From an optimization exercise on the open Yosys and OpenROAD flow, aimed at small area, a short achievable clock period and few clock cycles per item; shortcuts taken in it are not production practice. At most, simulation tests tie the RTL to the original design; equivalence was not proved. Not every run is shown, and edits may drop behaviour that the tests do not exercise. The RTL of runs 3 to 6 and 11 was laid out without a check of its function.

==> flow/design.v <==
`timescale 1ns/10ps
module  ATCONV(
	input		clk,
	input		reset,
	output 	    busy,	
	input		ready,	
	output reg	[11:0]	iaddr,
	input signed [12:0]	idata,
	output	reg 	cwr,
	output  reg	[11:0]	caddr_wr,
	output reg 	[12:0] 	cdata_wr,
	output	reg 	crd,
	output reg	[11:0] 	caddr_rd,
	input 	[12:0] 	cdata_rd,
	output reg 	csel
	);
	reg [2:0] cur_state, next_state;
	localparam IDLE = 3'd0;
	localparam READ_IMAGE = 3'd1;
	localparam WRITE_MEM0 = 3'd2;
	localparam READ_MEM0 = 3'd3;
	localparam WRITE_MEM1 = 3'd4;
	localparam FINISH = 3'd5;
	reg [5:0] col, row;
	reg [4:0] tempX_L0, tempY_L0;
	reg [3:0] cnt;
	wire [3:0] is_pad;
	assign is_pad[0] = (col < 6'd2);
	assign is_pad[1] = (col > 6'd61);
	assign is_pad[2] = (row < 6'd2);
	assign is_pad[3] = (row > 6'd61);
	assign busy = !(cur_state == FINISH || cur_state == IDLE);
    reg signed [12:0] kernal;
	reg signed [29:0] conv_sum;
	reg [12:0] max;
	always @(posedge clk or posedge reset) begin
		if(reset) cur_state <= IDLE; 
		else cur_state <= next_state;
	end
	always @(*) begin
		case(cur_state)
			IDLE: begin
				if(ready == 1'b1) next_state = READ_IMAGE;
				else next_state = IDLE;
			end
			READ_IMAGE: begin
				if(cnt == 4'd11) next_state = WRITE_MEM0;
				else next_state = READ_IMAGE;
			end
			WRITE_MEM0: begin
				if(row == 6'd63 && col == 6'd63) next_state = READ_MEM0;
				else next_state = READ_IMAGE;
			end
			READ_MEM0: begin
				if(cnt == 4'd5) next_state = WRITE_MEM1;
				else next_state = READ_MEM0;
			end
			WRITE_MEM1: begin
				if(row == 6'd62 && col == 6'd62) next_state = FINISH;
				else next_state = READ_MEM0;
			end
			FINISH: begin
				next_state = IDLE;
			end
			default: begin
				next_state = IDLE;
			end
		endcase
	end
	always @(posedge clk or posedge reset) begin
		if(reset) begin
			col <= 6'd0;
			row <= 6'd0;
			cnt <= 4'd0;
			tempX_L0 <= 5'd0;
			tempY_L0 <= 5'd0;
			csel <= 1'b0;
			cwr <= 1'b0;
			crd <= 1'b0;
			max <= 13'd0;
			iaddr <= 12'd0;
			caddr_rd <= 12'd0;
			caddr_wr <= 12'd0;
			cdata_wr <= 13'd0;
		end
		else begin
			case(cur_state)
				READ_IMAGE: begin
					case(cnt)
						4'd0: begin   
							case({is_pad[2], is_pad[0]})
								2'b00: iaddr <= {row-6'd2, col-6'd2};
								2'b01: iaddr <= {row-6'd2, 6'd0};
								2'b10: iaddr <= {6'd0, col-6'd2};
								2'b11: iaddr <= {6'd0, 6'd0};
						    endcase
							conv_sum <= 30'd0;
						end
						4'd1: begin   
							if(is_pad[2] == 1'b1) iaddr <= {6'd0, col};
							else iaddr <= {row-6'd2, col};
							conv_sum <= $signed(idata) * kernal;
						end
						4'd2: begin   
							case({is_pad[2], is_pad[1]})
								2'b00: iaddr <= {row-6'd2, col+6'd2};
								2'b01: iaddr <= {row-6'd2, 6'd63};
								2'b10: iaddr <= {6'd0, col+6'd2};
								2'b11: iaddr <= {6'd0, 6'd63};
							endcase
							conv_sum <= conv_sum + $signed(idata) * kernal;
						end
						4'd3: begin   
							if(is_pad[0] == 1'b1) iaddr <= {row, 6'd0};
							else iaddr <= {row, col-6'd2};
							conv_sum <= conv_sum + $signed(idata) * kernal;
						end
						4'd4: begin   
							iaddr <= {row, col};
							conv_sum <= conv_sum + $signed(idata) * kernal;
						end
						4'd5: begin   
							if(is_pad[1] == 1'b1) iaddr <= {row, 6'd63};
							else iaddr <= {row, col+6'd2};
							conv_sum <= conv_sum + $signed(idata) * kernal;
						end
						4'd6: begin   
							case({is_pad[3], is_pad[0]})
								2'b00: iaddr <= {row+6'd2, col-6'd2};
								2'b01: iaddr <= {row+6'd2, 6'd0};
								2'b10: iaddr <= {6'd63, col-6'd2};
								2'b11: iaddr <= {6'd63, 6'd0};
							endcase
							conv_sum <= conv_sum + $signed(idata) * kernal;
						end
						4'd7: begin   
							if(is_pad[3] == 1'b1) iaddr <= {6'd63, col};
							else iaddr <= {row+6'd2, col};
							conv_sum <= conv_sum + $signed(idata) * kernal;
						end
						4'd8: begin   
							case({is_pad[3], is_pad[1]})
								2'b00: iaddr <= {row+6'd2, col+6'd2};
								2'b01: iaddr <= {row+6'd2, 6'd63};
								2'b10: iaddr <= {6'd63, col+6'd2};
								2'b11: iaddr <= {6'd63, 6'd63};
							endcase
							conv_sum <= conv_sum + $signed(idata) * kernal;
						end
						4'd9: begin
							conv_sum <= conv_sum + $signed(idata) * kernal;
						end
						4'd10: begin
							conv_sum <= conv_sum + $signed(13'h1FF4);
						end
						4'd11: begin
							caddr_wr <= {row, col};
							cdata_wr <= (conv_sum[16] || conv_sum[16:4] <= 13'd11)? 13'd0 : conv_sum[16:4]-13'd11;
						end
					endcase
					if(cnt == 11) begin
						cnt <= 4'd0;
						cwr <= 1'b1;
						csel <= 1'b0;
					end
					else 
						cnt <= cnt + 4'd1;
				end
				WRITE_MEM0: begin
					cwr <= 1'b0;
					if(col == 6'd63) begin
						col <= 6'd0;
						row <= row + 6'd1;
					end
					else 
						col <= col + 6'd1;
					if(row == 6'd63 && col == 6'd63) begin
						row <= 6'd0;
						col <= 6'd0;
						cwr <= 1'b0;
						crd <= 1'b1;
						csel <= 1'b0;
					end
				end
				READ_MEM0: begin
					case(cnt)
						4'd0: begin
							caddr_rd <= {row, col};
							max <= 13'd0;
						end
						4'd1: begin
							caddr_rd <= {row, col+6'd1};
							max <= cdata_rd;
						end
						4'd2: begin
							caddr_rd <= {row+6'd1, col};
							max <= (max > cdata_rd)? max : cdata_rd; 
						end
						4'd3: begin
							caddr_rd <= {row+6'd1, col+6'd1};
							max <= (max > cdata_rd)? max : cdata_rd; 
						end
						4'd4: begin
							max <= (max > cdata_rd)? max : cdata_rd;
						end
						4'd5: begin 
							caddr_wr <= {tempY_L0, tempX_L0};
							if(max != 13'd0) begin
								if(max[3:0] != 13'd0) cdata_wr <= (max[12:4] + 1) << 4;
								else cdata_wr <= max[12:4] << 4;
							end
							else 
								cdata_wr <= 13'd0;
						end
					endcase
					if(cnt == 4'd5) begin
						cnt <= 4'd0;
						cwr <= 1'b1;
						crd <= 1'b0;
						csel <= 1'b1;
					end
					else 
						cnt <= cnt + 4'd1;
				end
				WRITE_MEM1: begin
					if(tempX_L0 == 5'd31) begin
						tempY_L0 <= tempY_L0 + 5'd1;
						tempX_L0 <= 5'd0;
					end
					else 
						tempX_L0 <= tempX_L0 + 5'd1;
					if(col == 6'd62) begin
						col <= 6'd0;
						row <= row + 6'd2;
					end
					else
						col <= col + 6'd2;
					if(row == 6'd62 && col == 6'd62) begin
						cwr <= 1'b0;
						crd <= 1'b0;
						csel <= 1'b0;
					end
					else begin
						cwr <= 1'b0;
						crd <= 1'b1;
						csel <= 1'b0;
					end
				end
				FINISH: begin
					row <= 6'd0;
					col <= 6'd0;
					tempX_L0 <= 5'd0;
					tempY_L0 <= 5'd0;
				end
			endcase
		end
	end
	always @(*) begin
		case(cnt)
			4'd1: kernal = 13'h1FFF;
			4'd2: kernal = 13'h1FFE;
			4'd3: kernal = 13'h1FFF;
			4'd4: kernal = 13'h1FFC;
			4'd5: kernal = 13'h0010;
			4'd6: kernal = 13'h1FFC;
			4'd7: kernal = 13'h1FFF;
			4'd8: kernal = 13'h1FFE;
			4'd9: kernal = 13'h1FFF;
			default: kernal = 13'h0;
		endcase
	end
endmodule
==> flow/run.sh <==
#!/bin/bash
# synth_recipe.tcl (not shown) runs the flow's synth.tcl, then flattens the netlist and writes it again
# the make line also repeats each setting of config.mk as NAME=value (left out here)
make -C /OpenROAD-flow-scripts/flow DESIGN_CONFIG=/design/flow/config.mk WORK_HOME=/design/flow/orfs CLKGATE_MAP_FILE= SYNTH_SCRIPT=/design/flow/synth_recipe.tcl finish
==> flow/config.mk <==
export PLATFORM = sky130hd
export DESIGN_NAME = ATCONV
export DESIGN_NICKNAME = ATCONV
export VERILOG_FILES = /design/flow/design.v
export SDC_FILE = /design/flow/constraint.sdc
export NUM_CORES = 4
export LEC_CHECK = 0
export CAP_MARGIN = 20
export CORE_MARGIN = 2
export CORE_UTILIZATION = 40
export SLEW_MARGIN = 20
==> flow/constraint.sdc <==
create_clock -name core_clock -period 10.0 [get_ports {clk}]
set_input_delay 2.0000 -clock core_clock [delete_from_list [all_inputs] [get_ports {clk}]]
set_output_delay 2.0000 -clock core_clock [all_outputs]
set_load 0.01 [all_outputs]
==> reports/results.tsv, run 1 <==
stage	metric	value	unit
critical_path	cp.depth	28	
sta	worst_pin_slew	1.07	ns
layout	syn_to_final_growth	12.3	%
layout	layout-drive-gt1-share	0.0307	
layout	final_common_cell	ha_1	
sta	fin_tns_setup	0	ns
synth	synth_cells	1331	
layout	n_antenna_cell	0	
layout	nets	1583	
global_route	grt-ovfl-total	0	
die	rows	62	
drt	viasPerCell	5.51	
clock_tree	post-cts-setup-buffers	0	
synth	yosysSeqAreaShare	0.249	
placement	gp_congestion	0.877	
clock_tree	clock_sinks	111	
critical_path	start_kind	input port	
synth	syn_area_per_cell	8.63	µm²
clock_tree	cts_inserted_buffers	9	
die	core_area	28500	µm²
hold_path	holdPathStages	2	
synth	synth_edf_count	17	
run_status	status	no timing/DRC/antenna violations	
clock_tree	path_clk_slew	0.08	ns
synth	ys_types	75	
die	io_pins	82	
clock_tree	clk_latency	0.36	ns
die	start_util	0.404	
sta	rsz0062_at_grt	no	
clock_tree	root_buffer	clkbuf_16	
global_route	grt_pass1_wl	49200	µm
synth	synth_area	11500	µm²
clock_tree	cts_hold_buf	0	
global_route	grt_usage	0.199	
critical_path	crit_family	adder cells	
die	die_height	174	µm
drt	first_pass_iters	5	
placement	port_buffers	81	
critical_path	crit_type	in -> reg	
critical_path	worstRegToRegCells	32	
sta	finClkSkew	0.00795	ns
critical_path	cpPeakStageDelay	0.84	ns
sta	holdWs	0.481	ns
clock_tree	cts_buffer_depth	2	
critical_path	end_kind	flip-flop	
sta	setup_violations	0	
drt	final_antenna_net_count	0	
sta	finalCritPeriodShare	0.874	
placement	dp_hpwl	22600	µm
die	die_w	174	µm
sta	finalHoldViolCount	0	
critical_path	arrival	8.85	ns
critical_path	cpMostUsedCell	ha_1	
clock_tree	ctsResizeCount	0	
critical_path	required	10.11	ns
global_route	grt_pass1_vias	9501	
critical_path	critPathSlowestCell	clkdlybuf4s50_1	
layout	fill_cells	2846	
die	dieArea	30100	µm²
clock_tree	cts_tree	built	
hold_path	holdCritPathClass	reg -> reg	
sta	period_needed	8.74	ns
sta	slew-limit-headroom	0.290	
synth	synthArstFlopShare	0.847	
critical_path	critPathBufInv	2	
global_route	grt_max_degree	65	
clock_tree	cts-htree-levels	3	
critical_path	rrSetupSlack	1.87	ns
sta	fmax	0.114	GHz
sta	slew_viol_final	0	
layout	final_cell_mix	ha_1 (125), nand2_1 (124), inv_1 (123)	
drt	avgRoutedWirePerCell	16.8	µm
synth	synth_ff_type	dfrtp_1	
synth	ys_ff_latch	111	
critical_path	crit_fanout	16	
synth	ys_warn_count	1	
drt	dr.first_iter.drc_count	597	
synth	synth_fp_nets	1551	
flow_run	cap_violations	0	
global_route	antenna_found_initial	0	
drt	route.detailed.drc	0	
Testbench counts for the RTL of run 1, summed over its fixed seeds: cycles 1,933,368, images 32.
run 1: cells in the mapped netlist, types with 24 or more instances:
library cell    n  area, µm²
nor2b_1        24        150
fa_1           66       1320
xor2_1         28        245
a21oi_1        85        425
nor3_1         26        130
xnor2_1        49        429
clkbuf_1       67        251
nand3_1        31        155
and2_1         28        175
nand2_1       124        465
ha_1          125       1560
dfrtp_1        94       2350
o21ai_0        73        365
nor2_1         95        357
inv_1         124        465
run 1: through the flow:
step                 util  setup WS (ns)  cell area [µm²]  instances
CTS                 0.453           1.34            12900       1751
global route        0.453          0.647            12900       1751
finish              0.453           1.26            12900       1751
floorplan               -           1.97            11500       1331
detailed placement  0.443          0.957            12600       1736
global placement    0.443           1.02            12600       1736
run 1: logic make-up after synthesis:
logic type,after synthesis,share of synthesized area
simple gates,400,0.166
compound gates,342,0.195
buf+inv,196,0.0645
fa+ha+maj,194,0.254
flops,111,0.249
xor+xnor,79,0.0626
mux,9,0.00871
run 1: worst reg2reg max path, delay by kind of cell (launching register included):
family / cells / cell delay (ns)
muxes: 1 / 0.37
buffers and inverters: 5 / 0.81
adders and majority gates: 9 / 3.00
and+or+nand+nor: 4 / 0.44
AOI/OAI and AO/OA: 11 / 2.06
DFF: 1 / 0.86
xor gates and xnor gates: 2 / 0.35
run 1: sequential cells by signal (all words and copies together) (netlist names):
| name | flops |
|---|---|
| conv_sum | 17 |
| cdata_wr | 13 |
| max | 13 |
| caddr_rd | 12 |
| caddr_wr | 12 |
| iaddr | 12 |
| col | 6 |
| row | 6 |
| tempX_L0 | 5 |
| tempY_L0 | 5 |
| cnt | 4 |
| cur_state | 3 |
| crd | 1 |
| csel | 1 |
| cwr | 1 |
run 1: area by class of cell:
cell class              count  area (µm²)  area share
inverters                 125         472      0.0366
flip-flops and latches    111        2860       0.222
multi-input cells        1024        7910       0.613
clock inverters             4        55.1     0.00427
repair buffers             92         893      0.0692
clock buffers              11         233      0.0180
well taps                 384         480      0.0372
run 1: per-layer routing:
layer	GRT usage	wire, µm	vias to the layer above
li1	-	-	4698
met1	0.283	14000	4719
met2	0.325	13900	202
met3	0.0224	1070	27
met4	0.0477	418	0
met5	0	0	-
run 1: final timing paths:
path	start	end
worst min register to register	iaddr[11]	iaddr[11]
min in group asynchronous	reset	cdata_wr[3]
max in group asynchronous	reset	iaddr[11]
worst max register to register	cnt[3]	conv_sum[16]
worst min-delay path	iaddr[11]	iaddr[11]
worst max-delay path	idata[4]	conv_sum[16]
run_1/met1.png
Bar = 50 µm.
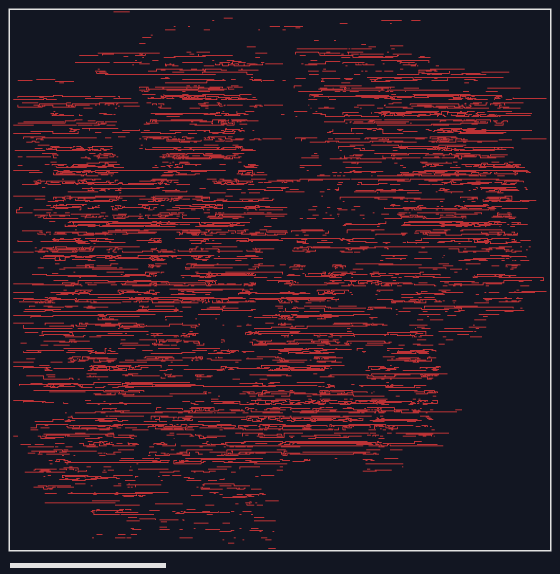
main direction: horizontal
nets with wire on the layer: 1466
longest straight run: 43.7 µm
via count: 9646
met1 Usage GRT: 0.283
total wire length: 29400 µm

run_1/met2.png
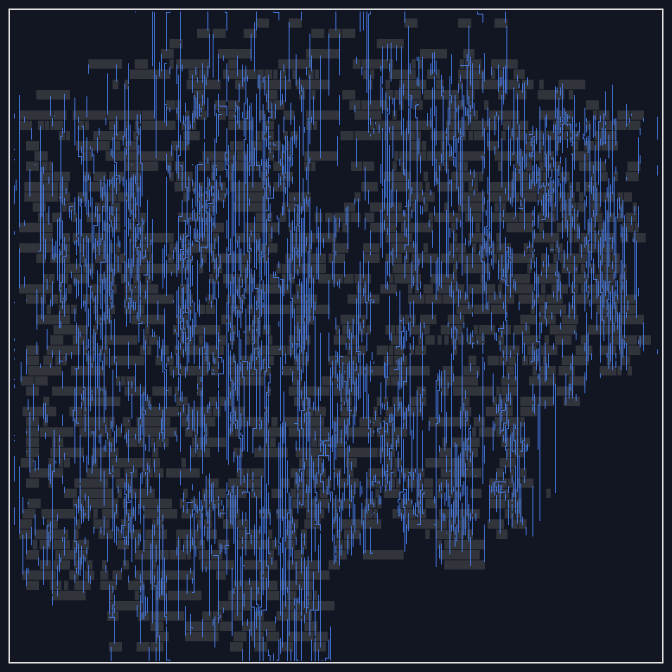
wire length on this layer: 13900 µm
share of all routed wire: 47%
main direction: vertical
nets with wire on the layer: 1308

run_1/met3.png
Bar = 50 µm.
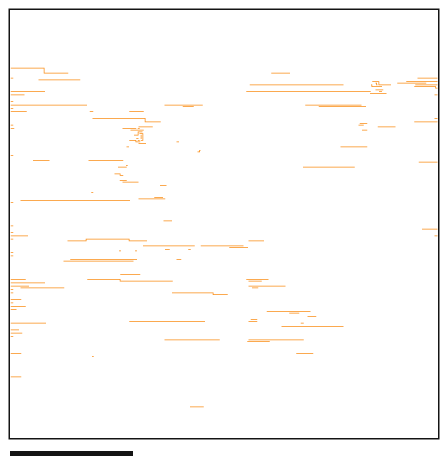
share of all routed wire: 3.6%
main direction: horizontal
wire length on this layer: 1070 µm
longest straight run: 50.1 µm
met3 usage in global routing: 0.0224

## Run 2: files that changed since run 1, shown whole
==> flow/design.v <==
`timescale 1ns/10ps
module  ATCONV(
	input		clk,
	input		reset,
	output 	    busy,
	input		ready,
	output reg	[11:0]	iaddr,
	input signed [12:0]	idata,
	output	reg 	cwr,
	output  reg	[11:0]	caddr_wr,
	output reg 	[12:0] 	cdata_wr,
	output	reg 	crd,
	output  	[11:0] 	caddr_rd,
	input 	[12:0] 	cdata_rd,
	output reg 	csel
	);
	localparam K = 4;           
	localparam L = K + 2;       
	reg        run;
	reg [2:0]  ci;
	reg [5:0]  s;
	reg        cp;
	reg [4:0]  b;
	assign busy = run;
	wire tail   = b[4] & (s == 6'd2);
	wire last_i = tail ? (ci == 3'd4) : (ci == L-1);
	reg [2:0] n_ci;
	reg [5:0] n_s;
	reg       n_cp;
	reg [4:0] n_b;
	always @(*) begin
		n_ci = ci + 3'd1;
		n_s  = s;
		n_cp = cp;
		n_b  = b;
		if (last_i) begin
			n_ci = 3'd0;
			if (b[4]) begin
				if (s != 6'd2) n_s = s + 6'd1;
			end else if (s == 6'd32) begin
				n_s = 6'd0;
				n_cp = ~cp;
				if (cp) n_b = b + 5'd1;
			end else
				n_s = s + 6'd1;
		end
	end
	wire [7:0] n_row = {n_b[4:1], 3'b000} + {7'd0, n_b[0]} + {4'd0, n_ci, 1'b0} - 8'd2;
	wire [5:0] n_rowc = n_row[7] ? 6'd0 : (n_row[6] ? 6'd63 : n_row[5:0]);
	wire [5:0] n_sm1 = n_s - 6'd1;
	wire [5:0] n_col = (n_s == 6'd0) ? 6'd0 :
	                   n_cp ? {n_sm1[4:0], 1'b1} :
	                   (n_s[5] ? 6'd63 : {n_s[4:0], 1'b0});
	wire wv = run & (ci >= 3'd2) &
	          (((s != 6'd0) & ~b[4] & ~(cp & (s == 6'd1))) |
	           ((s == 6'd0) & ~cp & (b != 5'd0)));
	wire init = (s == 6'd0);
	reg [12:0] pix, x1, x2;
	always @(posedge clk) begin
		pix <= idata;
		x1  <= pix;
		x2  <= x1;
	end
	wire [15:0] u  = {{3{x2[12]}}, x2} + {{3{pix[12]}}, pix};
	wire [15:0] v  = u + {{1{x1[12]}}, x1, 2'b00};                  
	wire [16:0] cc = {x1, 4'b0000} - {u, 1'b0} - 17'd188;           
	reg  [15:0] Vr;
	reg  [16:0] Cr;
	always @(posedge clk) begin
		Vr <= v;
		Cr <= cc;
	end
	reg [17*L-1:0] Pring;
	reg [16*L-1:0] Nring;
	wire [16:0] Ph = Pring[16:0];
	wire [16:0] Nh = {Nring[15], Nring[15:0]};
	wire [16:0] Vx = {Vr[15], Vr};
	reg [1:0] wvp, inp;      
	always @(posedge clk or posedge reset) begin
		if (reset) begin
			wvp <= 2'b00;
			inp <= 2'b00;
		end else begin
			wvp <= {wvp[0], wv};
			inp <= {inp[0], init};
		end
	end
	wire wv2 = wvp[1];
	wire in2 = inp[1];
	wire [16:0] t2 = Ph - (in2 ? Nh : Vx);      
	wire [16:0] Pn = Cr - (in2 ? Vx : Nh);
	always @(posedge clk) begin
		Pring <= {Pn, Pring[17*L-1:17]};
		Nring <= {Vr, Nring[16*L-1:16]};
	end
	wire ok0 = ~t2[16] & (|t2[15:4]) & (t2[15:4] < 12'hFF5);
	wire [12:0] l0 = ok0 ? {1'b0, t2[15:4]} : 13'd0;
	reg [5:0] wrow, wcol;
	always @(posedge clk or posedge reset) begin
		if (reset) begin
			wrow <= 6'd0;
			wcol <= 6'd0;
		end else if (wv2) begin
			if (wrow[2:1] != 2'b11)
				wrow <= wrow + 6'd2;
			else begin
				if (wcol == 6'd63) begin
					wcol <= 6'd0;
					wrow <= wrow[0] ? wrow + 6'd1 : wrow - 6'd5;
				end else begin
					wrow <= wrow - 6'd6;
					wcol <= (wcol == 6'd62) ? 6'd1 : wcol + 6'd2;
				end
			end
		end
	end
	reg [12:0] pc;             
	reg        pst, pwp;
	reg        rv, r0;
	reg [12:0] rdr, mx;
	assign caddr_rd = {pc[11:7], pc[1], pc[6:2], pc[0]};
	wire [12:0] pcn = pc + {12'd0, crd};
	wire [3:0]  g   = b[4:1];
	wire [3:0]  pg  = {1'b0, pcn[11:9]};
	wire        pen = ~pcn[12] & (((s >= 6'd2) | cp | b[0]) ? (pg < g) : (pg + 4'd1 < g));
	wire [9:0]  l1a = pc[11:2] - 10'd1;
	wire [8:0]  mxi = mx[12:4] + 9'd1;
	wire [12:0] l1 = (mx[3:0] != 4'd0) ? {mxi, 4'b0000} : mx;
	wire wr1  = run & (n_ci == 3'd3) & pwp;
	wire done = cwr & csel & (caddr_wr[9:0] == 10'h3FF);
	always @(posedge clk) begin
		rdr <= cdata_rd;
		if (rv) mx <= (r0 | (rdr > mx)) ? rdr : mx;
	end
	always @(posedge clk or posedge reset) begin
		if (reset) begin
			run <= 1'b0;
			ci <= 3'd0; s <= 6'd0; cp <= 1'b0; b <= 5'd0;
			iaddr <= 12'd0;
			pc <= 13'd0; pst <= 1'b0; pwp <= 1'b0;
			rv <= 1'b0; r0 <= 1'b0;
			crd <= 1'b0; cwr <= 1'b0; csel <= 1'b0;
			caddr_wr <= 12'd0; cdata_wr <= 13'd0;
		end else begin
			rv <= crd;
			r0 <= crd & (ci == 3'd1);
			if (!run) begin
				run <= ready;
				cwr <= 1'b0;
				crd <= 1'b0;
				csel <= 1'b0;
			end else if (done) begin
				run <= 1'b0;
				ci <= 3'd0; s <= 6'd0; cp <= 1'b0; b <= 5'd0;
				iaddr <= 12'd0;
				pc <= 13'd0; pst <= 1'b0; pwp <= 1'b0;
				crd <= 1'b0; cwr <= 1'b0; csel <= 1'b0;
			end else begin
				ci <= n_ci; s <= n_s; cp <= n_cp; b <= n_b;
				iaddr <= {n_rowc, n_col};
				pc <= pcn;
				if (n_ci == 3'd1) begin
					pst <= pen;
					pwp <= pst;
					crd <= pen;
				end else if (n_ci == 3'd3 || n_ci == 3'd5)
					crd <= 1'b0;
				else
					crd <= pst;
				if (wv2) begin
					cwr <= 1'b1; csel <= 1'b0;
					caddr_wr <= {wrow, wcol};
					cdata_wr <= l0;
				end else if (wr1) begin
					cwr <= 1'b1; csel <= 1'b1;
					caddr_wr <= {2'b00, l1a};
					cdata_wr <= l1;
				end else begin
					cwr <= 1'b0; csel <= 1'b0;
				end
			end
		end
	end
endmodule
run_2/met2.png
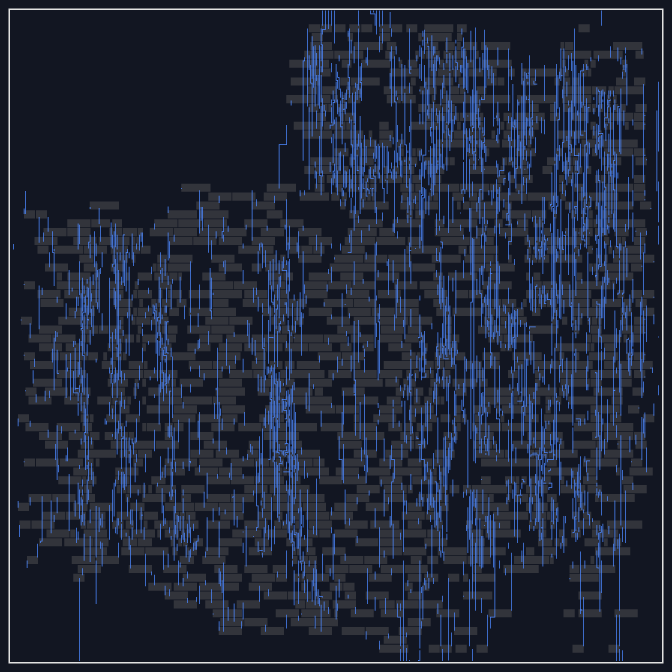
wire length on this layer: 12600 µm
nets with wire on the layer: 1360

run_2/met4.png
Bar = 50 µm.
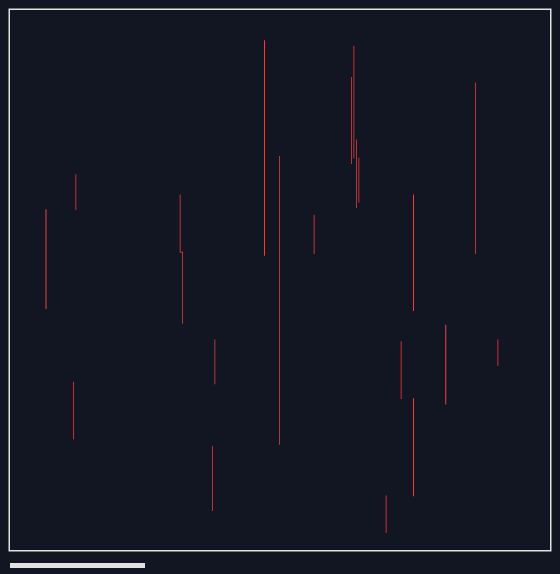
wire length on this layer: 690 µm
nets with wire on the layer: 10
main direction: vertical
longest straight run: 107 µm

run_2/met3.png
Bar = 50 µm.
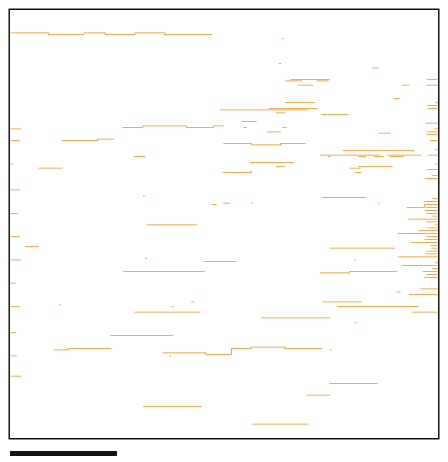
wire length on this layer: 1380 µm
nets with wire on the layer: 91
longest straight run: 40.9 µm
main direction: horizontal
share of all routed wire: 4.9%
total wire length: 28100 µm
met3 usage in global routing: 0.0314
via count: 9777

==> run 2 against run 1 <==
- still clean on timing, DRC and antenna
- first-iteration DRC count shrank 33%
- critical path depth decreased by 11
- wire length decreased by 4.6%
- global-route usage shrank 5.3 points
- synthesized cell count is 3.6% higher
- die area up 33%
- critical endpoint is now iaddr[10]
- largest cell class is now flip-flops and latches
==> reports/results.tsv, run 2 <==
stage	metric	value	unit
clock_tree	cts_buffer_depth	3	
die	rows	71	
layout	seqCellArea	8240	µm²
die	die_height	200	µm
layout	multi_input_area	6480	µm²
global_route	grt_usage	0.146	
layout	final_cells	2004	
run_status	status	no timing/DRC/antenna violations	
die	die_w	200	µm
global_route	grt_max_degree	51	
sta	fin_tns_setup	0	ns
clock_tree	cts_hold_buf	0	
layout	final_cell_mix	dfxtp_1 (281), ha_1 (131), inv_1 (93)	
sta	finalCritPeriodShare	0.427	
critical_path	crit_type	reg -> reg	
synth	synth_fp_nets	1542	
synth	ys_top_cells_by_count	dfxtp_1 (281), ha_1 (131), inv_1 (94)	
clock_tree	cts_inserted_buffers	41	
sta	finClkSkew	0.0212	ns
critical_path	crit_fanout	7	
sta	worst_pin_slew	1.01	ns
sta	rsz0062_at_grt	no	
hold_path	holdCritPathClass	reg -> reg	
die	start_util	0.407	
clock_tree	cts-htree-levels	2	
drt	viasPerCell	4.88	
drt	route.detailed.drc	0	
synth	ys_types	94	
synth	synth_cells	1379	
drt	dr.first_iter.drc_count	401	
global_route	grt-ovfl-total	0	
layout	syn_to_final_growth	18.0	%
global_route	grt_pass1_vias	9653	
flow_run	cap_violations	0	
placement	dp_hpwl	20000	µm
placement	place_ws	5.72	ns
critical_path	required	10.44	ns
sta	finalHoldViolCount	0	
synth	synth_area_leaders	dfxtp_1 (37%), dfrtp_1 (14%), ha_1 (11%)	
sta	period_needed	4.27	ns
placement	port_buffers	81	
critical_path	arrival	4.72	ns
clock_tree	path_clk_slew	0.06	ns
clock_tree	ctsResizeCount	0	
synth	netlist.area_leader.share	0.366	
placement	gp_congestion	0.782	
synth	yosysMostFrequentCell	dfxtp_1	
layout	final_common_cell	dfxtp_1	
critical_path	worstRegToRegCells	17	
synth	synth_edf_count	13	
layout	fill_cells	3372	
die	dieArea	40000	µm²
clock_tree	cts_tree	built	
die	io_pins	82	
critical_path	start_kind	flip-flop	
layout	layout-drive-gt1-share	0.0891	
sta	slew-limit-headroom	0.319	
synth	ys_ff_latch	383	
synth	yosysSeqAreaShare	0.536	
synth	syn_area_per_cell	11.2	µm²
clock_tree	root_buffer	clkbuf_16	
sta	slew_viol_final	0	
synth	synth_ff_type	dfxtp_1	
synth	synth_area	15400	µm²
drt	first_pass_iters	5	
critical_path	end_kind	flip-flop	
sta	setup_violations	0	
hold_path	holdPathStages	0	
global_route	antenna_found_initial	0	
global_route	grt_pass1_wl	47100	µm
synth	ys_warn_count	1	
layout	largest_reg_flops	102	
die	core_area	37800	µm²
sta	fmax	0.234	GHz
layout	largestRegisters	Pring x102, Nring x96, Cr x16	
layout	n_antenna_cell	0	
critical_path	rrSetupSlack	5.73	ns
clock_tree	post-cts-setup-buffers	0	
synth	synth.largest_area_cell	dfxtp_1	
layout	nets	1623	
clock_tree	clk_latency	0.55	ns
clock_tree	clock_sinks	383	
drt	avgRoutedWirePerCell	14.0	µm
drt	final_antenna_net_count	0	
placement	dp_cells	1928	
layout	regMostFlops	Pring	
synth	synthArstFlopShare	0.232	
sta	setup_slack	5.73	ns
Testbench counts for the RTL of run 2, summed over its fixed seeds: cycles 223,776, images 32.
## run 2: cell types whose count changed after synthesis, moves of 30 or more
cell | previous run | this run
nor2_1 | 95 | 65
dfxtp_1 | 0 | 281
fa_1 | 66 | 3
inv_1 | 124 | 94
mux2i_1 | 4 | 35
nand2_1 | 124 | 78
clkbuf_1 | 67 | 30
## run 2: worst paths after layout
| check | start | end |
|---|---|---|
| max | s[0] | iaddr[10] |
| min | Pring[98] | Pring[81] |
| max reg2reg | s[0] | iaddr[10] |
| min reg2reg | Pring[98] | Pring[81] |
| max in group asynchronous | reset | inp[1] |
| min in group asynchronous | reset | iaddr[9] |
## run 2: layout make-up
| class | count | share of cell area |
|---|---|---|
| Tap cell | 511 | 0.0352 |
| Multi-Input combinational cell | 850 | 0.357 |
| Clock buffer | 55 | 0.0721 |
| Inverter | 95 | 0.0197 |
| Sequential cell | 383 | 0.454 |
| Timing Repair Buffer | 89 | 0.0480 |
| Clock inverter | 21 | 0.0134 |
## run 2: metrics by stage
| stage | util | cell area, µm² | hold WS (ns) |
|---|---|---|---|
| final | 0.481 | 18100 | 0.313 |
| after global routing | 0.481 | 18100 | 0.327 |
| after CTS | 0.481 | 18100 | 0.321 |
| after detailed placement | 0.440 | 16600 | 0.312 |
| after global placement | 0.440 | 16600 | 0.310 |
| after floorplan | - | 15400 | 0.310 |
## run 2: routing by layer
metal / up-vias / GRT usage / routed length (µm)
li1: 4970 / - / -
met4: 0 / 0.0502 / 690
met5: - / 0 / 0
met3: 48 / 0.0314 / 1380
met1: 4590 / 0.190 / 13400
met2: 169 / 0.242 / 12600
## run 2: logic make-up after synthesis
| logic type | count (synthesis) | share of synthesized area |
|---|---|---|
| AO/OA/AOI/OAI | 290 | 0.132 |
| XOR/XNOR | 103 | 0.0587 |
| adder cells (fa/ha/maj) | 134 | 0.110 |
| buffers and inverters | 146 | 0.0426 |
| flip-flops | 383 | 0.536 |
| multiplexers | 39 | 0.0260 |
| AND/OR/NAND/NOR | 284 | 0.0938 |
## run 2: critical path, cell delays in order, from the launching register on
cell      delay [ns]
dfrtp_1         0.44
inv_1           0.14
ha_1            0.15
or4b_1          0.48
or2_2           0.34
nor3_2          0.30
nand2_1         0.20
mux2i_1         0.23
ha_1            0.28
nor3_2          0.26
nor2b_1         0.08
ha_1            0.21
o21ai_1         0.18
nand2b_1        0.09
a21oi_1         0.20
xnor2_1         0.18
a21o_1          0.20
a31o_1          0.21
## Run 3: files that changed since run 2, shown whole
==> flow/design.v <==
`timescale 1ns/10ps
module  ATCONV(
	input		clk,
	input		reset,
	output 	    busy,
	input		ready,
	output reg	[11:0]	iaddr,
	input signed [12:0]	idata,
	output	reg 	cwr,
	output  reg	[11:0]	caddr_wr,
	output reg 	[12:0] 	cdata_wr,
	output	reg 	crd,
	output  	[11:0] 	caddr_rd,
	input 	[12:0] 	cdata_rd,
	output reg 	csel
	);
	localparam K = 4;           
	localparam L = K + 2;       
	reg        run;
	reg [2:0]  ci;
	reg [5:0]  s;
	reg        cp;
	reg [4:0]  b;
	assign busy = run;
	wire tail   = b[4] & (s == 6'd2);
	wire last_i = tail ? (ci == 3'd4) : (ci == L-1);
	reg [2:0] n_ci;
	reg [5:0] n_s;
	reg       n_cp;
	reg [4:0] n_b;
	always @(*) begin
		n_ci = ci + 3'd1;
		n_s  = s;
		n_cp = cp;
		n_b  = b;
		if (last_i) begin
			n_ci = 3'd0;
			if (b[4]) begin
				if (s != 6'd2) n_s = s + 6'd1;
			end else if (s == 6'd32) begin
				n_s = 6'd0;
				n_cp = ~cp;
				if (cp) n_b = b + 5'd1;
			end else
				n_s = s + 6'd1;
		end
	end
	wire [7:0] row  = {b[4:1], 3'b000} + {7'd0, b[0]} + {4'd0, ci, 1'b0} - 8'd2;
	wire [5:0] rowc = row[7] ? 6'd0 : (row[6] ? 6'd63 : row[5:0]);
	wire [5:0] sm1  = s - 6'd1;
	wire [5:0] col  = (s == 6'd0) ? 6'd0 :
	                  cp ? {sm1[4:0], 1'b1} :
	                  (s[5] ? 6'd63 : {s[4:0], 1'b0});
	wire wv = (ci >= 3'd2) &
	          (((s != 6'd0) & ~b[4] & ~(cp & (s == 6'd1))) |
	           ((s == 6'd0) & ~cp & (b != 5'd0)));
	wire init = (s == 6'd0);
	reg [12:0] pix, x1, x2;
	always @(posedge clk) begin
		pix <= idata;
		x1  <= pix;
		x2  <= x1;
	end
	wire [15:0] sx2 = {{3{x2[12]}}, x2};
	wire [15:0] spx = {{3{pix[12]}}, pix};
	wire [15:0] v   = sx2 + spx + {x1[12], x1, 2'b00};                                   
	wire [16:0] cc  = {x1, 4'b0000} - {sx2[15], sx2, 1'b0} - {spx[15], spx, 1'b0} - 17'd188;  
	reg  [15:0] Vr;
	reg  [16:0] Cr;
	always @(posedge clk) begin
		Vr <= v;
		Cr <= cc;
	end
	reg [17*L-1:0] Pring;
	reg [16*L-1:0] Nring;
	wire [16:0] Ph = Pring[16:0];
	wire [16:0] Nh = {Nring[15], Nring[15:0]};
	wire [16:0] Vx = {Vr[15], Vr};
	reg [2:0] wvp, inp;      
	always @(posedge clk or posedge reset) begin
		if (reset) begin
			wvp <= 3'b000;
			inp <= 3'b000;
		end else begin
			wvp <= {wvp[1:0], wv & run};
			inp <= {inp[1:0], init};
		end
	end
	wire wv2 = wvp[2];
	wire in2 = inp[2];
	wire [16:0] t2 = Ph - (in2 ? Nh : Vx);      
	wire [16:0] Pn = Cr - (in2 ? Vx : Nh);
	always @(posedge clk) begin
		Pring <= {Pn, Pring[17*L-1:17]};
		Nring <= {Vr, Nring[16*L-1:16]};
	end
	wire ok0 = ~t2[16] & (|t2[15:4]) & (t2[15:4] < 12'hFF5);
	wire [12:0] l0 = {1'b0, t2[15:4] & {12{ok0}}};
	reg [5:0] wrow, wcol;
	always @(posedge clk or posedge reset) begin
		if (reset) begin
			wrow <= 6'd0;
			wcol <= 6'd0;
		end else if (wv2) begin
			if (wrow[2:1] != 2'b11)
				wrow <= wrow + 6'd2;
			else begin
				if (wcol == 6'd63) begin
					wcol <= 6'd0;
					wrow <= wrow[0] ? wrow + 6'd1 : wrow - 6'd5;
				end else begin
					wrow <= wrow - 6'd6;
					wcol <= (wcol == 6'd62) ? 6'd1 : wcol + 6'd2;
				end
			end
		end
	end
	reg [12:0] pc;             
	reg        pst, pwp, c0;
	reg        rv, r0;
	reg [12:0] rdr, mx;
	assign caddr_rd = {pc[11:7], pc[1], pc[6:2], pc[0]};
	wire [3:0]  ng  = pc[12:9] + {3'd0, crd & (&pc[8:0])};
	wire [3:0]  g   = b[4:1];
	wire        pen = ~ng[3] & (((s >= 6'd2) | cp | b[0]) ? (ng < g) : (ng + 4'd1 < g));
	wire [9:0]  l1a = pc[11:2] - 10'd1;
	wire [8:0]  mxi = mx[12:4] + 9'd1;
	wire [12:0] l1 = (mx[3:0] != 4'd0) ? {mxi, 4'b0000} : mx;
	wire wr1  = (ci == 3'd3) & pwp;
	wire done = cwr & csel & (caddr_wr[9:0] == 10'h3FF);
	always @(posedge clk) begin
		rdr <= cdata_rd;
		if (rv) mx <= (r0 | (rdr > mx)) ? rdr : mx;
		cdata_wr <= wr1 ? l1 : l0;
		caddr_wr <= wr1 ? {2'b00, l1a} : {wrow, wcol};
		if (!run) iaddr <= 12'd0;
		else iaddr <= {rowc, col};
	end
	always @(posedge clk or posedge reset) begin
		if (reset) begin
			run <= 1'b0;
			ci <= 3'd1; s <= 6'd0; cp <= 1'b0; b <= 5'd0;
			pc <= 13'd0; pst <= 1'b0; pwp <= 1'b0; c0 <= 1'b0;
			rv <= 1'b0; r0 <= 1'b0;
			crd <= 1'b0; cwr <= 1'b0; csel <= 1'b0;
		end else begin
			rv <= crd;
			r0 <= c0;
			if (!run) begin
				run <= ready;
				cwr <= 1'b0;
				crd <= 1'b0;
				csel <= 1'b0;
				c0 <= 1'b0;
			end else if (done) begin
				run <= 1'b0;
				ci <= 3'd1; s <= 6'd0; cp <= 1'b0; b <= 5'd0;
				pc <= 13'd0; pst <= 1'b0; pwp <= 1'b0; c0 <= 1'b0;
				crd <= 1'b0; cwr <= 1'b0; csel <= 1'b0;
			end else begin
				ci <= n_ci; s <= n_s; cp <= n_cp; b <= n_b;
				pc <= pc + {12'd0, crd};
				if (ci == 3'd1) begin
					pst <= pen;
					pwp <= pst;
					crd <= pen;
					c0  <= pen;
				end else begin
					c0 <= 1'b0;
					crd <= (ci == 3'd3 || ci == 3'd5) ? 1'b0 : pst;
				end
				cwr  <= wv2 | wr1;
				csel <= wr1;
			end
		end
	end
endmodule
run_3/met1.png
Bar = 50 µm.
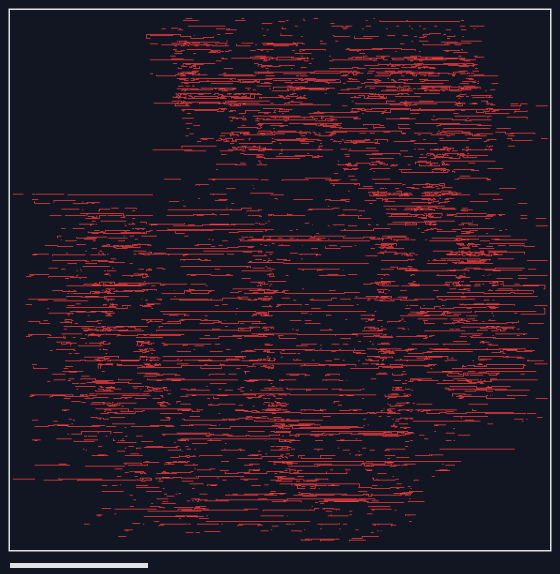
wire length on this layer: 12700 µm
main direction: horizontal
nets with wire on the layer: 1433
total wire length: 25200 µm
met1 Usage GRT: 0.191

run_3/final_clocks.png
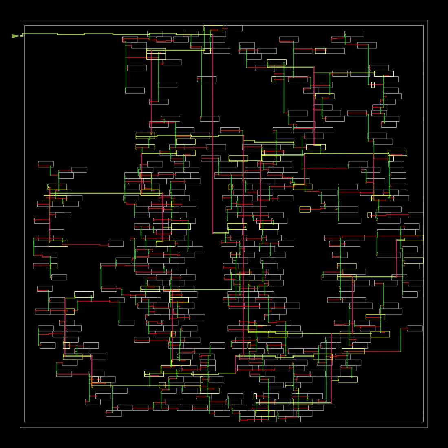
Fin Clk Skew: 0.0132 ns
clk sinks: 386
Clock Latency Late Sink: 0.54 ns

run_3/met3.png
Bar = 50 µm.
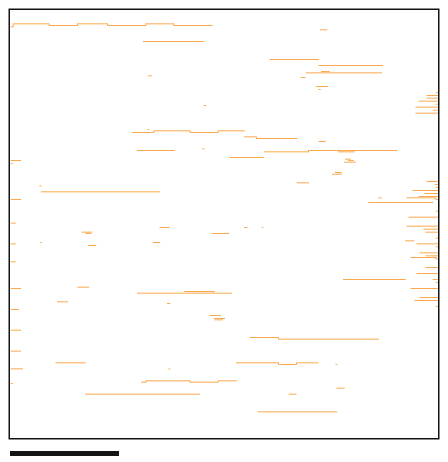
wire length on this layer: 1160 µm
share of all routed wire: 4.6%

==> run 3 against run 2 <==
- critical path depth is 5 lower
- first-iteration DRC count is 16% lower
- synthesized area is 4.4% lower
- largest cell class unchanged
- highest routed layer unchanged
==> reports/results.tsv, run 3 <==
stage	metric	value	unit
run_status	status	no timing/DRC/antenna violations	
layout	layout-drive-gt1-share	0.0674	
sta	worst_pin_slew	0.748	ns
clock_tree	cts_buffer_depth	3	
synth	synth_fa_ha_area_frac	0.144	
die	dieArea	38300	µm²
synth	synthArstFlopShare	0.142	
layout	syn_to_final_growth	17.8	%
drt	route.detailed.drc	0	
sta	rsz0062_at_grt	no	
synth	ys_types	64	
drt	first_pass_iters	4	
clock_tree	ctsResizeCount	0	
flow_run	cap_violations	0	
global_route	grt_pass1_vias	8755	
synth	muxShareOfSynthArea	0.0260	
layout	largest_reg_flops	102	
clock_tree	path_clk_slew	0.06	ns
synth	synth_edf_count	13	
layout	final_common_cell	dfxtp_1	
drt	viasPerCell	4.73	
synth	synth_compound_area_frac	0.0921	
sta	fin_tns_setup	0	ns
placement	dp_hpwl	18000	µm
global_route	antenna_found_initial	0	
sta	slew_viol_final	0	
critical_path	end_kind	flip-flop	
layout	largestRegisters	Pring x102, Nring x96, Cr x16	
global_route	grt_usage	0.138	
hold_path	holdCritPathClass	reg -> reg	
sta	setup_violations	0	
synth	ys_warn_count	1	
synth	ys_top_cells_by_count	dfxtp_1 (318), ha_1 (126), inv_1 (80)	
die	die_height	196	µm
critical_path	crit_start	inp[2]	
sta	finalCritPeriodShare	0.381	
critical_path	worstRegToRegCells	12	
synth	netlist.area_leader.share	0.433	
critical_path	rr_endpoint	cdata_wr[5]	
synth	synth.largest_area_cell	dfxtp_1	
layout	regMostFlops	Pring	
placement	gp_congestion	0.798	
clock_tree	cts_tree	built	
synth	synth-simple-area-share	0.0877	
drt	avgRoutedWirePerCell	13.5	µm
sta	slew-limit-headroom	0.501	
critical_path	crit_end	cdata_wr[5]	
clock_tree	post-cts-setup-buffers	0	
clock_tree	cts_hold_buf	0	
synth	ys_ff_latch	386	
die	start_util	0.404	
synth	syn_area_per_cell	11.5	µm²
synth	synth_cells	1276	
drt	dr_total_vias	8807	
drt	final_antenna_net_count	0	
critical_path	arrival	4.20	ns
synth	synth_top_family_by_area	adder cells	
die	core_area	36400	µm²
sta	fmax	0.262	GHz
layout	nets	1547	
synth	synth_area_leaders	dfxtp_1 (43%), ha_1 (11%), dfrtp_1 (9.2%)	
synth	yosysMostFrequentCell	dfxtp_1	
critical_path	r2r_start	inp[2]	
synth	synth_ff_type	dfxtp_1	
[run 3: cell types whose count changed after synthesis, moves of 12 or more]
cell / previous run / this run
a21oi_1: 77 / 65
xnor2_1: 74 / 62
o2bb2ai_1: 18 / 0
dfxtp_1: 281 / 318
fa_1: 3 / 27
xor2_1: 29 / 43
inv_1: 94 / 80
dfrtp_1: 89 / 54
[run 3: stage by stage]
step / area [µm²] / cells / setup slack, ns
floorplan: 14700 / 1276 / 6.04
global placement: 15900 / 1790 / 6.29
detailed placement: 15900 / 1790 / 6.15
CTS: 17300 / 1861 / 6.13
global route: 17300 / 1862 / 5.86
finish: 17300 / 1862 / 6.19
[run 3: critical path, stage by stage, from the launching register on]
cell and delay, ns:
dfrtp_2 0.34, buf_4 0.44, mux2i_1 0.16, ha_1 0.21
or3_1 0.36, o22ai_1 0.29, o211ai_2 0.19, a211oi_1 0.41
xor2_1 0.14, or4_1 0.45, nand2b_1 0.22, o21ai_4 0.27
o22ai_1 0.14
[run 3: cell type report]
| class | instances | area [µm²] | area share |
|---|---|---|---|
| clock buffer | 58 | 1240 | 0.0713 |
| clock inverter | 13 | 145 | 0.00838 |
| inverter | 80 | 300 | 0.0173 |
| multi-input combinational | 770 | 6060 | 0.350 |
| sequential | 386 | 8140 | 0.469 |
| tap | 468 | 586 | 0.0338 |
| timing repair buffer | 87 | 863 | 0.0498 |
[run 3: metal layers]
| metal | share of wire | track usage |
|---|---|---|
| met1 | 0.50 | 0.191 |
| met2 | 0.43 | 0.212 |
| met3 | 0.046 | 0.0327 |
| met4 | 0.025 | 0.0474 |
| met5 | 0 | 0 |
[run 3: kinds of logic (layout without fill, tap and decap cells)]
| group | count (synthesis) | count (layout) |
|---|---|---|
| multiplexers | 38 | 38 |
| AO/OA/AOI/OAI | 215 | 215 |
| buffers and inverters | 120 | 238 |
| flip-flops | 386 | 386 |
| XOR/XNOR | 105 | 105 |
| AND/OR/NAND/NOR | 259 | 259 |
| adder cells (fa/ha/maj) | 153 | 153 |
[run 3: worst min-delay path by stage]
stage               from         to  depth (start not counted)
2_1_floorplan  Nring[16]   Nring[0]                          0
3_3_place_gp   Nring[72]  Nring[56]                          0
3_5_place_dp   Nring[40]  Nring[24]                          0
4_1_cts        Nring[67]  Nring[51]                          0
5_1_grt        Pring[49]  Pring[32]                          0
6_report       Pring[65]  Pring[48]                          0
==> inputs of run 4 (changes only) <==
--- a/flow/config.mk
+++ b/flow/config.mk
@@ -5,6 +5,7 @@
 export SDC_FILE = /design/flow/constraint.sdc
 export NUM_CORES = 4
 export LEC_CHECK = 0
+export ABC_CLOCK_PERIOD_IN_PS = 2000
 export CAP_MARGIN = 20
 export CORE_MARGIN = 2
 export CORE_UTILIZATION = 40
run_4/met2.png
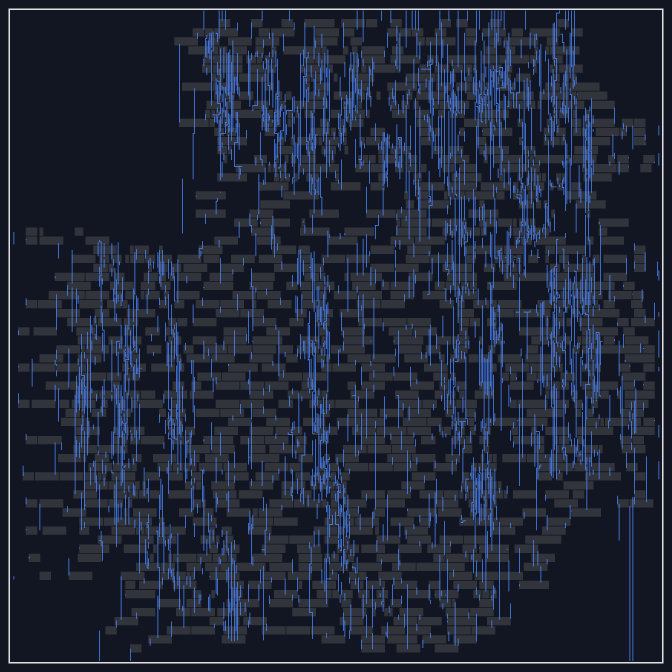
wire length on this layer: 10700 µm
main direction: vertical
nets with wire on the layer: 1262
share of all routed wire: 43%
longest straight run: 49.1 µm
met2 Use GR: 0.212
via count: 8807

==> run 4 against run 3 <==
- critical path type unchanged
- highest routed layer unchanged
- first-iteration DRC count did not move
- largest cell class unchanged
- utilization unchanged
==> reports/results.tsv, run 4 <==
stage	metric	value	unit
clock_tree	cts_buffer_depth	3	
sta	period_needed	3.81	ns
sta	slew-limit-headroom	0.501	
critical_path	arrival	4.20	ns
sta	finClkSkew	0.0132	ns
synth	yosysSeqAreaShare	0.553	
sta	finalHoldViolCount	0	
synth	synth_area	14700	µm²
sta	worst_pin_slew	0.748	ns
layout	layout-drive-gt1-share	0.0674	
critical_path	start_kind	flip-flop	
layout	final_cell_mix	dfxtp_1 (318), ha_1 (126), clkdlybuf4s50_1 (81)	
die	dieArea	38300	µm²
critical_path	crit_fanout	32	
clock_tree	post-cts-setup-buffers	0	
synth	ys_warn_count	1	
drt	viasPerCell	4.73	
critical_path	crit_type	reg -> reg	
clock_tree	clock_sinks	386	
synth	synthArstFlopShare	0.142	
global_route	grt_pass1_wl	42900	µm
critical_path	critPathSlowestCell	or4_1	
clock_tree	clk_latency	0.54	ns
layout	final_cell_area	17300	µm²
layout	syn_to_final_growth	17.8	%
critical_path	cp_cell_sequence	buf_4 > mux2i_1 > ha_1 > or3_1 > o22ai_1 > o211ai_2 > a211oi_1 > xor2_1 > or4_1 > nand2b_1 > o21ai_4 > o22ai_1	
synth	synth_area_leaders	dfxtp_1 (43%), ha_1 (11%), dfrtp_1 (9.2%)	
synth	ys_types	64	
sta	finalCritPeriodShare	0.381	
placement	port_buffers	81	
sta	setup_slack	6.19	ns
layout	final_common_cell	dfxtp_1	
layout	regMostFlops	Pring	
critical_path	crit_family	compound AO/OA/AOI/OAI gates	
die	rows	70	
sta	fmax	0.262	GHz
synth	yosysMostFrequentCell	dfxtp_1	
sta	fin_tns_setup	0	ns
placement	gp_congestion	0.798	
layout	nets	1547	
global_route	grt_pass1_vias	8755	
clock_tree	ctsResizeCount	0	
drt	first_pass_iters	4	
layout	largest_reg_flops	102	
layout	largestRegisters	Pring x102, Nring x96, Cr x16	
global_route	antenna_found_initial	0	
drt	avgRoutedWirePerCell	13.5	µm
die	die_w	196	µm
run_status	status	no timing/DRC/antenna violations	
synth	netlist.area_leader.share	0.433	
synth	synth_cells	1276	
synth	ys_ff_latch	386	
layout	final_cells	1862	
critical_path	required	10.39	ns
die	core_area	36400	µm²
clock_tree	path_clk_slew	0.06	ns
global_route	grt_max_degree	56	
clock_tree	cts-htree-levels	2	
placement	place_ws	6.15	ns
synth	syn_area_per_cell	11.5	µm²
drt	final_antenna_net_count	0	
synth	synth_ff_type	dfxtp_1	
placement	dp_hpwl	18000	µm
synth	synth_fp_nets	1458	
clock_tree	cts_hold_buf	0	
global_route	grt_usage	0.138	
drt	wl	25200	µm
die	die_height	196	µm
critical_path	cpPeakStageDelay	0.45	ns
layout	n_antenna_cell	0	
hold_path	holdCritPathClass	reg -> reg	
synth	ys_top_cells_by_count	dfxtp_1 (318), ha_1 (126), inv_1 (80)	
clock_tree	cts_tree	built	
die	io_pins	82	
sta	rsz0062_at_grt	no	
drt	dr.first_iter.drc_count	338	
synth	synth.largest_area_cell	dfxtp_1	
sta	slew_viol_final	0	
critical_path	cpMostUsedCell	o22ai_1	
critical_path	end_kind	flip-flop	
sta	setup_violations	0	
placement	placed_cell_area	15900	µm²
placement	dp_cells	1790	
die	start_util	0.404	
synth	synth_edf_count	13	
drt	route.detailed.drc	0	
critical_path	critPathBufInv	1	
flow_run	cap_violations	0	
clock_tree	root_buffer	clkbuf_16	
clock_tree	cts_inserted_buffers	40	
global_route	grt-ovfl-total	0	
run 4: cell counts in the layout (fill, tap and decap cells not counted):
No cell type changed its count.
run 4: routing by layer:
metal  global-route usage  part of all wire  vias up
met1                0.191              0.50     4083
met5                    0                 0        -
met3               0.0327             0.046       47
met4               0.0474             0.025        0
met2                0.212              0.43      139
li1                     -                 -     4538
run 4: per-stage QoR:
stage,utilization,hold WS (ns)
floorplan,-,0.310
global placement,0.437,0.310
detailed placement,0.437,0.312
CTS,0.475,0.319
global route,0.476,0.324
finish,0.476,0.318
run 4: worst paths after layout:
check / start / endpoint / slack, ns / cells after the start
worst max-delay path: inp[2] / cdata_wr[5] / 6.19 / 12
min in group asynchronous: reset / s[3] / 1.99 / 3
max in group asynchronous: reset / inp[2] / 7.47 / 3
worst min register to register: Pring[65] / Pring[48] / 0.32 / 0
worst min-delay path: Pring[65] / Pring[48] / 0.32 / 0
worst max register to register: inp[2] / cdata_wr[5] / 6.19 / 12
run 4: cell families (layout without fill, tap and decap cells):
kind of cell	count (synthesis)	count (layout)	share of synthesized area
DFF	386	386	0.553
and+or+nand+nor	259	259	0.0877
adders and majority gates	153	153	0.144
buffers and inverters	120	238	0.0346
muxes	38	38	0.0260
AOI/OAI and AO/OA	215	215	0.0921
xor gates and xnor gates	105	105	0.0625
run 4: cell type report:
| class | instances | area (µm²) |
|---|---|---|
| clock inverters | 13 | 145 |
| well taps | 468 | 586 |
| multi-input cells | 770 | 6060 |
| fillers | 3287 | 19100 |
| inverters | 80 | 300 |
| repair buffers | 87 | 863 |
| clock buffers | 58 | 1240 |
| flip-flops and latches | 386 | 8140 |
run 4: worst reg2reg max path, cell delays in order (launching register included):
cell	delay, ns
dfrtp_2	0.34
buf_4	0.44
mux2i_1	0.20
ha_1	0.21
or3_1	0.36
o22ai_1	0.29
o211ai_2	0.19
a211oi_1	0.41
xor2_1	0.14
or4_1	0.45
nand2b_1	0.22
o21ai_4	0.27
o22ai_1	0.14
==> inputs of run 5 (changes only) <==
==> flow/config.mk (replaced) <==
export PLATFORM = sky130hd
export DESIGN_NAME = ATCONV
export DESIGN_NICKNAME = ATCONV
export VERILOG_FILES = /design/flow/design.v
export SDC_FILE = /design/flow/constraint.sdc
export NUM_CORES = 4
export LEC_CHECK = 0
export CAP_MARGIN = 20
export CORE_MARGIN = 2
export CORE_UTILIZATION = 65
export PLACE_DENSITY = 0.75
export SLEW_MARGIN = 20
run_5/final_clocks.png
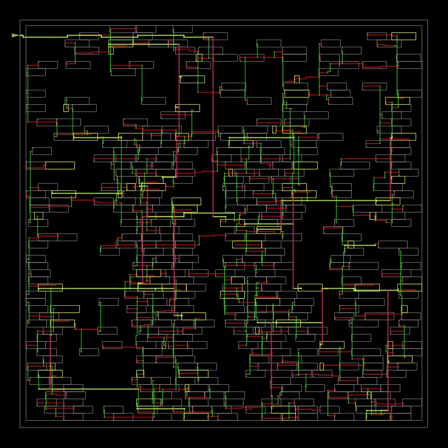
FF+latch count: 386
Clock Latency Late Sink: 0.51 ns

run_5/met2.png
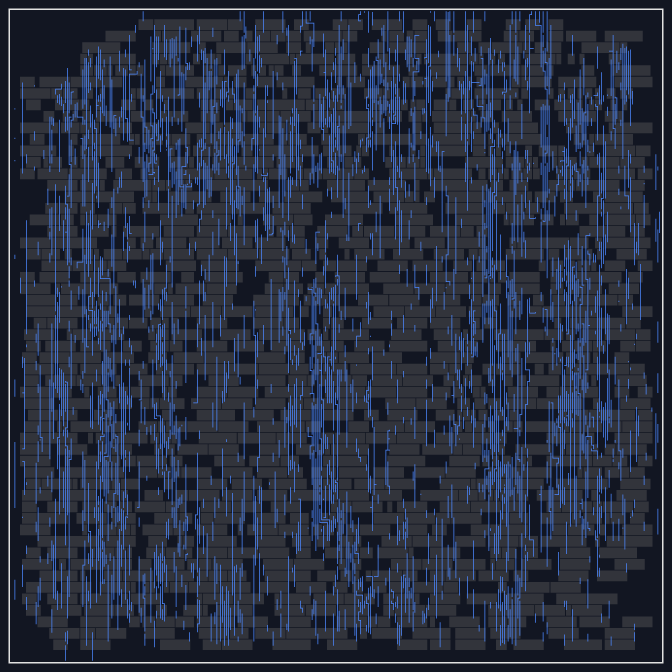
nets with wire on the layer: 1302
main direction: vertical
longest straight run: 45.2 µm
share of all routed wire: 47%

run_5/met1.png
Bar = 50 µm.
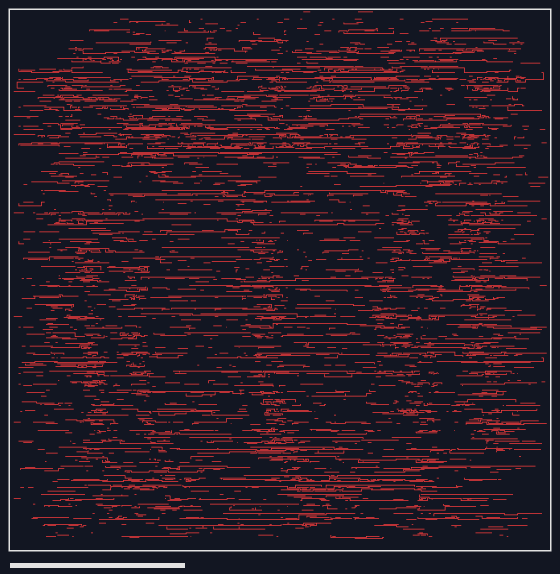
share of all routed wire: 48%
nets with wire on the layer: 1454
longest straight run: 35.0 µm

==> run 5 against run 4 <==
- global-route usage increased by 7.9 points
- largest cell class unchanged
- first-iteration DRC count increased by 51%
- still clean on timing, DRC and antenna
- utilization increased by 28 points
- via count increased by 1.5%
- wire length increased by 0.32%
- sequential share of layout area increased by 0.88 points
==> reports/results.tsv, run 5 <==
stage	metric	value	unit
sta	fin_tns_setup	0	ns
placement	port_buffers	81	
synth	syn_area_per_cell	11.5	µm²
clock_tree	root_buffer	clkbuf_16	
synth	ys_types	64	
synth	synth_area	14700	µm²
clock_tree	cts_buffer_depth	3	
sta	rsz0062_at_grt	no	
synth	synth_edf_count	13	
critical_path	crit_fanout	29	
global_route	grt-ovfl-total	0	
critical_path	cp_cell_sequence	clkdlybuf4s50_1	
synth	synth_top_family_by_area	adder cells	
sta	finClkSkew	0.0142	ns
clock_tree	cts-htree-levels	2	
placement	gp_congestion	0.867	
sta	finalCritPeriodShare	0.405	
layout	fill_cells	1517	
drt	dr_total_vias	8939	
sta	setup_slack	5.95	ns
die	core_area	22400	µm²
synth	ys_warn_count	1	
die	dieArea	23800	µm²
synth	yosysSeqAreaShare	0.553	
clock_tree	clock_sinks	386	
synth	ys_top_cells_by_count	dfxtp_1 (318), ha_1 (126), inv_1 (80)	
sta	worst_pin_slew	0.992	ns
flow_run	cap_violations	0	
critical_path	critPathBufInv	1	
run_status	status	no timing/DRC/antenna violations	
global_route	grt_usage	0.217	
hold_path	holdPathStages	0	
hold_path	holdCritPathClass	reg -> reg	
layout	nets	1543	
synth	synth_fa_ha_area_frac	0.144	
synth	synthXorXnorAreaFrac	0.0625	
critical_path	crit_type	reg -> out	
global_route	grt_pass1_wl	42300	µm
synth	synthArstFlopShare	0.142	
synth	muxShareOfSynthArea	0.0260	
clock_tree	post-cts-setup-buffers	0	
hold_path	hold_start	Nring[41]	
drt	wl	25300	µm
global_route	grt_pass1_vias	9037	
layout	syn_to_final_growth	15.6	%
sta	holdWs	0.323	ns
die	die_w	154	µm
[run 5: area by class of cell]
type | instances | area, µm² | share of cell area
sequential | 386 | 8130 | 0.478
timing repair buffer | 85 | 841 | 0.0494
clock inverter | 17 | 225 | 0.0132
inverter | 80 | 300 | 0.0177
multi-input combinational | 770 | 6060 | 0.356
tap | 285 | 357 | 0.0210
clock buffer | 52 | 1090 | 0.0639
[run 5: cells by family after synthesis]
kind of cell | count (synthesis)
buffers and inverters | 120
XOR/XNOR | 105
adder cells (fa/ha/maj) | 153
AND/OR/NAND/NOR | 259
AO/OA/AOI/OAI | 215
flip-flops | 386
multiplexers | 38
[run 5: metrics by stage]
stage	utilization	instance area [µm²]
final	0.758	17000
after global routing	0.758	17000
after CTS	0.758	17000
after detailed placement	0.700	15700
after global placement	0.700	15700
after floorplan	-	14700
[run 5: worst max-delay path by stage]
stage	startpoint	to	slack, ns	cells past startpoint
floorplan	inp[2]	cdata_wr[10]	6.04	14
global placement	inp[2]	cdata_wr[7]	6.37	12
detailed placement	inp[2]	cdata_wr[10]	6.26	12
CTS	run	busy	5.94	1
global route	run	busy	5.85	1
finish	run	busy	5.95	1
[run 5: routing by layer]
layer | global-route usage | wire (µm) | vias to the layer above
li1 | - | - | 4535
met1 | 0.300 | 12100 | 4217
met2 | 0.358 | 11800 | 152
met3 | 0.0342 | 953 | 35
met4 | 0.0595 | 446 | 0
met5 | 0 | 0 | -
==> inputs of run 6 (changes only) <==
--- a/flow/config.mk
+++ b/flow/config.mk
@@ -7,6 +7,6 @@
 export LEC_CHECK = 0
 export CAP_MARGIN = 20
 export CORE_MARGIN = 2
-export CORE_UTILIZATION = 65
-export PLACE_DENSITY = 0.75
+export CORE_UTILIZATION = 40
+export CTS_BUF_LIST = sky130_fd_sc_hd__clkbuf_4 sky130_fd_sc_hd__clkbuf_8
 export SLEW_MARGIN = 20
run_6/met1.png
Bar = 50 µm.
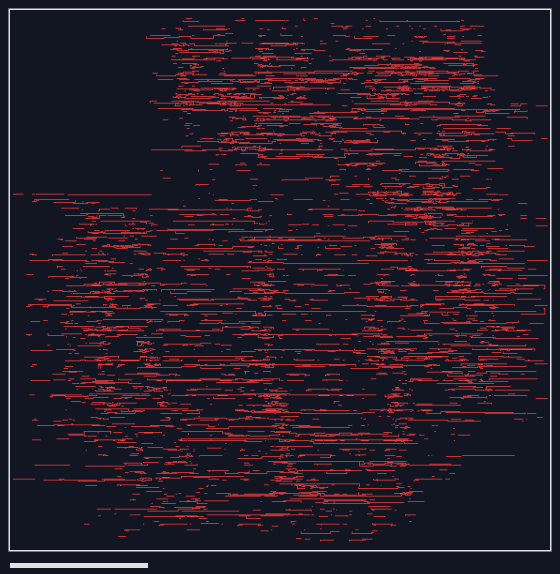
wire length on this layer: 12800 µm
main direction: horizontal
share of all routed wire: 50%
met1 Usage GRT: 0.189
total wire length: 25400 µm
via count: 8951

run_6/final_clocks.png
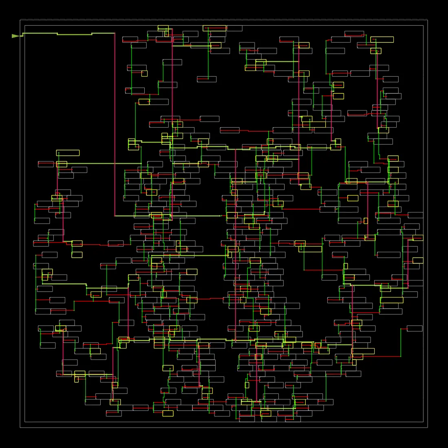
Num CTS Buffers: 68
Fin Clk Skew: 0.0256 ns

run_6/met2.png
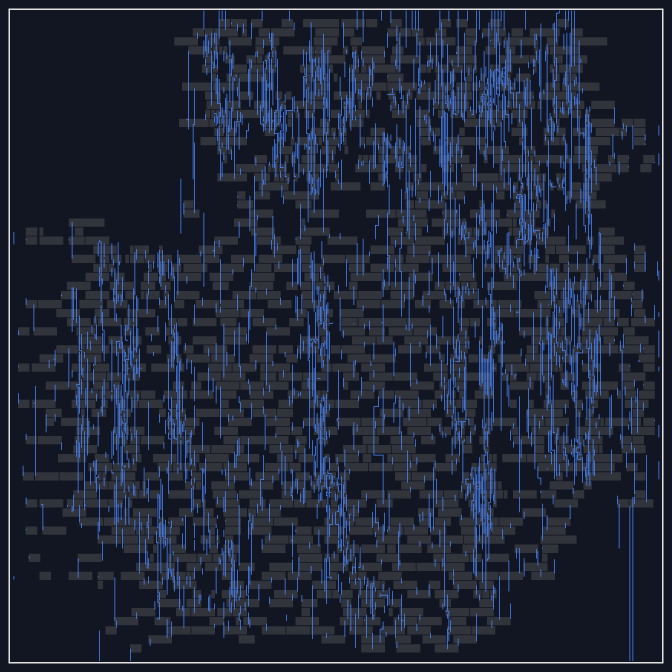
main direction: vertical
longest straight run: 49.1 µm
wire length on this layer: 10900 µm
share of all routed wire: 43%
nets with wire on the layer: 1289

==> run 6 against run 5 <==
- still clean on timing, DRC and antenna
- wire length increased by 0.60%
- maximum frequency increased by 5.7%
- global-route usage decreased by 7.8 points
- critical path depth increased by 11
- sequential share of layout area decreased by 1.3 points
- register-to-register slack got worse by 0.06 ns
- synthesized area unchanged
- via count increased by 0.13%
- design area increased by 2.9%
- critical endpoint is now cdata_wr[5]
- highest routed layer unchanged
==> reports/results.tsv, run 6 <==
stage	metric	value	unit
run_status	status	no timing/DRC/antenna violations	
sta	slew_viol_final	0	
critical_path	rrSetupSlack	6.17	ns
critical_path	crit_start	inp[2]	
sta	finalHoldViolCount	0	
drt	final_antenna_net_count	0	
sta	finalCritPeriodShare	0.383	
sta	period_needed	3.83	ns
layout	largestRegisters	Pring x102, Nring x96, Cr x16	
synth	synth_ff_type	dfxtp_1	
placement	dp_cells	1790	
global_route	antenna_found_initial	0	
synth	yosysMostFrequentCell	dfxtp_1	
hold_path	holdCritPathClass	reg -> reg	
critical_path	r2r_start	inp[2]	
layout	largest_reg_flops	102	
global_route	grt_usage	0.139	
drt	first_pass_iters	4	
die	start_util	0.404	
clock_tree	cts_buffer_depth	3	
synth	synth.largest_area_cell	dfxtp_1	
synth	yosysSeqAreaShare	0.553	
drt	dr_wl_met3	1080	µm
die	io_pins	82	
placement	port_buffers	81	
synth	ys_ff_latch	386	
drt	route.met2.wl	10900	µm
hold_path	hold_start	Pring[21]	
drt	wl_met1	12800	µm
drt	route.detailed.drc	0	
sta	slew-limit-headroom	0.493	
synth	synth_compound_area_frac	0.0921	
layout	seqCellArea	8140	µm²
placement	dp_hpwl	18000	µm
critical_path	end_kind	flip-flop	
sta	setup_violations	0	
placement	gp_congestion	0.798	
sta	fmax	0.261	GHz
synth	synth_area	14700	µm²
[run 6: layer usage]
layer | global-route usage | vias to the layer above
li1 | - | 4590
met4 | 0.0575 | 0
met3 | 0.0354 | 48
met5 | 0 | -
met2 | 0.211 | 151
met1 | 0.189 | 4162
[run 6: layout make-up]
class	instances	share of cell area
clock inverter	20	0.0166
sequential	386	0.465
multi-input combinational	770	0.347
clock buffer	97	0.0724
inverter	80	0.0172
tap	468	0.0335
timing repair buffer	86	0.0485
[run 6: logic make-up (layout without fill, tap and decap cells)]
logic type | count (synthesis) | count (layout)
compound gates | 215 | 215
xor+xnor | 105 | 105
mux | 38 | 38
simple gates | 259 | 259
flops | 386 | 386
fa+ha+maj | 153 | 153
buf+inv | 120 | 283
[run 6: final timing paths]
check,endpoint,depth (start not counted)
max reg2reg,cdata_wr[5],12
min in group asynchronous,s[2],3
min reg2reg,Pring[4],0
min,Pring[4],0
max in group asynchronous,inp[2],3
max,cdata_wr[5],12
[run 6: worst max-delay path: stages, from the launching register on]
cell and delay, ns:
dfrtp_2 0.34, buf_4 0.45, mux2i_1 0.16, ha_1 0.21, or3_1 0.36, o22ai_1 0.30
o211ai_2 0.19, a211oi_1 0.42, xor2_1 0.14, or4_1 0.45, nand2b_1 0.22, o21ai_4 0.27
o22ai_1 0.14
[run 6: through the flow]
stage	area [µm²]	hold slack (ns)	utilization	worst slack [ns]
floorplan	14700	0.310	-	6.04
detailed placement	15900	0.312	0.437	6.15
CTS	17500	0.300	0.480	6.13
global route	17500	0.312	0.480	5.86
finish	17500	0.302	0.480	6.17
global placement	15900	0.310	0.437	6.29
## Run 7: files that changed since run 6, shown whole
==> flow/design.v <==
`timescale 1ns/10ps
module  ATCONV(
	input		clk,
	input		reset,
	output 	    busy,
	input		ready,
	output reg	[11:0]	iaddr,
	input signed [12:0]	idata,
	output	reg 	cwr,
	output  reg	[11:0]	caddr_wr,
	output reg 	[12:0] 	cdata_wr,
	output	reg 	crd,
	output  	[11:0] 	caddr_rd,
	input 	[12:0] 	cdata_rd,
	output reg 	csel
	);
	localparam K = 4;           
	localparam L = K + 2;       
	reg        run;
	reg [2:0]  ci;
	reg [5:0]  s;
	reg        cp;
	reg [4:0]  b;
	assign busy = run;
	wire tail   = b[4] & (s == 6'd2);
	wire last_i = tail ? (ci == 3'd4) : (ci == L-1);
	reg [2:0] n_ci;
	reg [5:0] n_s;
	reg       n_cp;
	reg [4:0] n_b;
	always @(*) begin
		n_ci = ci + 3'd1;
		n_s  = s;
		n_cp = cp;
		n_b  = b;
		if (last_i) begin
			n_ci = 3'd0;
			if (b[4]) begin
				if (s != 6'd2) n_s = s + 6'd1;
			end else if (s == 6'd32) begin
				n_s = 6'd0;
				n_cp = ~cp;
				if (cp) n_b = b + 5'd1;
			end else
				n_s = s + 6'd1;
		end
	end
	wire [7:0] row  = {b[4:1], 3'b000} + {7'd0, b[0]} + {4'd0, ci, 1'b0} - 8'd2;
	wire [5:0] rowc = row[7] ? 6'd0 : (row[6] ? 6'd63 : row[5:0]);
	wire [5:0] sm1  = s - 6'd1;
	wire [5:0] s32  = 6'd32 - s;
	wire [5:0] col  = cp ? ((s == 6'd0) ? 6'd0 : {sm1[4:0], 1'b1})
	                     : ((s == 6'd0) ? 6'd63 : {s32[4:0], 1'b0});
	wire wv = (ci >= 3'd2) &
	          (((s >= 6'd2) & ~b[4]) | ((s == 6'd0) & ((b != 5'd0) | cp)));
	wire fl = (s == 6'd0);      
	reg [12:0] pix, x1, x2;
	always @(posedge clk) begin
		pix <= idata;
		x1  <= pix;
		x2  <= x1;
	end
	reg [3:0] wvp;           
	reg [1:0] flp;           
	always @(posedge clk or posedge reset) begin
		if (reset) begin
			wvp <= 4'b0000;
			flp <= 2'b00;
		end else begin
			wvp <= {wvp[2:0], wv & run};
			flp <= {flp[0], fl};
		end
	end
	reg [17*L-1:0] Pring;
	reg [16*L-1:0] Nring;
	wire [15:0] sx2 = {{3{x2[12]}}, x2};
	wire [15:0] spx = {{3{pix[12]}}, pix};
	wire [15:0] v   = sx2 + spx + {x1[12], x1, 2'b00};                                   
	wire [16:0] cc  = {x1, 4'b0000} - {sx2[15], sx2, 1'b0} - {spx[15], spx, 1'b0} - 17'd188;  
	reg  [15:0] Vr, Xo;
	reg  [16:0] Cr;
	always @(posedge clk) begin
		Vr <= v;
		Xo <= flp[1] ? Nring[31:16] : v;
		Cr <= cc;
	end
	wire [16:0] t2 = Pring[16:0] - {Xo[15], Xo};           
	wire [16:0] Pn = Cr - {Nring[15], Nring[15:0]};
	reg  [12:0] t2r;
	always @(posedge clk) begin
		Pring <= {Pn, Pring[17*L-1:17]};
		Nring <= {Vr, Nring[16*L-1:16]};
		t2r   <= t2[16:4];
	end
	wire ok0 = ~t2r[12] & (|t2r[11:0]) & (t2r[11:0] < 12'hFF5);
	wire [12:0] l0 = {1'b0, t2r[11:0] & {12{ok0}}};
	reg [5:0] wrow, wcol;
	always @(posedge clk or posedge reset) begin
		if (reset) begin
			wrow <= 6'd0;
			wcol <= 6'd62;
		end else if (wvp[3]) begin
			if (wrow[2:1] != 2'b11)
				wrow <= wrow + 6'd2;
			else begin
				wrow <= wrow - 6'd6;
				if (wcol == 6'd63) begin
					wcol <= 6'd62;
					wrow <= wrow[0] ? wrow + 6'd1 : wrow - 6'd5;
				end else if (wcol == 6'd0)
					wcol <= 6'd1;
				else if (wcol[0])
					wcol <= wcol + 6'd2;
				else
					wcol <= wcol - 6'd2;
			end
		end
	end
	reg [12:0] pc;             
	reg        pst, pwp, c0;
	reg [12:0] mx;
	assign caddr_rd = {pc[11:7], pc[1], pc[6:2], pc[0]};
	wire [3:0]  ng  = pc[12:9] + {3'd0, crd & (&pc[8:0])};
	wire [3:0]  g   = b[4:1];
	wire        pen = ~ng[3] & (((s >= 6'd2) | cp | b[0]) ? (ng < g) : (ng + 4'd1 < g));
	wire [9:0]  l1a = pc[11:2] - 10'd1;
	wire [8:0]  mxi = mx[12:4] + 9'd1;
	wire [12:0] l1 = (mx[3:0] != 4'd0) ? {mxi, 4'b0000} : mx;
	wire wr1  = (ci == 3'd4) & pwp;
	wire done = cwr & csel & (caddr_wr[9:0] == 10'h3FF);
	always @(posedge clk) begin
		if (crd) mx <= (c0 | (cdata_rd > mx)) ? cdata_rd : mx;
		cdata_wr <= wr1 ? l1 : l0;
		caddr_wr <= wr1 ? {2'b00, l1a} : {wrow, wcol};
		if (!run) iaddr <= 12'd63;
		else iaddr <= {rowc, col};
	end
	always @(posedge clk or posedge reset) begin
		if (reset) begin
			run <= 1'b0;
			ci <= 3'd1; s <= 6'd0; cp <= 1'b0; b <= 5'd0;
			pc <= 13'd0; pst <= 1'b0; pwp <= 1'b0; c0 <= 1'b0;
			crd <= 1'b0; cwr <= 1'b0; csel <= 1'b0;
		end else begin
			if (!run) begin
				run <= ready;
				cwr <= 1'b0;
				crd <= 1'b0;
				csel <= 1'b0;
				c0 <= 1'b0;
			end else if (done) begin
				run <= 1'b0;
				ci <= 3'd1; s <= 6'd0; cp <= 1'b0; b <= 5'd0;
				pc <= 13'd0; pst <= 1'b0; pwp <= 1'b0; c0 <= 1'b0;
				crd <= 1'b0; cwr <= 1'b0; csel <= 1'b0;
			end else begin
				ci <= n_ci; s <= n_s; cp <= n_cp; b <= n_b;
				pc <= pc + {12'd0, crd};
				if (ci == 3'd3) begin
					pst <= pen;
					pwp <= pst;
					crd <= pen;
					c0  <= pen;
				end else begin
					c0 <= 1'b0;
					crd <= (ci == 3'd4 || ci == 3'd5) ? 1'b0 : pst;
				end
				cwr  <= wvp[3] | wr1;
				csel <= wr1;
			end
		end
	end
endmodule
==> flow/config.mk <==
export PLATFORM = sky130hd
export DESIGN_NAME = ATCONV
export DESIGN_NICKNAME = ATCONV
export VERILOG_FILES = /design/flow/design.v
export SDC_FILE = /design/flow/constraint.sdc
export NUM_CORES = 4
export LEC_CHECK = 0
export CAP_MARGIN = 20
export CORE_MARGIN = 2
export CORE_UTILIZATION = 40
export SLEW_MARGIN = 20
run_7/met4.png
Bar = 50 µm.
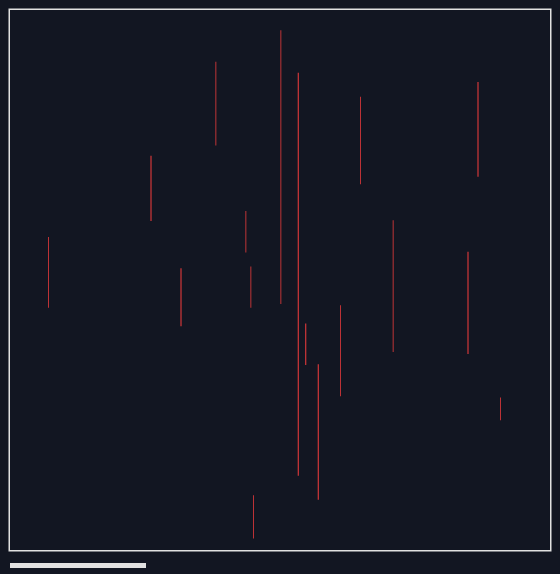
nets with wire on the layer: 8
longest straight run: 148 µm
wire length on this layer: 654 µm
main direction: vertical
total wire length: 25400 µm
via count: 9374

run_7/final_clocks.png
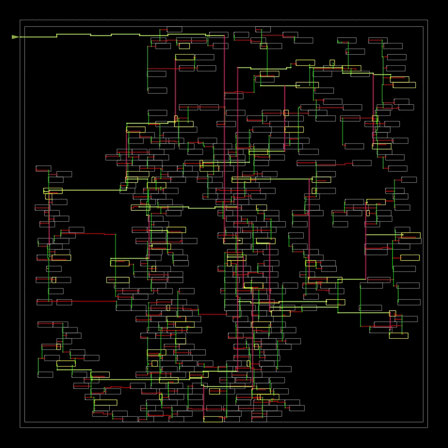
clk sinks: 400
Clock Latency Late Sink: 0.56 ns
Fin Clk Skew: 0.0135 ns
FF+latch count: 400

run_7/met1.png
Bar = 50 µm.
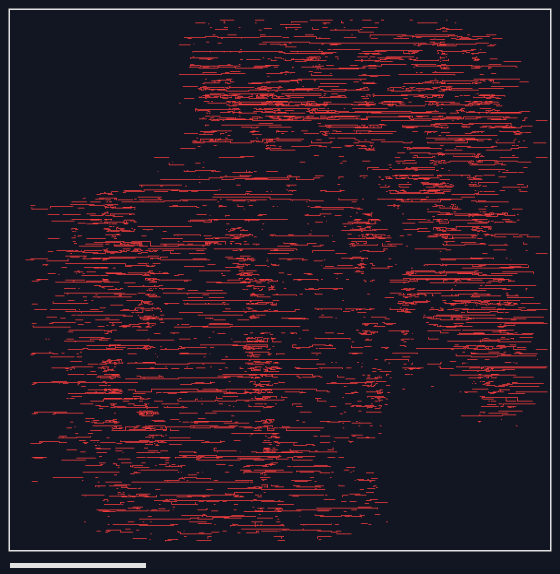
wire length on this layer: 12600 µm
share of all routed wire: 49%
nets with wire on the layer: 1524
main direction: horizontal

==> run 7 against run 6 <==
- utilization decreased by 0.26 points
- sequential share of layout area up 0.36 points
- cell count increased by 4.7%
- clock skew fell by 0.012 ns
- maximum frequency is 0.24% lower
- die area grew 3.4%
==> reports/results.tsv, run 7 <==
stage	metric	value	unit
critical_path	start_kind	input port	
global_route	grt_max_degree	54	
sta	slew_viol_final	0	
drt	dr.first_iter.drc_count	427	
sta	rsz0062_at_grt	no	
clock_tree	path_clk_slew	0.06	ns
placement	gp_congestion	0.790	
run_status	status	no timing/DRC/antenna violations	
sta	fin_tns_setup	0	ns
synth	synth_edf_count	13	
die	io_pins	82	
synth	synth_fp_nets	1546	
placement	dp_hpwl	18700	µm
clock_tree	post-cts-setup-buffers	0	
layout	seqCellArea	8410	µm²
critical_path	cpPeakStageDelay	0.46	ns
global_route	met2_usage	0.213	
drt	viasPerCell	4.69	
clock_tree	cts-htree-levels	2	
critical_path	arrival	4.11	ns
critical_path	end_kind	flip-flop	
critical_path	crit_fanout	8	
synth	ys_ff_latch	400	
critical_path	required	10.27	ns
synth	ys_types	74	
sta	finalHoldViolCount	0	
layout	largestRegisters	Pring x102, Nring x96	
drt	final_antenna_net_count	0	
drt	first_pass_iters	5	
sta	fmax	0.260	GHz
clock_tree	cts_buffer_depth	3	
layout	syn_to_final_growth	17.9	%
drt	route.detailed.drc	0	
clock_tree	root_buffer	clkbuf_16	
drt	avgRoutedWirePerCell	12.7	µm
layout	final_cell_mix	dfxtp_1 (334), ha_1 (128), inv_1 (109)	
synth	yosysSeqAreaShare	0.553	
placement	port_buffers	81	
global_route	antenna_found_initial	0	
layout	regMostFlops	Pring	
die	rows	71	
hold_path	holdCritPathClass	reg -> reg	
layout	multi_input_area	6200	µm²
global_route	grt_usage	0.135	
global_route	met1_usage	0.180	
layout	layout-drive-gt1-share	0.0747	
layout	n_antenna_cell	0	
layout	largest_reg_flops	102	
flow_run	cap_violations	0	
clock_tree	cts_inserted_buffers	41	
sta	setup_violations	0	
critical_path	crit_type	in -> reg	
critical_path	critPathSlowestCell	a21oi_1	
global_route	grt_pass1_wl	43200	µm
die	start_util	0.405	
global_route	grt_use_met3	0.0309	
sta	slew-limit-headroom	0.432	
global_route	grt_pass1_vias	9173	
synth	synth_cells	1361	
synth	synthArstFlopShare	0.133	
synth	synth_ff_type	dfxtp_1	
synth	ys_warn_count	1	
synth	yosysMostFrequentCell	dfxtp_1	
synth	netlist.area_leader.share	0.439	
layout	final_common_cell	dfxtp_1	
die	die_height	199	µm
clock_tree	ctsResizeCount	0	
die	die_w	199	µm
sta	worst_pin_slew	0.846	ns
synth	ys_top_cells_by_count	dfxtp_1 (334), ha_1 (128), inv_1 (110)	
global_route	grt-ovfl-total	0	
sta	period_needed	3.84	ns
layout	fill_cells	3406	
die	dieArea	39600	µm²
global_route	busiest_layer	met2	
sta	finalCritPeriodShare	0.384	
synth	synth.largest_area_cell	dfxtp_1	
clock_tree	cts_tree	built	
clock_tree	cts_hold_buf	0	
synth	synth_area	15200	µm²
critical_path	cp_cell_sequence	clkdlybuf4s50_1 > ha_1 > nor2b_1 > o21a_1 > o21ai_0 > nand2b_1 > a21oi_1 > o21a_1 > a21oi_1 > buf_4	
synth	syn_area_per_cell	11.2	µm²
layout	nets	1639	
synth	synth_area_leaders	dfxtp_1 (44%), ha_1 (11%), dfrtp_1 (7.7%)	
die	core_area	37600	µm²
Testbench counts for the RTL of run 7, summed over its fixed seeds: cycles 223,808, images 32.
[run 7: area by class of cell]
type                            instances  share of cell area
Sequential cell                       400               0.469
Multi-Input combinational cell        813               0.346
Clock buffer                           55              0.0641
Timing Repair Buffer                   87              0.0477
Tap cell                              511              0.0356
Inverter                              111              0.0232
Clock inverter                         20              0.0151
[run 7: stage by stage]
stage,cell area [µm²],setup WS [ns],hold slack (ns),cells,util
after floorplan,15200,6.09,0.310,1361,-
after global placement,16500,5.33,0.310,1921,0.439
after detailed placement,16500,5.57,0.312,1922,0.440
after CTS,17900,6.20,0.313,1997,0.477
after global routing,17900,6.05,0.322,1997,0.477
final,17900,6.16,0.315,1997,0.477
[run 7: path summary, 6_finish.rpt]
path                             start       end  slack [ns]  cells past startpoint
max                        cdata_rd[1]     mx[1]        6.16                     10
min                          Pring[22]  Pring[5]        0.32                      0
max reg2reg                      pc[2]       pst        6.70                     14
min reg2reg                  Pring[22]  Pring[5]        0.32                      0
max in group asynchronous        reset      b[2]        7.57                      3
min in group asynchronous        reset   wrow[0]        1.94                      3
[run 7: per-layer routing]
| metal | up-vias | wire, µm |
|---|---|---|
| li1 | 4821 | - |
| met3 | 44 | 1190 |
| met5 | - | 0 |
| met4 | 0 | 654 |
| met1 | 4334 | 12600 |
| met2 | 175 | 11000 |
[run 7: logic make-up (layout without fill, tap and decap cells)]
kind of cell    Yosys count  after routing  share of synthesized area
mux                      18             18                     0.0132
xor+xnor                 98             98                     0.0564
flops                   400            400                      0.553
fa+ha+maj               156            156                      0.142
simple gates            308            308                     0.0973
buf+inv                 148            273                     0.0399
compound gates          233            233                     0.0985
[run 7: worst max-delay path, delay by kind of cell]
family | cells | cell delay (ns)
compound gates | 5 | 0.89
buf+inv | 2 | 0.72
fa+ha+maj | 1 | 0.30
simple gates | 2 | 0.20
==> inputs of run 8 (changes only) <==
==> flow/flow/run.sh (new file) <==
#!/bin/bash
set -euo pipefail
export BUFFER_PORTS_ARGS="-buffer_cell sky130_fd_sc_hd__buf_4"
export SETUP_SLACK_MARGIN=6.5
bash standard.sh > standard.log 2>&1
==> flow/standard.sh (new file) <==
#!/bin/bash
# synth_recipe.tcl (not shown) runs the flow's synth.tcl, then flattens the netlist and writes it again
# the make line also repeats each setting of config.mk as NAME=value (left out here)
make -C /OpenROAD-flow-scripts/flow DESIGN_CONFIG=/design/flow/config.mk WORK_HOME=/design/flow/orfs CLKGATE_MAP_FILE= SYNTH_SCRIPT=/design/flow/synth_recipe.tcl "${@:-finish}"
removed: flow/run.sh
run_8/met2.png
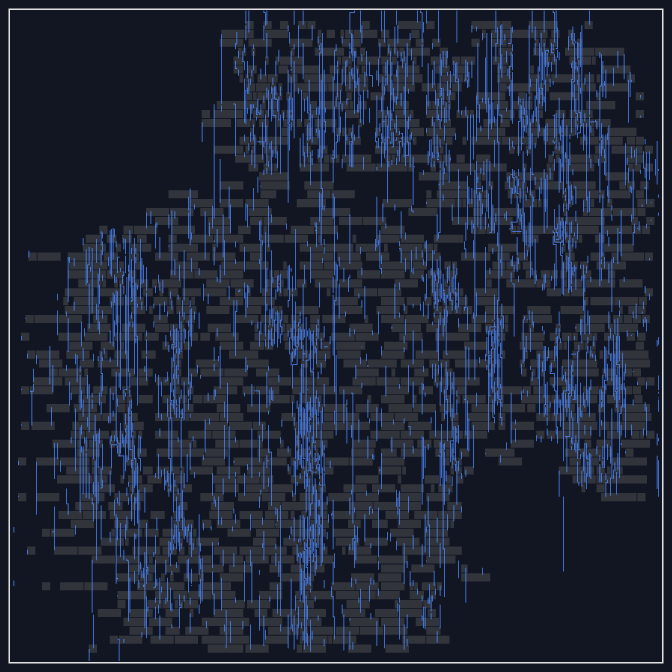
nets with wire on the layer: 1356
main direction: vertical
wire length on this layer: 11500 µm
total wire length: 25900 µm
via count: 9358
met2 Use GR: 0.220

run_8/final_clocks.png
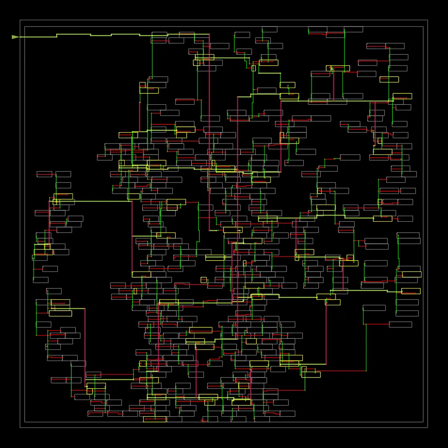
Clock Latency Late Sink: 0.57 ns
Num CTS Buffers: 42

run_8/met1.png
Bar = 50 µm.
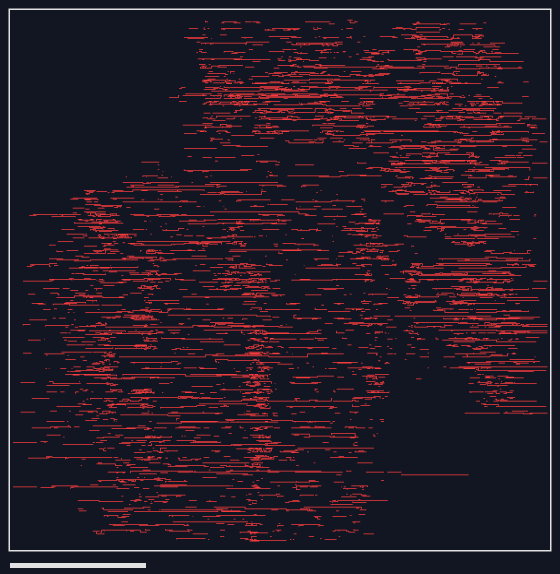
nets with wire on the layer: 1532
wire length on this layer: 12600 µm
main direction: horizontal
longest straight run: 48.3 µm

==> run 8 against run 7 <==
- design area decreased by 0.67%
- critical path type is now reg -> out
- first-iteration DRC count down 26%
- utilization decreased by 0.32 points
- critical path depth is 9 lower
- critical endpoint is now caddr_rd[3]
==> reports/results.tsv, run 8 <==
stage	metric	value	unit
run_status	status	no timing/DRC/antenna violations	
synth	synth.largest_area_cell	dfxtp_1	
critical_path	crit_type	reg -> out	
synth	synth_cells	1361	
global_route	grt_use_met3	0.0310	
synth	synth_fp_nets	1546	
critical_path	critPathBufInv	1	
critical_path	crit_fanout	11	
critical_path	start_kind	flip-flop	
clock_tree	root_buffer	clkbuf_16	
critical_path	rrSetupSlack	6.77	ns
hold_path	hold_start	Nring[40]	
sta	finalCritPeriodShare	0.329	
synth	yosysMostFrequentCell	dfxtp_1	
critical_path	crit_start	pc[4]	
clock_tree	cts_tree	built	
critical_path	r2r_start	pix[1]	
global_route	grt_usage	0.136	
hold_path	holdPathStages	0	
synth	synth_edf_count	13	
synth	ys_top_cells_by_count	dfxtp_1 (334), ha_1 (128), inv_1 (110)	
die	die_height	199	µm
placement	gp_congestion	0.792	
sta	rsz0062_at_grt	no	
layout	fill_cells	3470	
hold_path	holdCritPathClass	reg -> reg	
layout	syn_to_final_growth	17.1	%
layout	layout-drive-gt1-share	0.136	
critical_path	worstRegToRegCells	12	
critical_path	required	8.00	ns
die	start_util	0.405	
clock_tree	cts_buffer_depth	3	
synth	synth_area	15200	µm²
synth	synth_area_leaders	dfxtp_1 (44%), ha_1 (11%), dfrtp_1 (7.7%)	
synth	ys_types	74	
sta	period_needed	3.29	ns
critical_path	crit_end	caddr_rd[3]	
synth	synth_ff_type	dfxtp_1	
drt	route.detailed.drc	0	
drt	avgRoutedWirePerCell	12.9	µm
synth	netlist.area_leader.share	0.439	
global_route	grt_max_degree	54	
drt	final_antenna_net_count	0	
clock_tree	cts-htree-levels	2	
layout	regMostFlops	Pring	
global_route	busiest_layer	met2	
flow_run	cap_violations	0	
die	rows	71	
synth	syn_area_per_cell	11.2	µm²
synth	ys_ff_latch	400	
## run 8: cell counts after synthesis
No cell type changed its count.
## run 8: worst min-delay path by stage
stage	endpoint
4_1_cts	Nring[24]
3_5_place_dp	Nring[24]
5_1_grt	Nring[24]
2_1_floorplan	Nring[16]
6_report	Nring[24]
3_3_place_gp	Pring[35]
## run 8: worst reg2reg max path, stage by stage, from the launching register on
cell       delay, ns
dfxtp_1         0.31
ha_1            0.30
inv_1           0.05
ha_1            0.29
ha_1            0.21
fa_1            0.44
a211oi_2        0.29
o21ai_1         0.15
a2111oi_2       0.47
nor2_1          0.13
a21o_1          0.19
a211oi_1        0.21
nor2_1          0.07
## run 8: cell families (layout without fill, tap and decap cells)
kind of cell / count (synthesis) / in the layout / synth area share
adders and majority gates: 156 / 156 / 0.142
xor gates and xnor gates: 98 / 98 / 0.0564
DFF: 400 / 400 / 0.553
and+or+nand+nor: 308 / 308 / 0.0973
buffers and inverters: 148 / 275 / 0.0399
AOI/OAI and AO/OA: 233 / 233 / 0.0985
muxes: 18 / 18 / 0.0132
## run 8: timing repair
action | CTS | global route
endpoints found under the setup margin | 0 | 3
setup buffers | 0 | 0
gates resized for setup | 0 | 3
endpoints found under the hold margin | 0 | 0
hold buffers | 0 | 0
## run 8: final cells by class
cell class	count	area, µm²	share of cell area
Tap cell	511	639	0.0359
Timing Repair Buffer	86	646	0.0362
Multi-Input combinational cell	813	6220	0.349
Sequential cell	400	8410	0.472
Inverter	111	417	0.0234
Clock inverter	24	288	0.0161
Clock buffer	54	1200	0.0673
## run 8: stage by stage
step / worst slack, ns / area (µm²) / cells
2_1_floorplan: 6.50 / 15200 / 1361
5_1_grt: 6.53 / 17800 / 1999
4_1_cts: 6.67 / 17800 / 1999
3_3_place_gp: 6.23 / 16300 / 1921
6_report: 6.71 / 17800 / 1999
3_5_place_dp: 6.19 / 16300 / 1921
## run 8: metal layers
| layer | vias up | share of wire |
|---|---|---|
| met1 | 4353 | 0.49 |
| met3 | 39 | 0.047 |
| met2 | 141 | 0.44 |
| met5 | - | 0 |
| met4 | 0 | 0.022 |
| li1 | 4825 | - |
==> inputs of run 9 (changes only) <==
--- a/flow/config.mk
+++ b/flow/config.mk
@@ -8,4 +8,6 @@
 export CAP_MARGIN = 20
 export CORE_MARGIN = 2
 export CORE_UTILIZATION = 40
+export CTS_CLUSTER_DIAMETER = 80
+export CTS_CLUSTER_SIZE = 20
 export SLEW_MARGIN = 20
run_9/final_clocks.png
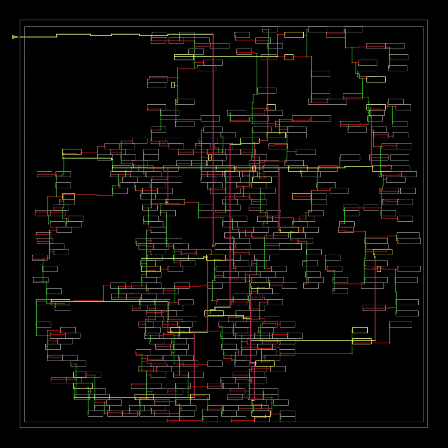
Fin Clk Skew: 0.0306 ns
Num CTS Buffers: 27

run_9/met3.png
Bar = 50 µm.
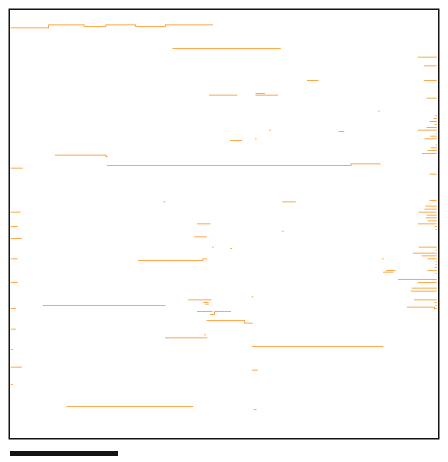
wire length on this layer: 910 µm
share of all routed wire: 3.6%
via count: 9213
total wire length: 25300 µm
met3 usage in global routing: 0.0195

run_9/met4.png
Bar = 50 µm.
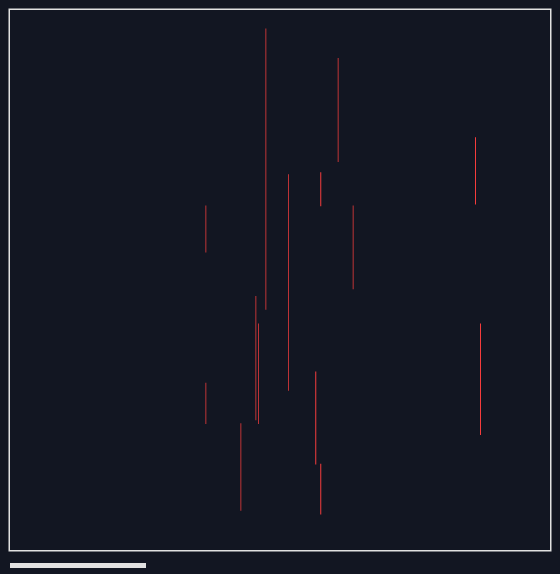
longest straight run: 103 µm
share of all routed wire: 2.1%

==> run 9 against run 8 <==
- still clean on timing, DRC and antenna
- count of clock-buffer cells in the layout fell by 21
- design area down 3.6%
- maximum frequency barely moved
- setup slack got worse by 0.0020 ns
- highest routed layer unchanged
==> reports/results.tsv, run 9 <==
stage	metric	value	unit
run_status	status	no timing/DRC/antenna violations	
sta	setup_violations	0	
synth	synth_fp_nets	1546	
synth	synth_cells	1361	
die	core_area	37600	µm²
synth	ys_top_cells_by_count	dfxtp_1 (334), ha_1 (128), inv_1 (110)	
placement	place_ws	6.19	ns
clock_tree	clock_sinks	400	
layout	final_common_cell	dfxtp_1	
sta	slew-limit-headroom	0.431	
placement	port_buffers	81	
clock_tree	cts_tree	built	
critical_path	critPathBufInv	1	
critical_path	required	8.00	ns
synth	ys_warn_count	1	
critical_path	end_kind	output port	
sta	worst_pin_slew	0.848	ns
synth	synthArstFlopShare	0.133	
drt	viasPerCell	4.70	
clock_tree	path_clk_slew	0.08	ns
critical_path	crit_family	flip-flops	
critical_path	cpPeakStageDelay	0.56	ns
die	io_pins	82	
drt	route.met2.wl	11100	µm
hold_path	holdCritPathClass	reg -> reg	
sta	fmax	0.303	GHz
drt	final_antenna_net_count	0	
global_route	grt_max_degree	54	
synth	syn_area_per_cell	11.2	µm²
drt	top_layer	met4	
global_route	antenna_found_initial	0	
clock_tree	cts_buffer_depth	3	
global_route	grt_pass1_wl	42400	µm
sta	finalHoldViolCount	0	
placement	gp_congestion	0.792	
critical_path	critPathSlowestCell	dfrtp_1	
die	dieArea	39600	µm²
layout	syn_to_final_growth	12.9	%
synth	synth_area	15200	µm²
drt	route.detailed.drc	0	
critical_path	cp_cell_sequence	buf_4	
sta	finalCritPeriodShare	0.330	
global_route	grt_pass1_vias	8929	
clock_tree	clk_latency	0.56	ns
synth	synth_area_leaders	dfxtp_1 (44%), ha_1 (11%), dfrtp_1 (7.7%)	
synth	ys_types	74	
critical_path	crit_type	reg -> out	
drt	dr_wl_met3	910	µm
synth	netlist.area_leader.share	0.439	
clock_tree	cts_hold_buf	0	
layout	nets	1624	
run 9: cell count changes in the layout (fill, tap and decap cells not counted), sizes merged:
cell / delta
clkinv: -9
bufinv: -3
clkbuf: -21
clkinvlp: -5
run 9: cell type report:
class | instances | area [µm²]
multi-input cells | 813 | 6220
clock inverters | 7 | 110
repair buffers | 86 | 646
clock buffers | 33 | 741
flip-flops and latches | 400 | 8410
inverters | 111 | 417
well taps | 511 | 639
fillers | 3537 | 20400
run 9: cell families after synthesis:
| kind of cell | synth area share |
|---|---|
| flops | 0.553 |
| simple gates | 0.0973 |
| compound gates | 0.0985 |
| fa+ha+maj | 0.142 |
| buf+inv | 0.0399 |
| xor+xnor | 0.0564 |
| mux | 0.0132 |
run 9: per-stage QoR:
stage | utilization | area, µm² | std cells | hold WS [ns]
5_1_grt | 0.457 | 17200 | 1961 | 0.328
2_1_floorplan | - | 15200 | 1361 | 0.310
6_report | 0.457 | 17200 | 1961 | 0.317
3_5_place_dp | 0.435 | 16300 | 1921 | 0.312
3_3_place_gp | 0.435 | 16300 | 1921 | 0.310
4_1_cts | 0.457 | 17200 | 1961 | 0.323
run 9: path summary, 6_finish.rpt:
kind | from | to | cells past startpoint | slack [ns]
max | pc[4] | caddr_rd[3] | 1 | 6.70
min | Pring[25] | Pring[8] | 0 | 0.32
max reg2reg | pix[1] | Cr[14] | 12 | 6.79
min reg2reg | Pring[25] | Pring[8] | 0 | 0.32
max in group asynchronous | reset | pc[2] | 3 | 7.85
min in group asynchronous | reset | run | 3 | 1.63
run 9: routing by layer:
layer | global-route usage | vias up
met4 | 0.0381 | 0
met5 | 0 | -
met3 | 0.0195 | 32
met2 | 0.216 | 117
li1 | - | 4763
met1 | 0.179 | 4301
run 9: repair_timing:
action / CTS / global route
resized for setup: 0 / 3
endpoints found under the hold margin: 0 / 0
endpoints found under the setup margin: 0 / 3
==> inputs of run 10 (changes only) <==
--- a/flow/config.mk
+++ b/flow/config.mk
@@ -8,6 +8,6 @@
 export CAP_MARGIN = 20
 export CORE_MARGIN = 2
 export CORE_UTILIZATION = 40
-export CTS_CLUSTER_DIAMETER = 80
-export CTS_CLUSTER_SIZE = 20
+export CTS_CLUSTER_DIAMETER = 100
+export CTS_CLUSTER_SIZE = 25
 export SLEW_MARGIN = 20
run_10/met2.png
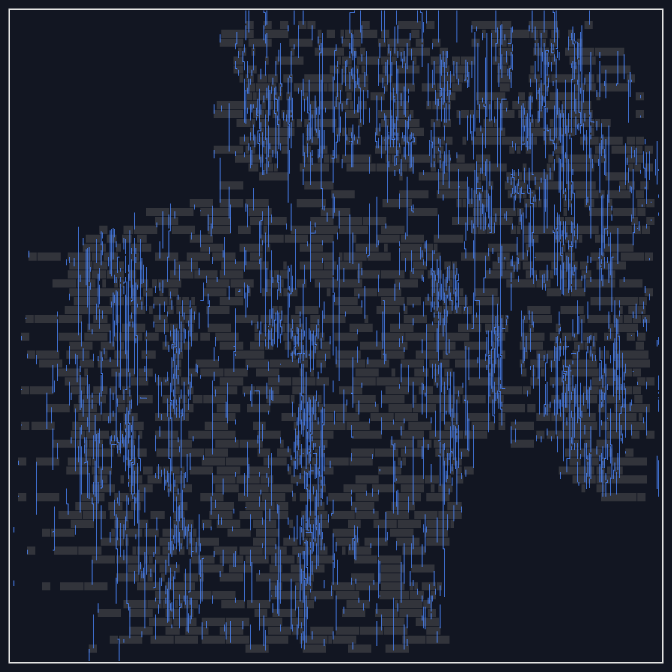
wire length on this layer: 11000 µm
longest straight run: 77.0 µm
nets with wire on the layer: 1332
met2 Use GR: 0.214
total wire length: 24900 µm
via count: 9142

run_10/final_clocks.png
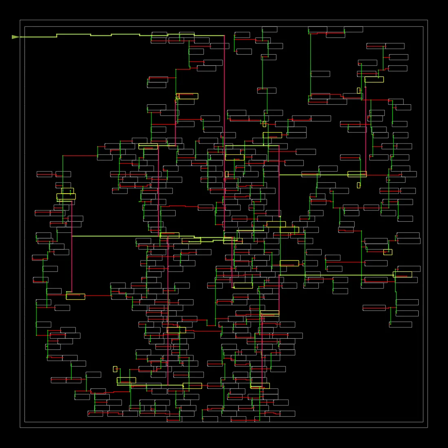
clock buf count: 26
Clock Latency Late Sink: 0.52 ns
Num CTS Buffers: 20

run_10/met1.png
Bar = 50 µm.
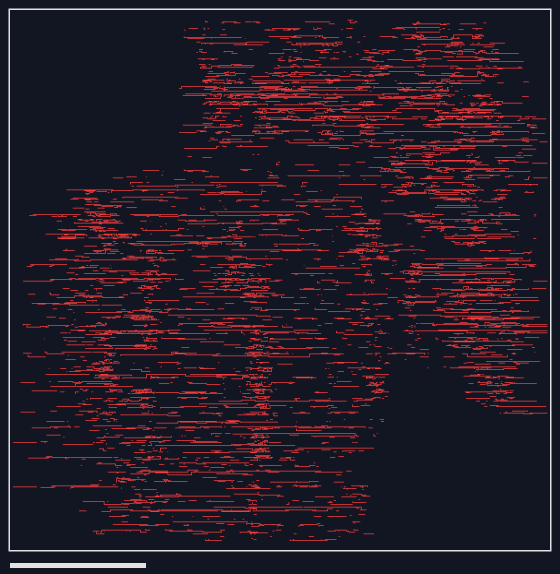
share of all routed wire: 51%
main direction: horizontal
wire length on this layer: 12600 µm
nets with wire on the layer: 1505
met1 Usage GRT: 0.179

==> run 10 against run 9 <==
- still clean on timing, DRC and antenna
- largest cell class unchanged
- worst hold slack better by 0.0041 ns
- highest routed layer unchanged
- synthesized cell count unchanged
- non-clock buffer count unchanged
==> reports/results.tsv, run 10 <==
stage	metric	value	unit
sta	finalCritPeriodShare	0.327	
die	core_area	37600	µm²
layout	layout-drive-gt1-share	0.106	
hold_path	hold_start	Nring[91]	
synth	synth_fp_nets	1546	
synth	yosysMostFrequentCell	dfxtp_1	
clock_tree	cts_buffer_depth	3	
synth	synth_edf_count	13	
drt	first_pass_iters	4	
drt	final_antenna_net_count	0	
placement	gp_congestion	0.792	
layout	final_cell_mix	dfxtp_1 (334), ha_1 (128), inv_1 (109)	
layout	syn_to_final_growth	11.1	%
synth	synth_cells	1361	
layout	final_common_cell	dfxtp_1	
critical_path	crit_family	flip-flops	
drt	dr.first_iter.drc_count	347	
sta	setup_slack	6.73	ns
layout	largestRegisters	Pring x102, Nring x96	
placement	dp_hpwl	18900	µm
critical_path	crit_fanout	11	
run_status	status	no timing/DRC/antenna violations	
die	io_pins	82	
critical_path	cp_cell_sequence	buf_4	
synth	yosysSeqAreaShare	0.553	
synth	synthArstFlopShare	0.133	
synth	synth.largest_area_cell	dfxtp_1	
placement	placed_cell_area	16300	µm²
critical_path	critPathBufInv	1	
layout	postLayoutCoreUtil	0.450	
sta	finClkSkew	0.0145	ns
layout	n_antenna_cell	0	
placement	port_buffers	81	
synth	ys_types	74	
critical_path	start_kind	flip-flop	
critical_path	crit_type	reg -> out	
layout	regMostFlops	Pring	
die	rows	71	
layout	final_cell_area	16900	µm²
global_route	grt_max_degree	54	
global_route	grt_pass1_vias	8933	
critical_path	arrival	1.27	ns
placement	dp_cells	1921	
sta	period_needed	3.27	ns
layout	final_cells	1950	
drt	viasPerCell	4.69	
sta	setup_violations	0	
hold_path	holdCritPathClass	reg -> reg	
critical_path	end_kind	output port	
synth	ys_top_cells_by_count	dfxtp_1 (334), ha_1 (128), inv_1 (110)	
synth	netlist.area_leader.share	0.439	
global_route	antenna_found_initial	0	
clock_tree	cts-htree-levels	1	
sta	slew_viol_final	0	
synth	synth_ff_type	dfxtp_1	
critical_path	crit_start	pc[4]	
critical_path	required	8.00	ns
clock_tree	path_clk_slew	0.10	ns
synth	synth_area	15200	µm²
layout	largest_reg_flops	102	
synth	syn_area_per_cell	11.2	µm²
flow_run	cap_violations	0	
global_route	grt-ovfl-total	0	
die	dieArea	39600	µm²
drt	route.detailed.drc	0	
die	die_height	199	µm
synth	ys_ff_latch	400	
layout	nets	1617	
clock_tree	clock_sinks	400	
critical_path	r2r_start	pix[1]	
clock_tree	root_buffer	clkbuf_16	
sta	worst_pin_slew	0.847	ns
die	die_w	199	µm
layout	fill_cells	3572	
sta	slew-limit-headroom	0.431	
synth	ys_warn_count	1	
die	start_util	0.405	
synth	synth_area_leaders	dfxtp_1 (44%), ha_1 (11%), dfrtp_1 (7.7%)	
placement	place_ws	6.19	ns
drt	avgRoutedWirePerCell	12.8	µm
critical_path	cpPeakStageDelay	0.56	ns
sta	fmax	0.305	GHz
sta	finalHoldViolCount	0	
sta	fin_tns_setup	0	ns
clock_tree	cts_hold_buf	0	
clock_tree	cts_tree	built	
critical_path	critPathSlowestCell	dfrtp_1	
global_route	grt_pass1_wl	42100	µm
sta	rsz0062_at_grt	no	
global_route	grt_usage	0.129	
==> run 10: cell counts after synthesis <==
No cell type changed its count.
==> run 10: per-layer routing <==
layer  vias up  global-route usage  wire length (µm)  share of wire
li1       4742                   -                 -              -
met2       115               0.214             11000           0.44
met5         -                   0                 0              0
met3        25              0.0175               829          0.033
met1      4260               0.179             12600           0.51
met4         0              0.0301               479          0.019
==> run 10: repair_timing <==
action                                  CTS  global route
endpoints found under the setup margin    0             3
gates resized for setup                   0             3
buffers inserted                          0             0
==> run 10: logic make-up (layout without fill, tap and decap cells) <==
family	count (synthesis)	after routing	synth area share
xor+xnor	98	98	0.0564
mux	18	18	0.0132
simple gates	308	308	0.0973
flops	400	400	0.553
fa+ha+maj	156	156	0.142
buf+inv	148	226	0.0399
compound gates	233	233	0.0985
==> run 10: final timing paths <==
| path | slack (ns) | endpoint | cells after the start |
|---|---|---|---|
| worst min register to register | 0.32 | Nring[75] | 0 |
| max in group asynchronous | 7.86 | pc[3] | 3 |
| worst max-delay path | 6.73 | caddr_rd[3] | 1 |
| worst min-delay path | 0.32 | Nring[75] | 0 |
| min in group asynchronous | 1.64 | run | 3 |
| worst max register to register | 6.79 | Cr[14] | 12 |
==> run 10: cell type report <==
type	instances	area, µm²	area share
tap	511	639	0.0378
multi-input combinational	813	6220	0.368
clock buffer	26	544	0.0322
timing repair buffer	86	646	0.0382
clock inverter	3	32.5	0.00192
sequential	400	8410	0.497
inverter	111	417	0.0246
==> run 10: stage by stage <==
| stage | hold slack, ns |
|---|---|
| final | 0.321 |
| after global routing | 0.330 |
| after CTS | 0.324 |
| after detailed placement | 0.312 |
| after global placement | 0.310 |
| after floorplan | 0.310 |
==> inputs of run 11 (changes only) <==
--- a/flow/design.v
+++ b/flow/design.v
@@ -16,6 +16,19 @@
 	);
 	localparam K = 4;           
 	localparam L = K + 2;       
+	function [12:0] inc13;
+		input [12:0] x;
+		input ci;
+		reg c;
+		integer i;
+		begin
+			c = ci;
+			for (i = 0; i < 13; i = i + 1) begin
+				inc13[i] = x[i] ^ c;
+				c = c & x[i];
+			end
+		end
+	endfunction
 	reg        run;
 	reg [2:0]  ci;
 	reg [5:0]  s;
@@ -61,31 +74,32 @@
 		x2  <= x1;
 	end
 	reg [3:0] wvp;           
-	reg [1:0] flp;           
+	reg [2:0] flp;           
 	always @(posedge clk or posedge reset) begin
 		if (reset) begin
 			wvp <= 4'b0000;
-			flp <= 2'b00;
+			flp <= 3'b000;
 		end else begin
 			wvp <= {wvp[2:0], wv & run};
-			flp <= {flp[0], fl};
+			flp <= {flp[1:0], fl};
 		end
 	end
 	reg [17*L-1:0] Pring;
 	reg [16*L-1:0] Nring;
 	wire [15:0] sx2 = {{3{x2[12]}}, x2};
 	wire [15:0] spx = {{3{pix[12]}}, pix};
-	wire [15:0] v   = sx2 + spx + {x1[12], x1, 2'b00};                                   
-	wire [16:0] cc  = {x1, 4'b0000} - {sx2[15], sx2, 1'b0} - {spx[15], spx, 1'b0} - 17'd188;  
-	reg  [15:0] Vr, Xo;
+	wire [15:0] v   = sx2 + spx + {x1[12], x1, 2'b00} + 16'd94;                 
+	wire [16:0] cc  = {x1, 4'b0000} - {sx2[15], sx2, 1'b0} - {spx[15], spx, 1'b0};  
+	reg  [15:0] Vr;
 	reg  [16:0] Cr;
 	always @(posedge clk) begin
 		Vr <= v;
-		Xo <= flp[1] ? Nring[31:16] : v;
 		Cr <= cc;
 	end
-	wire [16:0] t2 = Pring[16:0] - {Xo[15], Xo};           
-	wire [16:0] Pn = Cr - {Nring[15], Nring[15:0]};
+	wire [15:0] Nh = Nring[15:0];
+	wire [15:0] Xo = flp[2] ? Nh : Vr;
+	wire [16:0] t2 = Pring[16:0] - {Xo[15], Xo};    
+	wire [16:0] Pn = Cr - {Nh[15], Nh};
 	reg  [12:0] t2r;
 	always @(posedge clk) begin
 		Pring <= {Pn, Pring[17*L-1:17]};
@@ -120,9 +134,9 @@
 	reg        pst, pwp, c0;
 	reg [12:0] mx;
 	assign caddr_rd = {pc[11:7], pc[1], pc[6:2], pc[0]};
+	reg  [3:0]  rg;            
 	wire [3:0]  ng  = pc[12:9] + {3'd0, crd & (&pc[8:0])};
-	wire [3:0]  g   = b[4:1];
-	wire        pen = ~ng[3] & (((s >= 6'd2) | cp | b[0]) ? (ng < g) : (ng + 4'd1 < g));
+	wire        pen = ~ng[3] & (ng < rg);
 	wire [9:0]  l1a = pc[11:2] - 10'd1;
 	wire [8:0]  mxi = mx[12:4] + 9'd1;
 	wire [12:0] l1 = (mx[3:0] != 4'd0) ? {mxi, 4'b0000} : mx;
@@ -139,9 +153,10 @@
 		if (reset) begin
 			run <= 1'b0;
 			ci <= 3'd1; s <= 6'd0; cp <= 1'b0; b <= 5'd0;
-			pc <= 13'd0; pst <= 1'b0; pwp <= 1'b0; c0 <= 1'b0;
+			pc <= 13'd0; pst <= 1'b0; pwp <= 1'b0; c0 <= 1'b0; rg <= 4'd0;
 			crd <= 1'b0; cwr <= 1'b0; csel <= 1'b0;
 		end else begin
+			rg <= ((s >= 6'd2) | cp | b[0]) ? b[4:1] : ((b[4:1] == 4'd0) ? 4'd0 : b[4:1] - 4'd1);
 			if (!run) begin
 				run <= ready;
 				cwr <= 1'b0;
@@ -155,7 +170,7 @@
 				crd <= 1'b0; cwr <= 1'b0; csel <= 1'b0;
 			end else begin
 				ci <= n_ci; s <= n_s; cp <= n_cp; b <= n_b;
-				pc <= pc + {12'd0, crd};
+				pc <= inc13(pc, crd);
 				if (ci == 3'd3) begin
 					pst <= pen;
 					pwp <= pst;
run_11/met1.png
Bar = 50 µm.
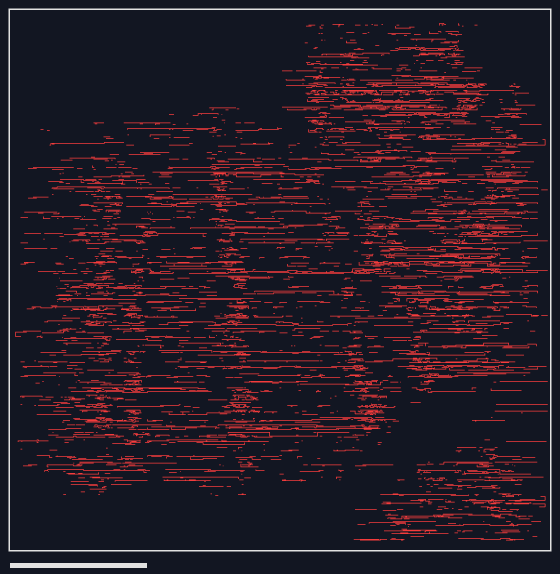
share of all routed wire: 49%
nets with wire on the layer: 1504
main direction: horizontal
longest straight run: 47.4 µm
via count: 9053
total wire length: 26200 µm

run_11/met2.png
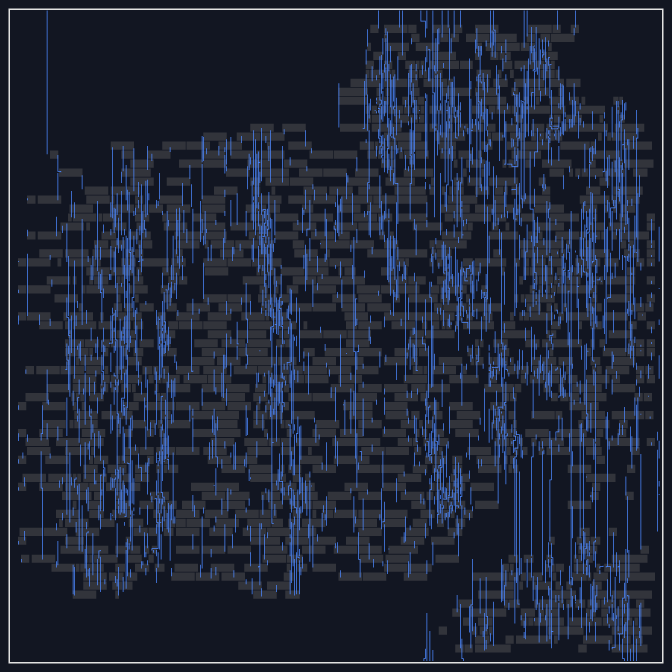
wire length on this layer: 11800 µm
main direction: vertical
nets with wire on the layer: 1300
longest straight run: 111 µm

run_11/final_clocks.png
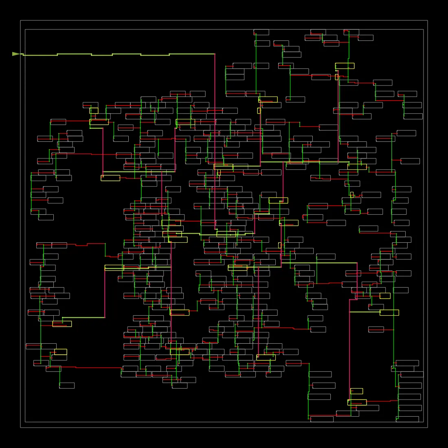
Clock Latency Late Sink: 0.53 ns
Fin Clk Skew: 0.0267 ns
FF+latch count: 389
clock buf count: 27

==> run 11 against run 10 <==
- still clean
- setup slack got worse by 0.074 ns
- register-to-register slack got worse by 0.02 ns
- sequential cell count decreased by 11
- sequential share of layout area decreased by 0.53 points
- largest cell class unchanged
==> reports/results.tsv, run 11 <==
stage	metric	value	unit
drt	first_pass_iters	4	
die	rows	70	
drt	final_antenna_net_count	0	
die	core_area	36800	µm²
critical_path	crit_end	busy	
global_route	grt_max_degree	59	
synth	netlist.area_leader.share	0.425	
sta	rsz0062_at_grt	yes	
synth	synth_area_leaders	dfxtp_1 (43%), ha_1 (11%), dfrtp_1 (8.7%)	
sta	slew-limit-headroom	0.368	
layout	final_cell_mix	dfxtp_1 (318), ha_1 (133), inv_1 (126)	
global_route	antenna_found_initial	0	
die	io_pins	82	
die	die_height	198	µm
flow_run	cap_violations	0	
critical_path	crit_start	run	
sta	fin_tns_setup	0	ns
layout	syn_to_final_growth	11.5	%
layout	layout-drive-gt1-share	0.0947	
sta	worst_pin_slew	0.940	ns
clock_tree	path_clk_slew	0.10	ns
hold_path	holdPathStages	0	
synth	yosysMostFrequentCell	dfxtp_1	
synth	synth_cells	1339	
synth	ys_types	62	
clock_tree	cts_tree	built	
placement	dp_cells	1862	
sta	finalCritPeriodShare	0.335	
critical_path	rr_endpoint	Vr[14]	
layout	final_cells	1893	
clock_tree	cts_inserted_buffers	20	
synth	ys_top_cells_by_count	dfxtp_1 (318), ha_1 (134), inv_1 (127)	
hold_path	holdCritPathClass	reg -> reg	
drt	viasPerCell	4.78	
critical_path	arrival	1.35	ns
clock_tree	root_buffer	clkbuf_16	
run_status	status	no timing/DRC/antenna violations	
sta	period_needed	3.35	ns
sta	holdWs	0.308	ns
layout	largest_reg_flops	102	
layout	nets	1610	
global_route	grt_pass1_vias	9083	
die	die_w	198	µm
placement	port_buffers	81	
layout	final_cell_area	16700	µm²
critical_path	rrSetupSlack	6.77	ns
synth	synth_ff_type	dfxtp_1	
critical_path	crit_fanout	38	
sta	fmax	0.299	GHz
clock_tree	cts_buffer_depth	3	
synth	syn_area_per_cell	11.2	µm²
synth	ys_warn_count	1	
==> run 11: area by class of cell <==
cell class | instances | area (µm²)
Clock inverter | 3 | 43.8
Sequential cell | 389 | 8220
Inverter | 128 | 480
Fill cell | 3406 | 20100
Tap cell | 468 | 586
Multi-Input combinational cell | 792 | 6150
Clock buffer | 27 | 558
Timing Repair Buffer | 86 | 662
==> run 11: worst min path at each step <==
| stage | from | endpoint |
|---|---|---|
| 2_1_floorplan | Nring[16] | Nring[0] |
| 3_3_place_gp | Pring[60] | Pring[43] |
| 3_5_place_dp | Nring[29] | Nring[13] |
| 4_1_cts | Pring[91] | Pring[74] |
| 5_1_grt | Pring[91] | Pring[74] |
| 6_report | Pring[34] | Pring[17] |
==> run 11: per-layer routing <==
metal / part of all wire / global-route usage / up-vias
li1: - / - / 4657
met1: 0.49 / 0.182 / 4205
met2: 0.45 / 0.229 / 144
met3: 0.031 / 0.0174 / 47
met4: 0.028 / 0.0412 / 0
met5: 0 / 0 / -
==> run 11: through the flow <==
step,setup WS (ns),utilization
2_1_floorplan,6.34,-
6_report,6.65,0.454
3_3_place_gp,6.05,0.437
5_1_grt,6.50,0.454
3_5_place_dp,6.02,0.437
4_1_cts,6.55,0.453
==> run 11: cell families after synthesis <==
family	synth area share
AO/OA/AOI/OAI	0.102
XOR/XNOR	0.0538
adder cells (fa/ha/maj)	0.152
buffers and inverters	0.0434
flip-flops	0.549
multiplexers	0.0114
AND/OR/NAND/NOR	0.0889
==> run 11: critical path: stages (launching register included) <==
cell,delay (ns)
dfrtp_1,0.35
buf_6,0.27
buf_4,0.18
==> run 11: what timing repair did <==
action | CTS | global route
setup endpoints to repair | 1 | 12
pin swaps | 0 | 1
cloned | 0 | 0
resized for setup | 1 | 2
setup buffers | 0 | 1

[separate check: timing with driven ports]
In the flow no input, the clock included, has a driving cell. The finished layouts below were timed again as built, in two steps. Step 1 (the two cells are an assumption about what drives the block):
set clk [get_ports {clk}]
set_driving_cell -lib_cell sky130_fd_sc_hd__clkbuf_16 $clk
set_driving_cell -lib_cell sky130_fd_sc_hd__buf_2 [delete_from_list [all_inputs] $clk]
Step 2 adds t to the input delays and takes it off the output delays; t is the mean of the earliest and latest rising clock arrival at the registers after step 1. Input paths then give back, and output paths get back, about the clock's delay inside the block. Three values: no drivers, after step 1, after step 2; two values: the first two.
| run | t, ns | setup WS [ns] | worst setup path at the end |
|---|---|---|---|
| run 1 | 0.404 | 1.261 / 1.273 / 0.869 | input to register |
| run 2 | 0.590 | 5.725 / 5.725 / 5.725 | register to register |
| run 3 | 0.583 | 6.187 / 6.187 / 6.187 | register to register |
| run 4 | 0.583 | 6.187 / 6.187 / 6.187 | register to register |
| run 5 | 0.550 | 5.953 / 5.906 / 6.226 | register to register |
| run 6 | 0.611 | 6.170 / 6.170 / 6.170 | register to register |
| run 7 | 0.611 | 6.161 / 6.189 / 5.578 | input to register |
| run 8 | 0.607 | 6.706 / 6.654 / 6.181 | input to register |
| run 9 | 0.597 | 6.704 / 6.652 / 6.192 | input to register |
| run 10 | 0.569 | 6.726 / 6.672 / 6.193 | input to register |
| run 11 | 0.569 | 6.652 / 6.605 / 6.166 | input to register |
After both steps setup and hold are still met in every run listed. The setup slack of run 7, which loses most, moves by +0.028 ns with the drivers and by -0.583 ns with both steps.
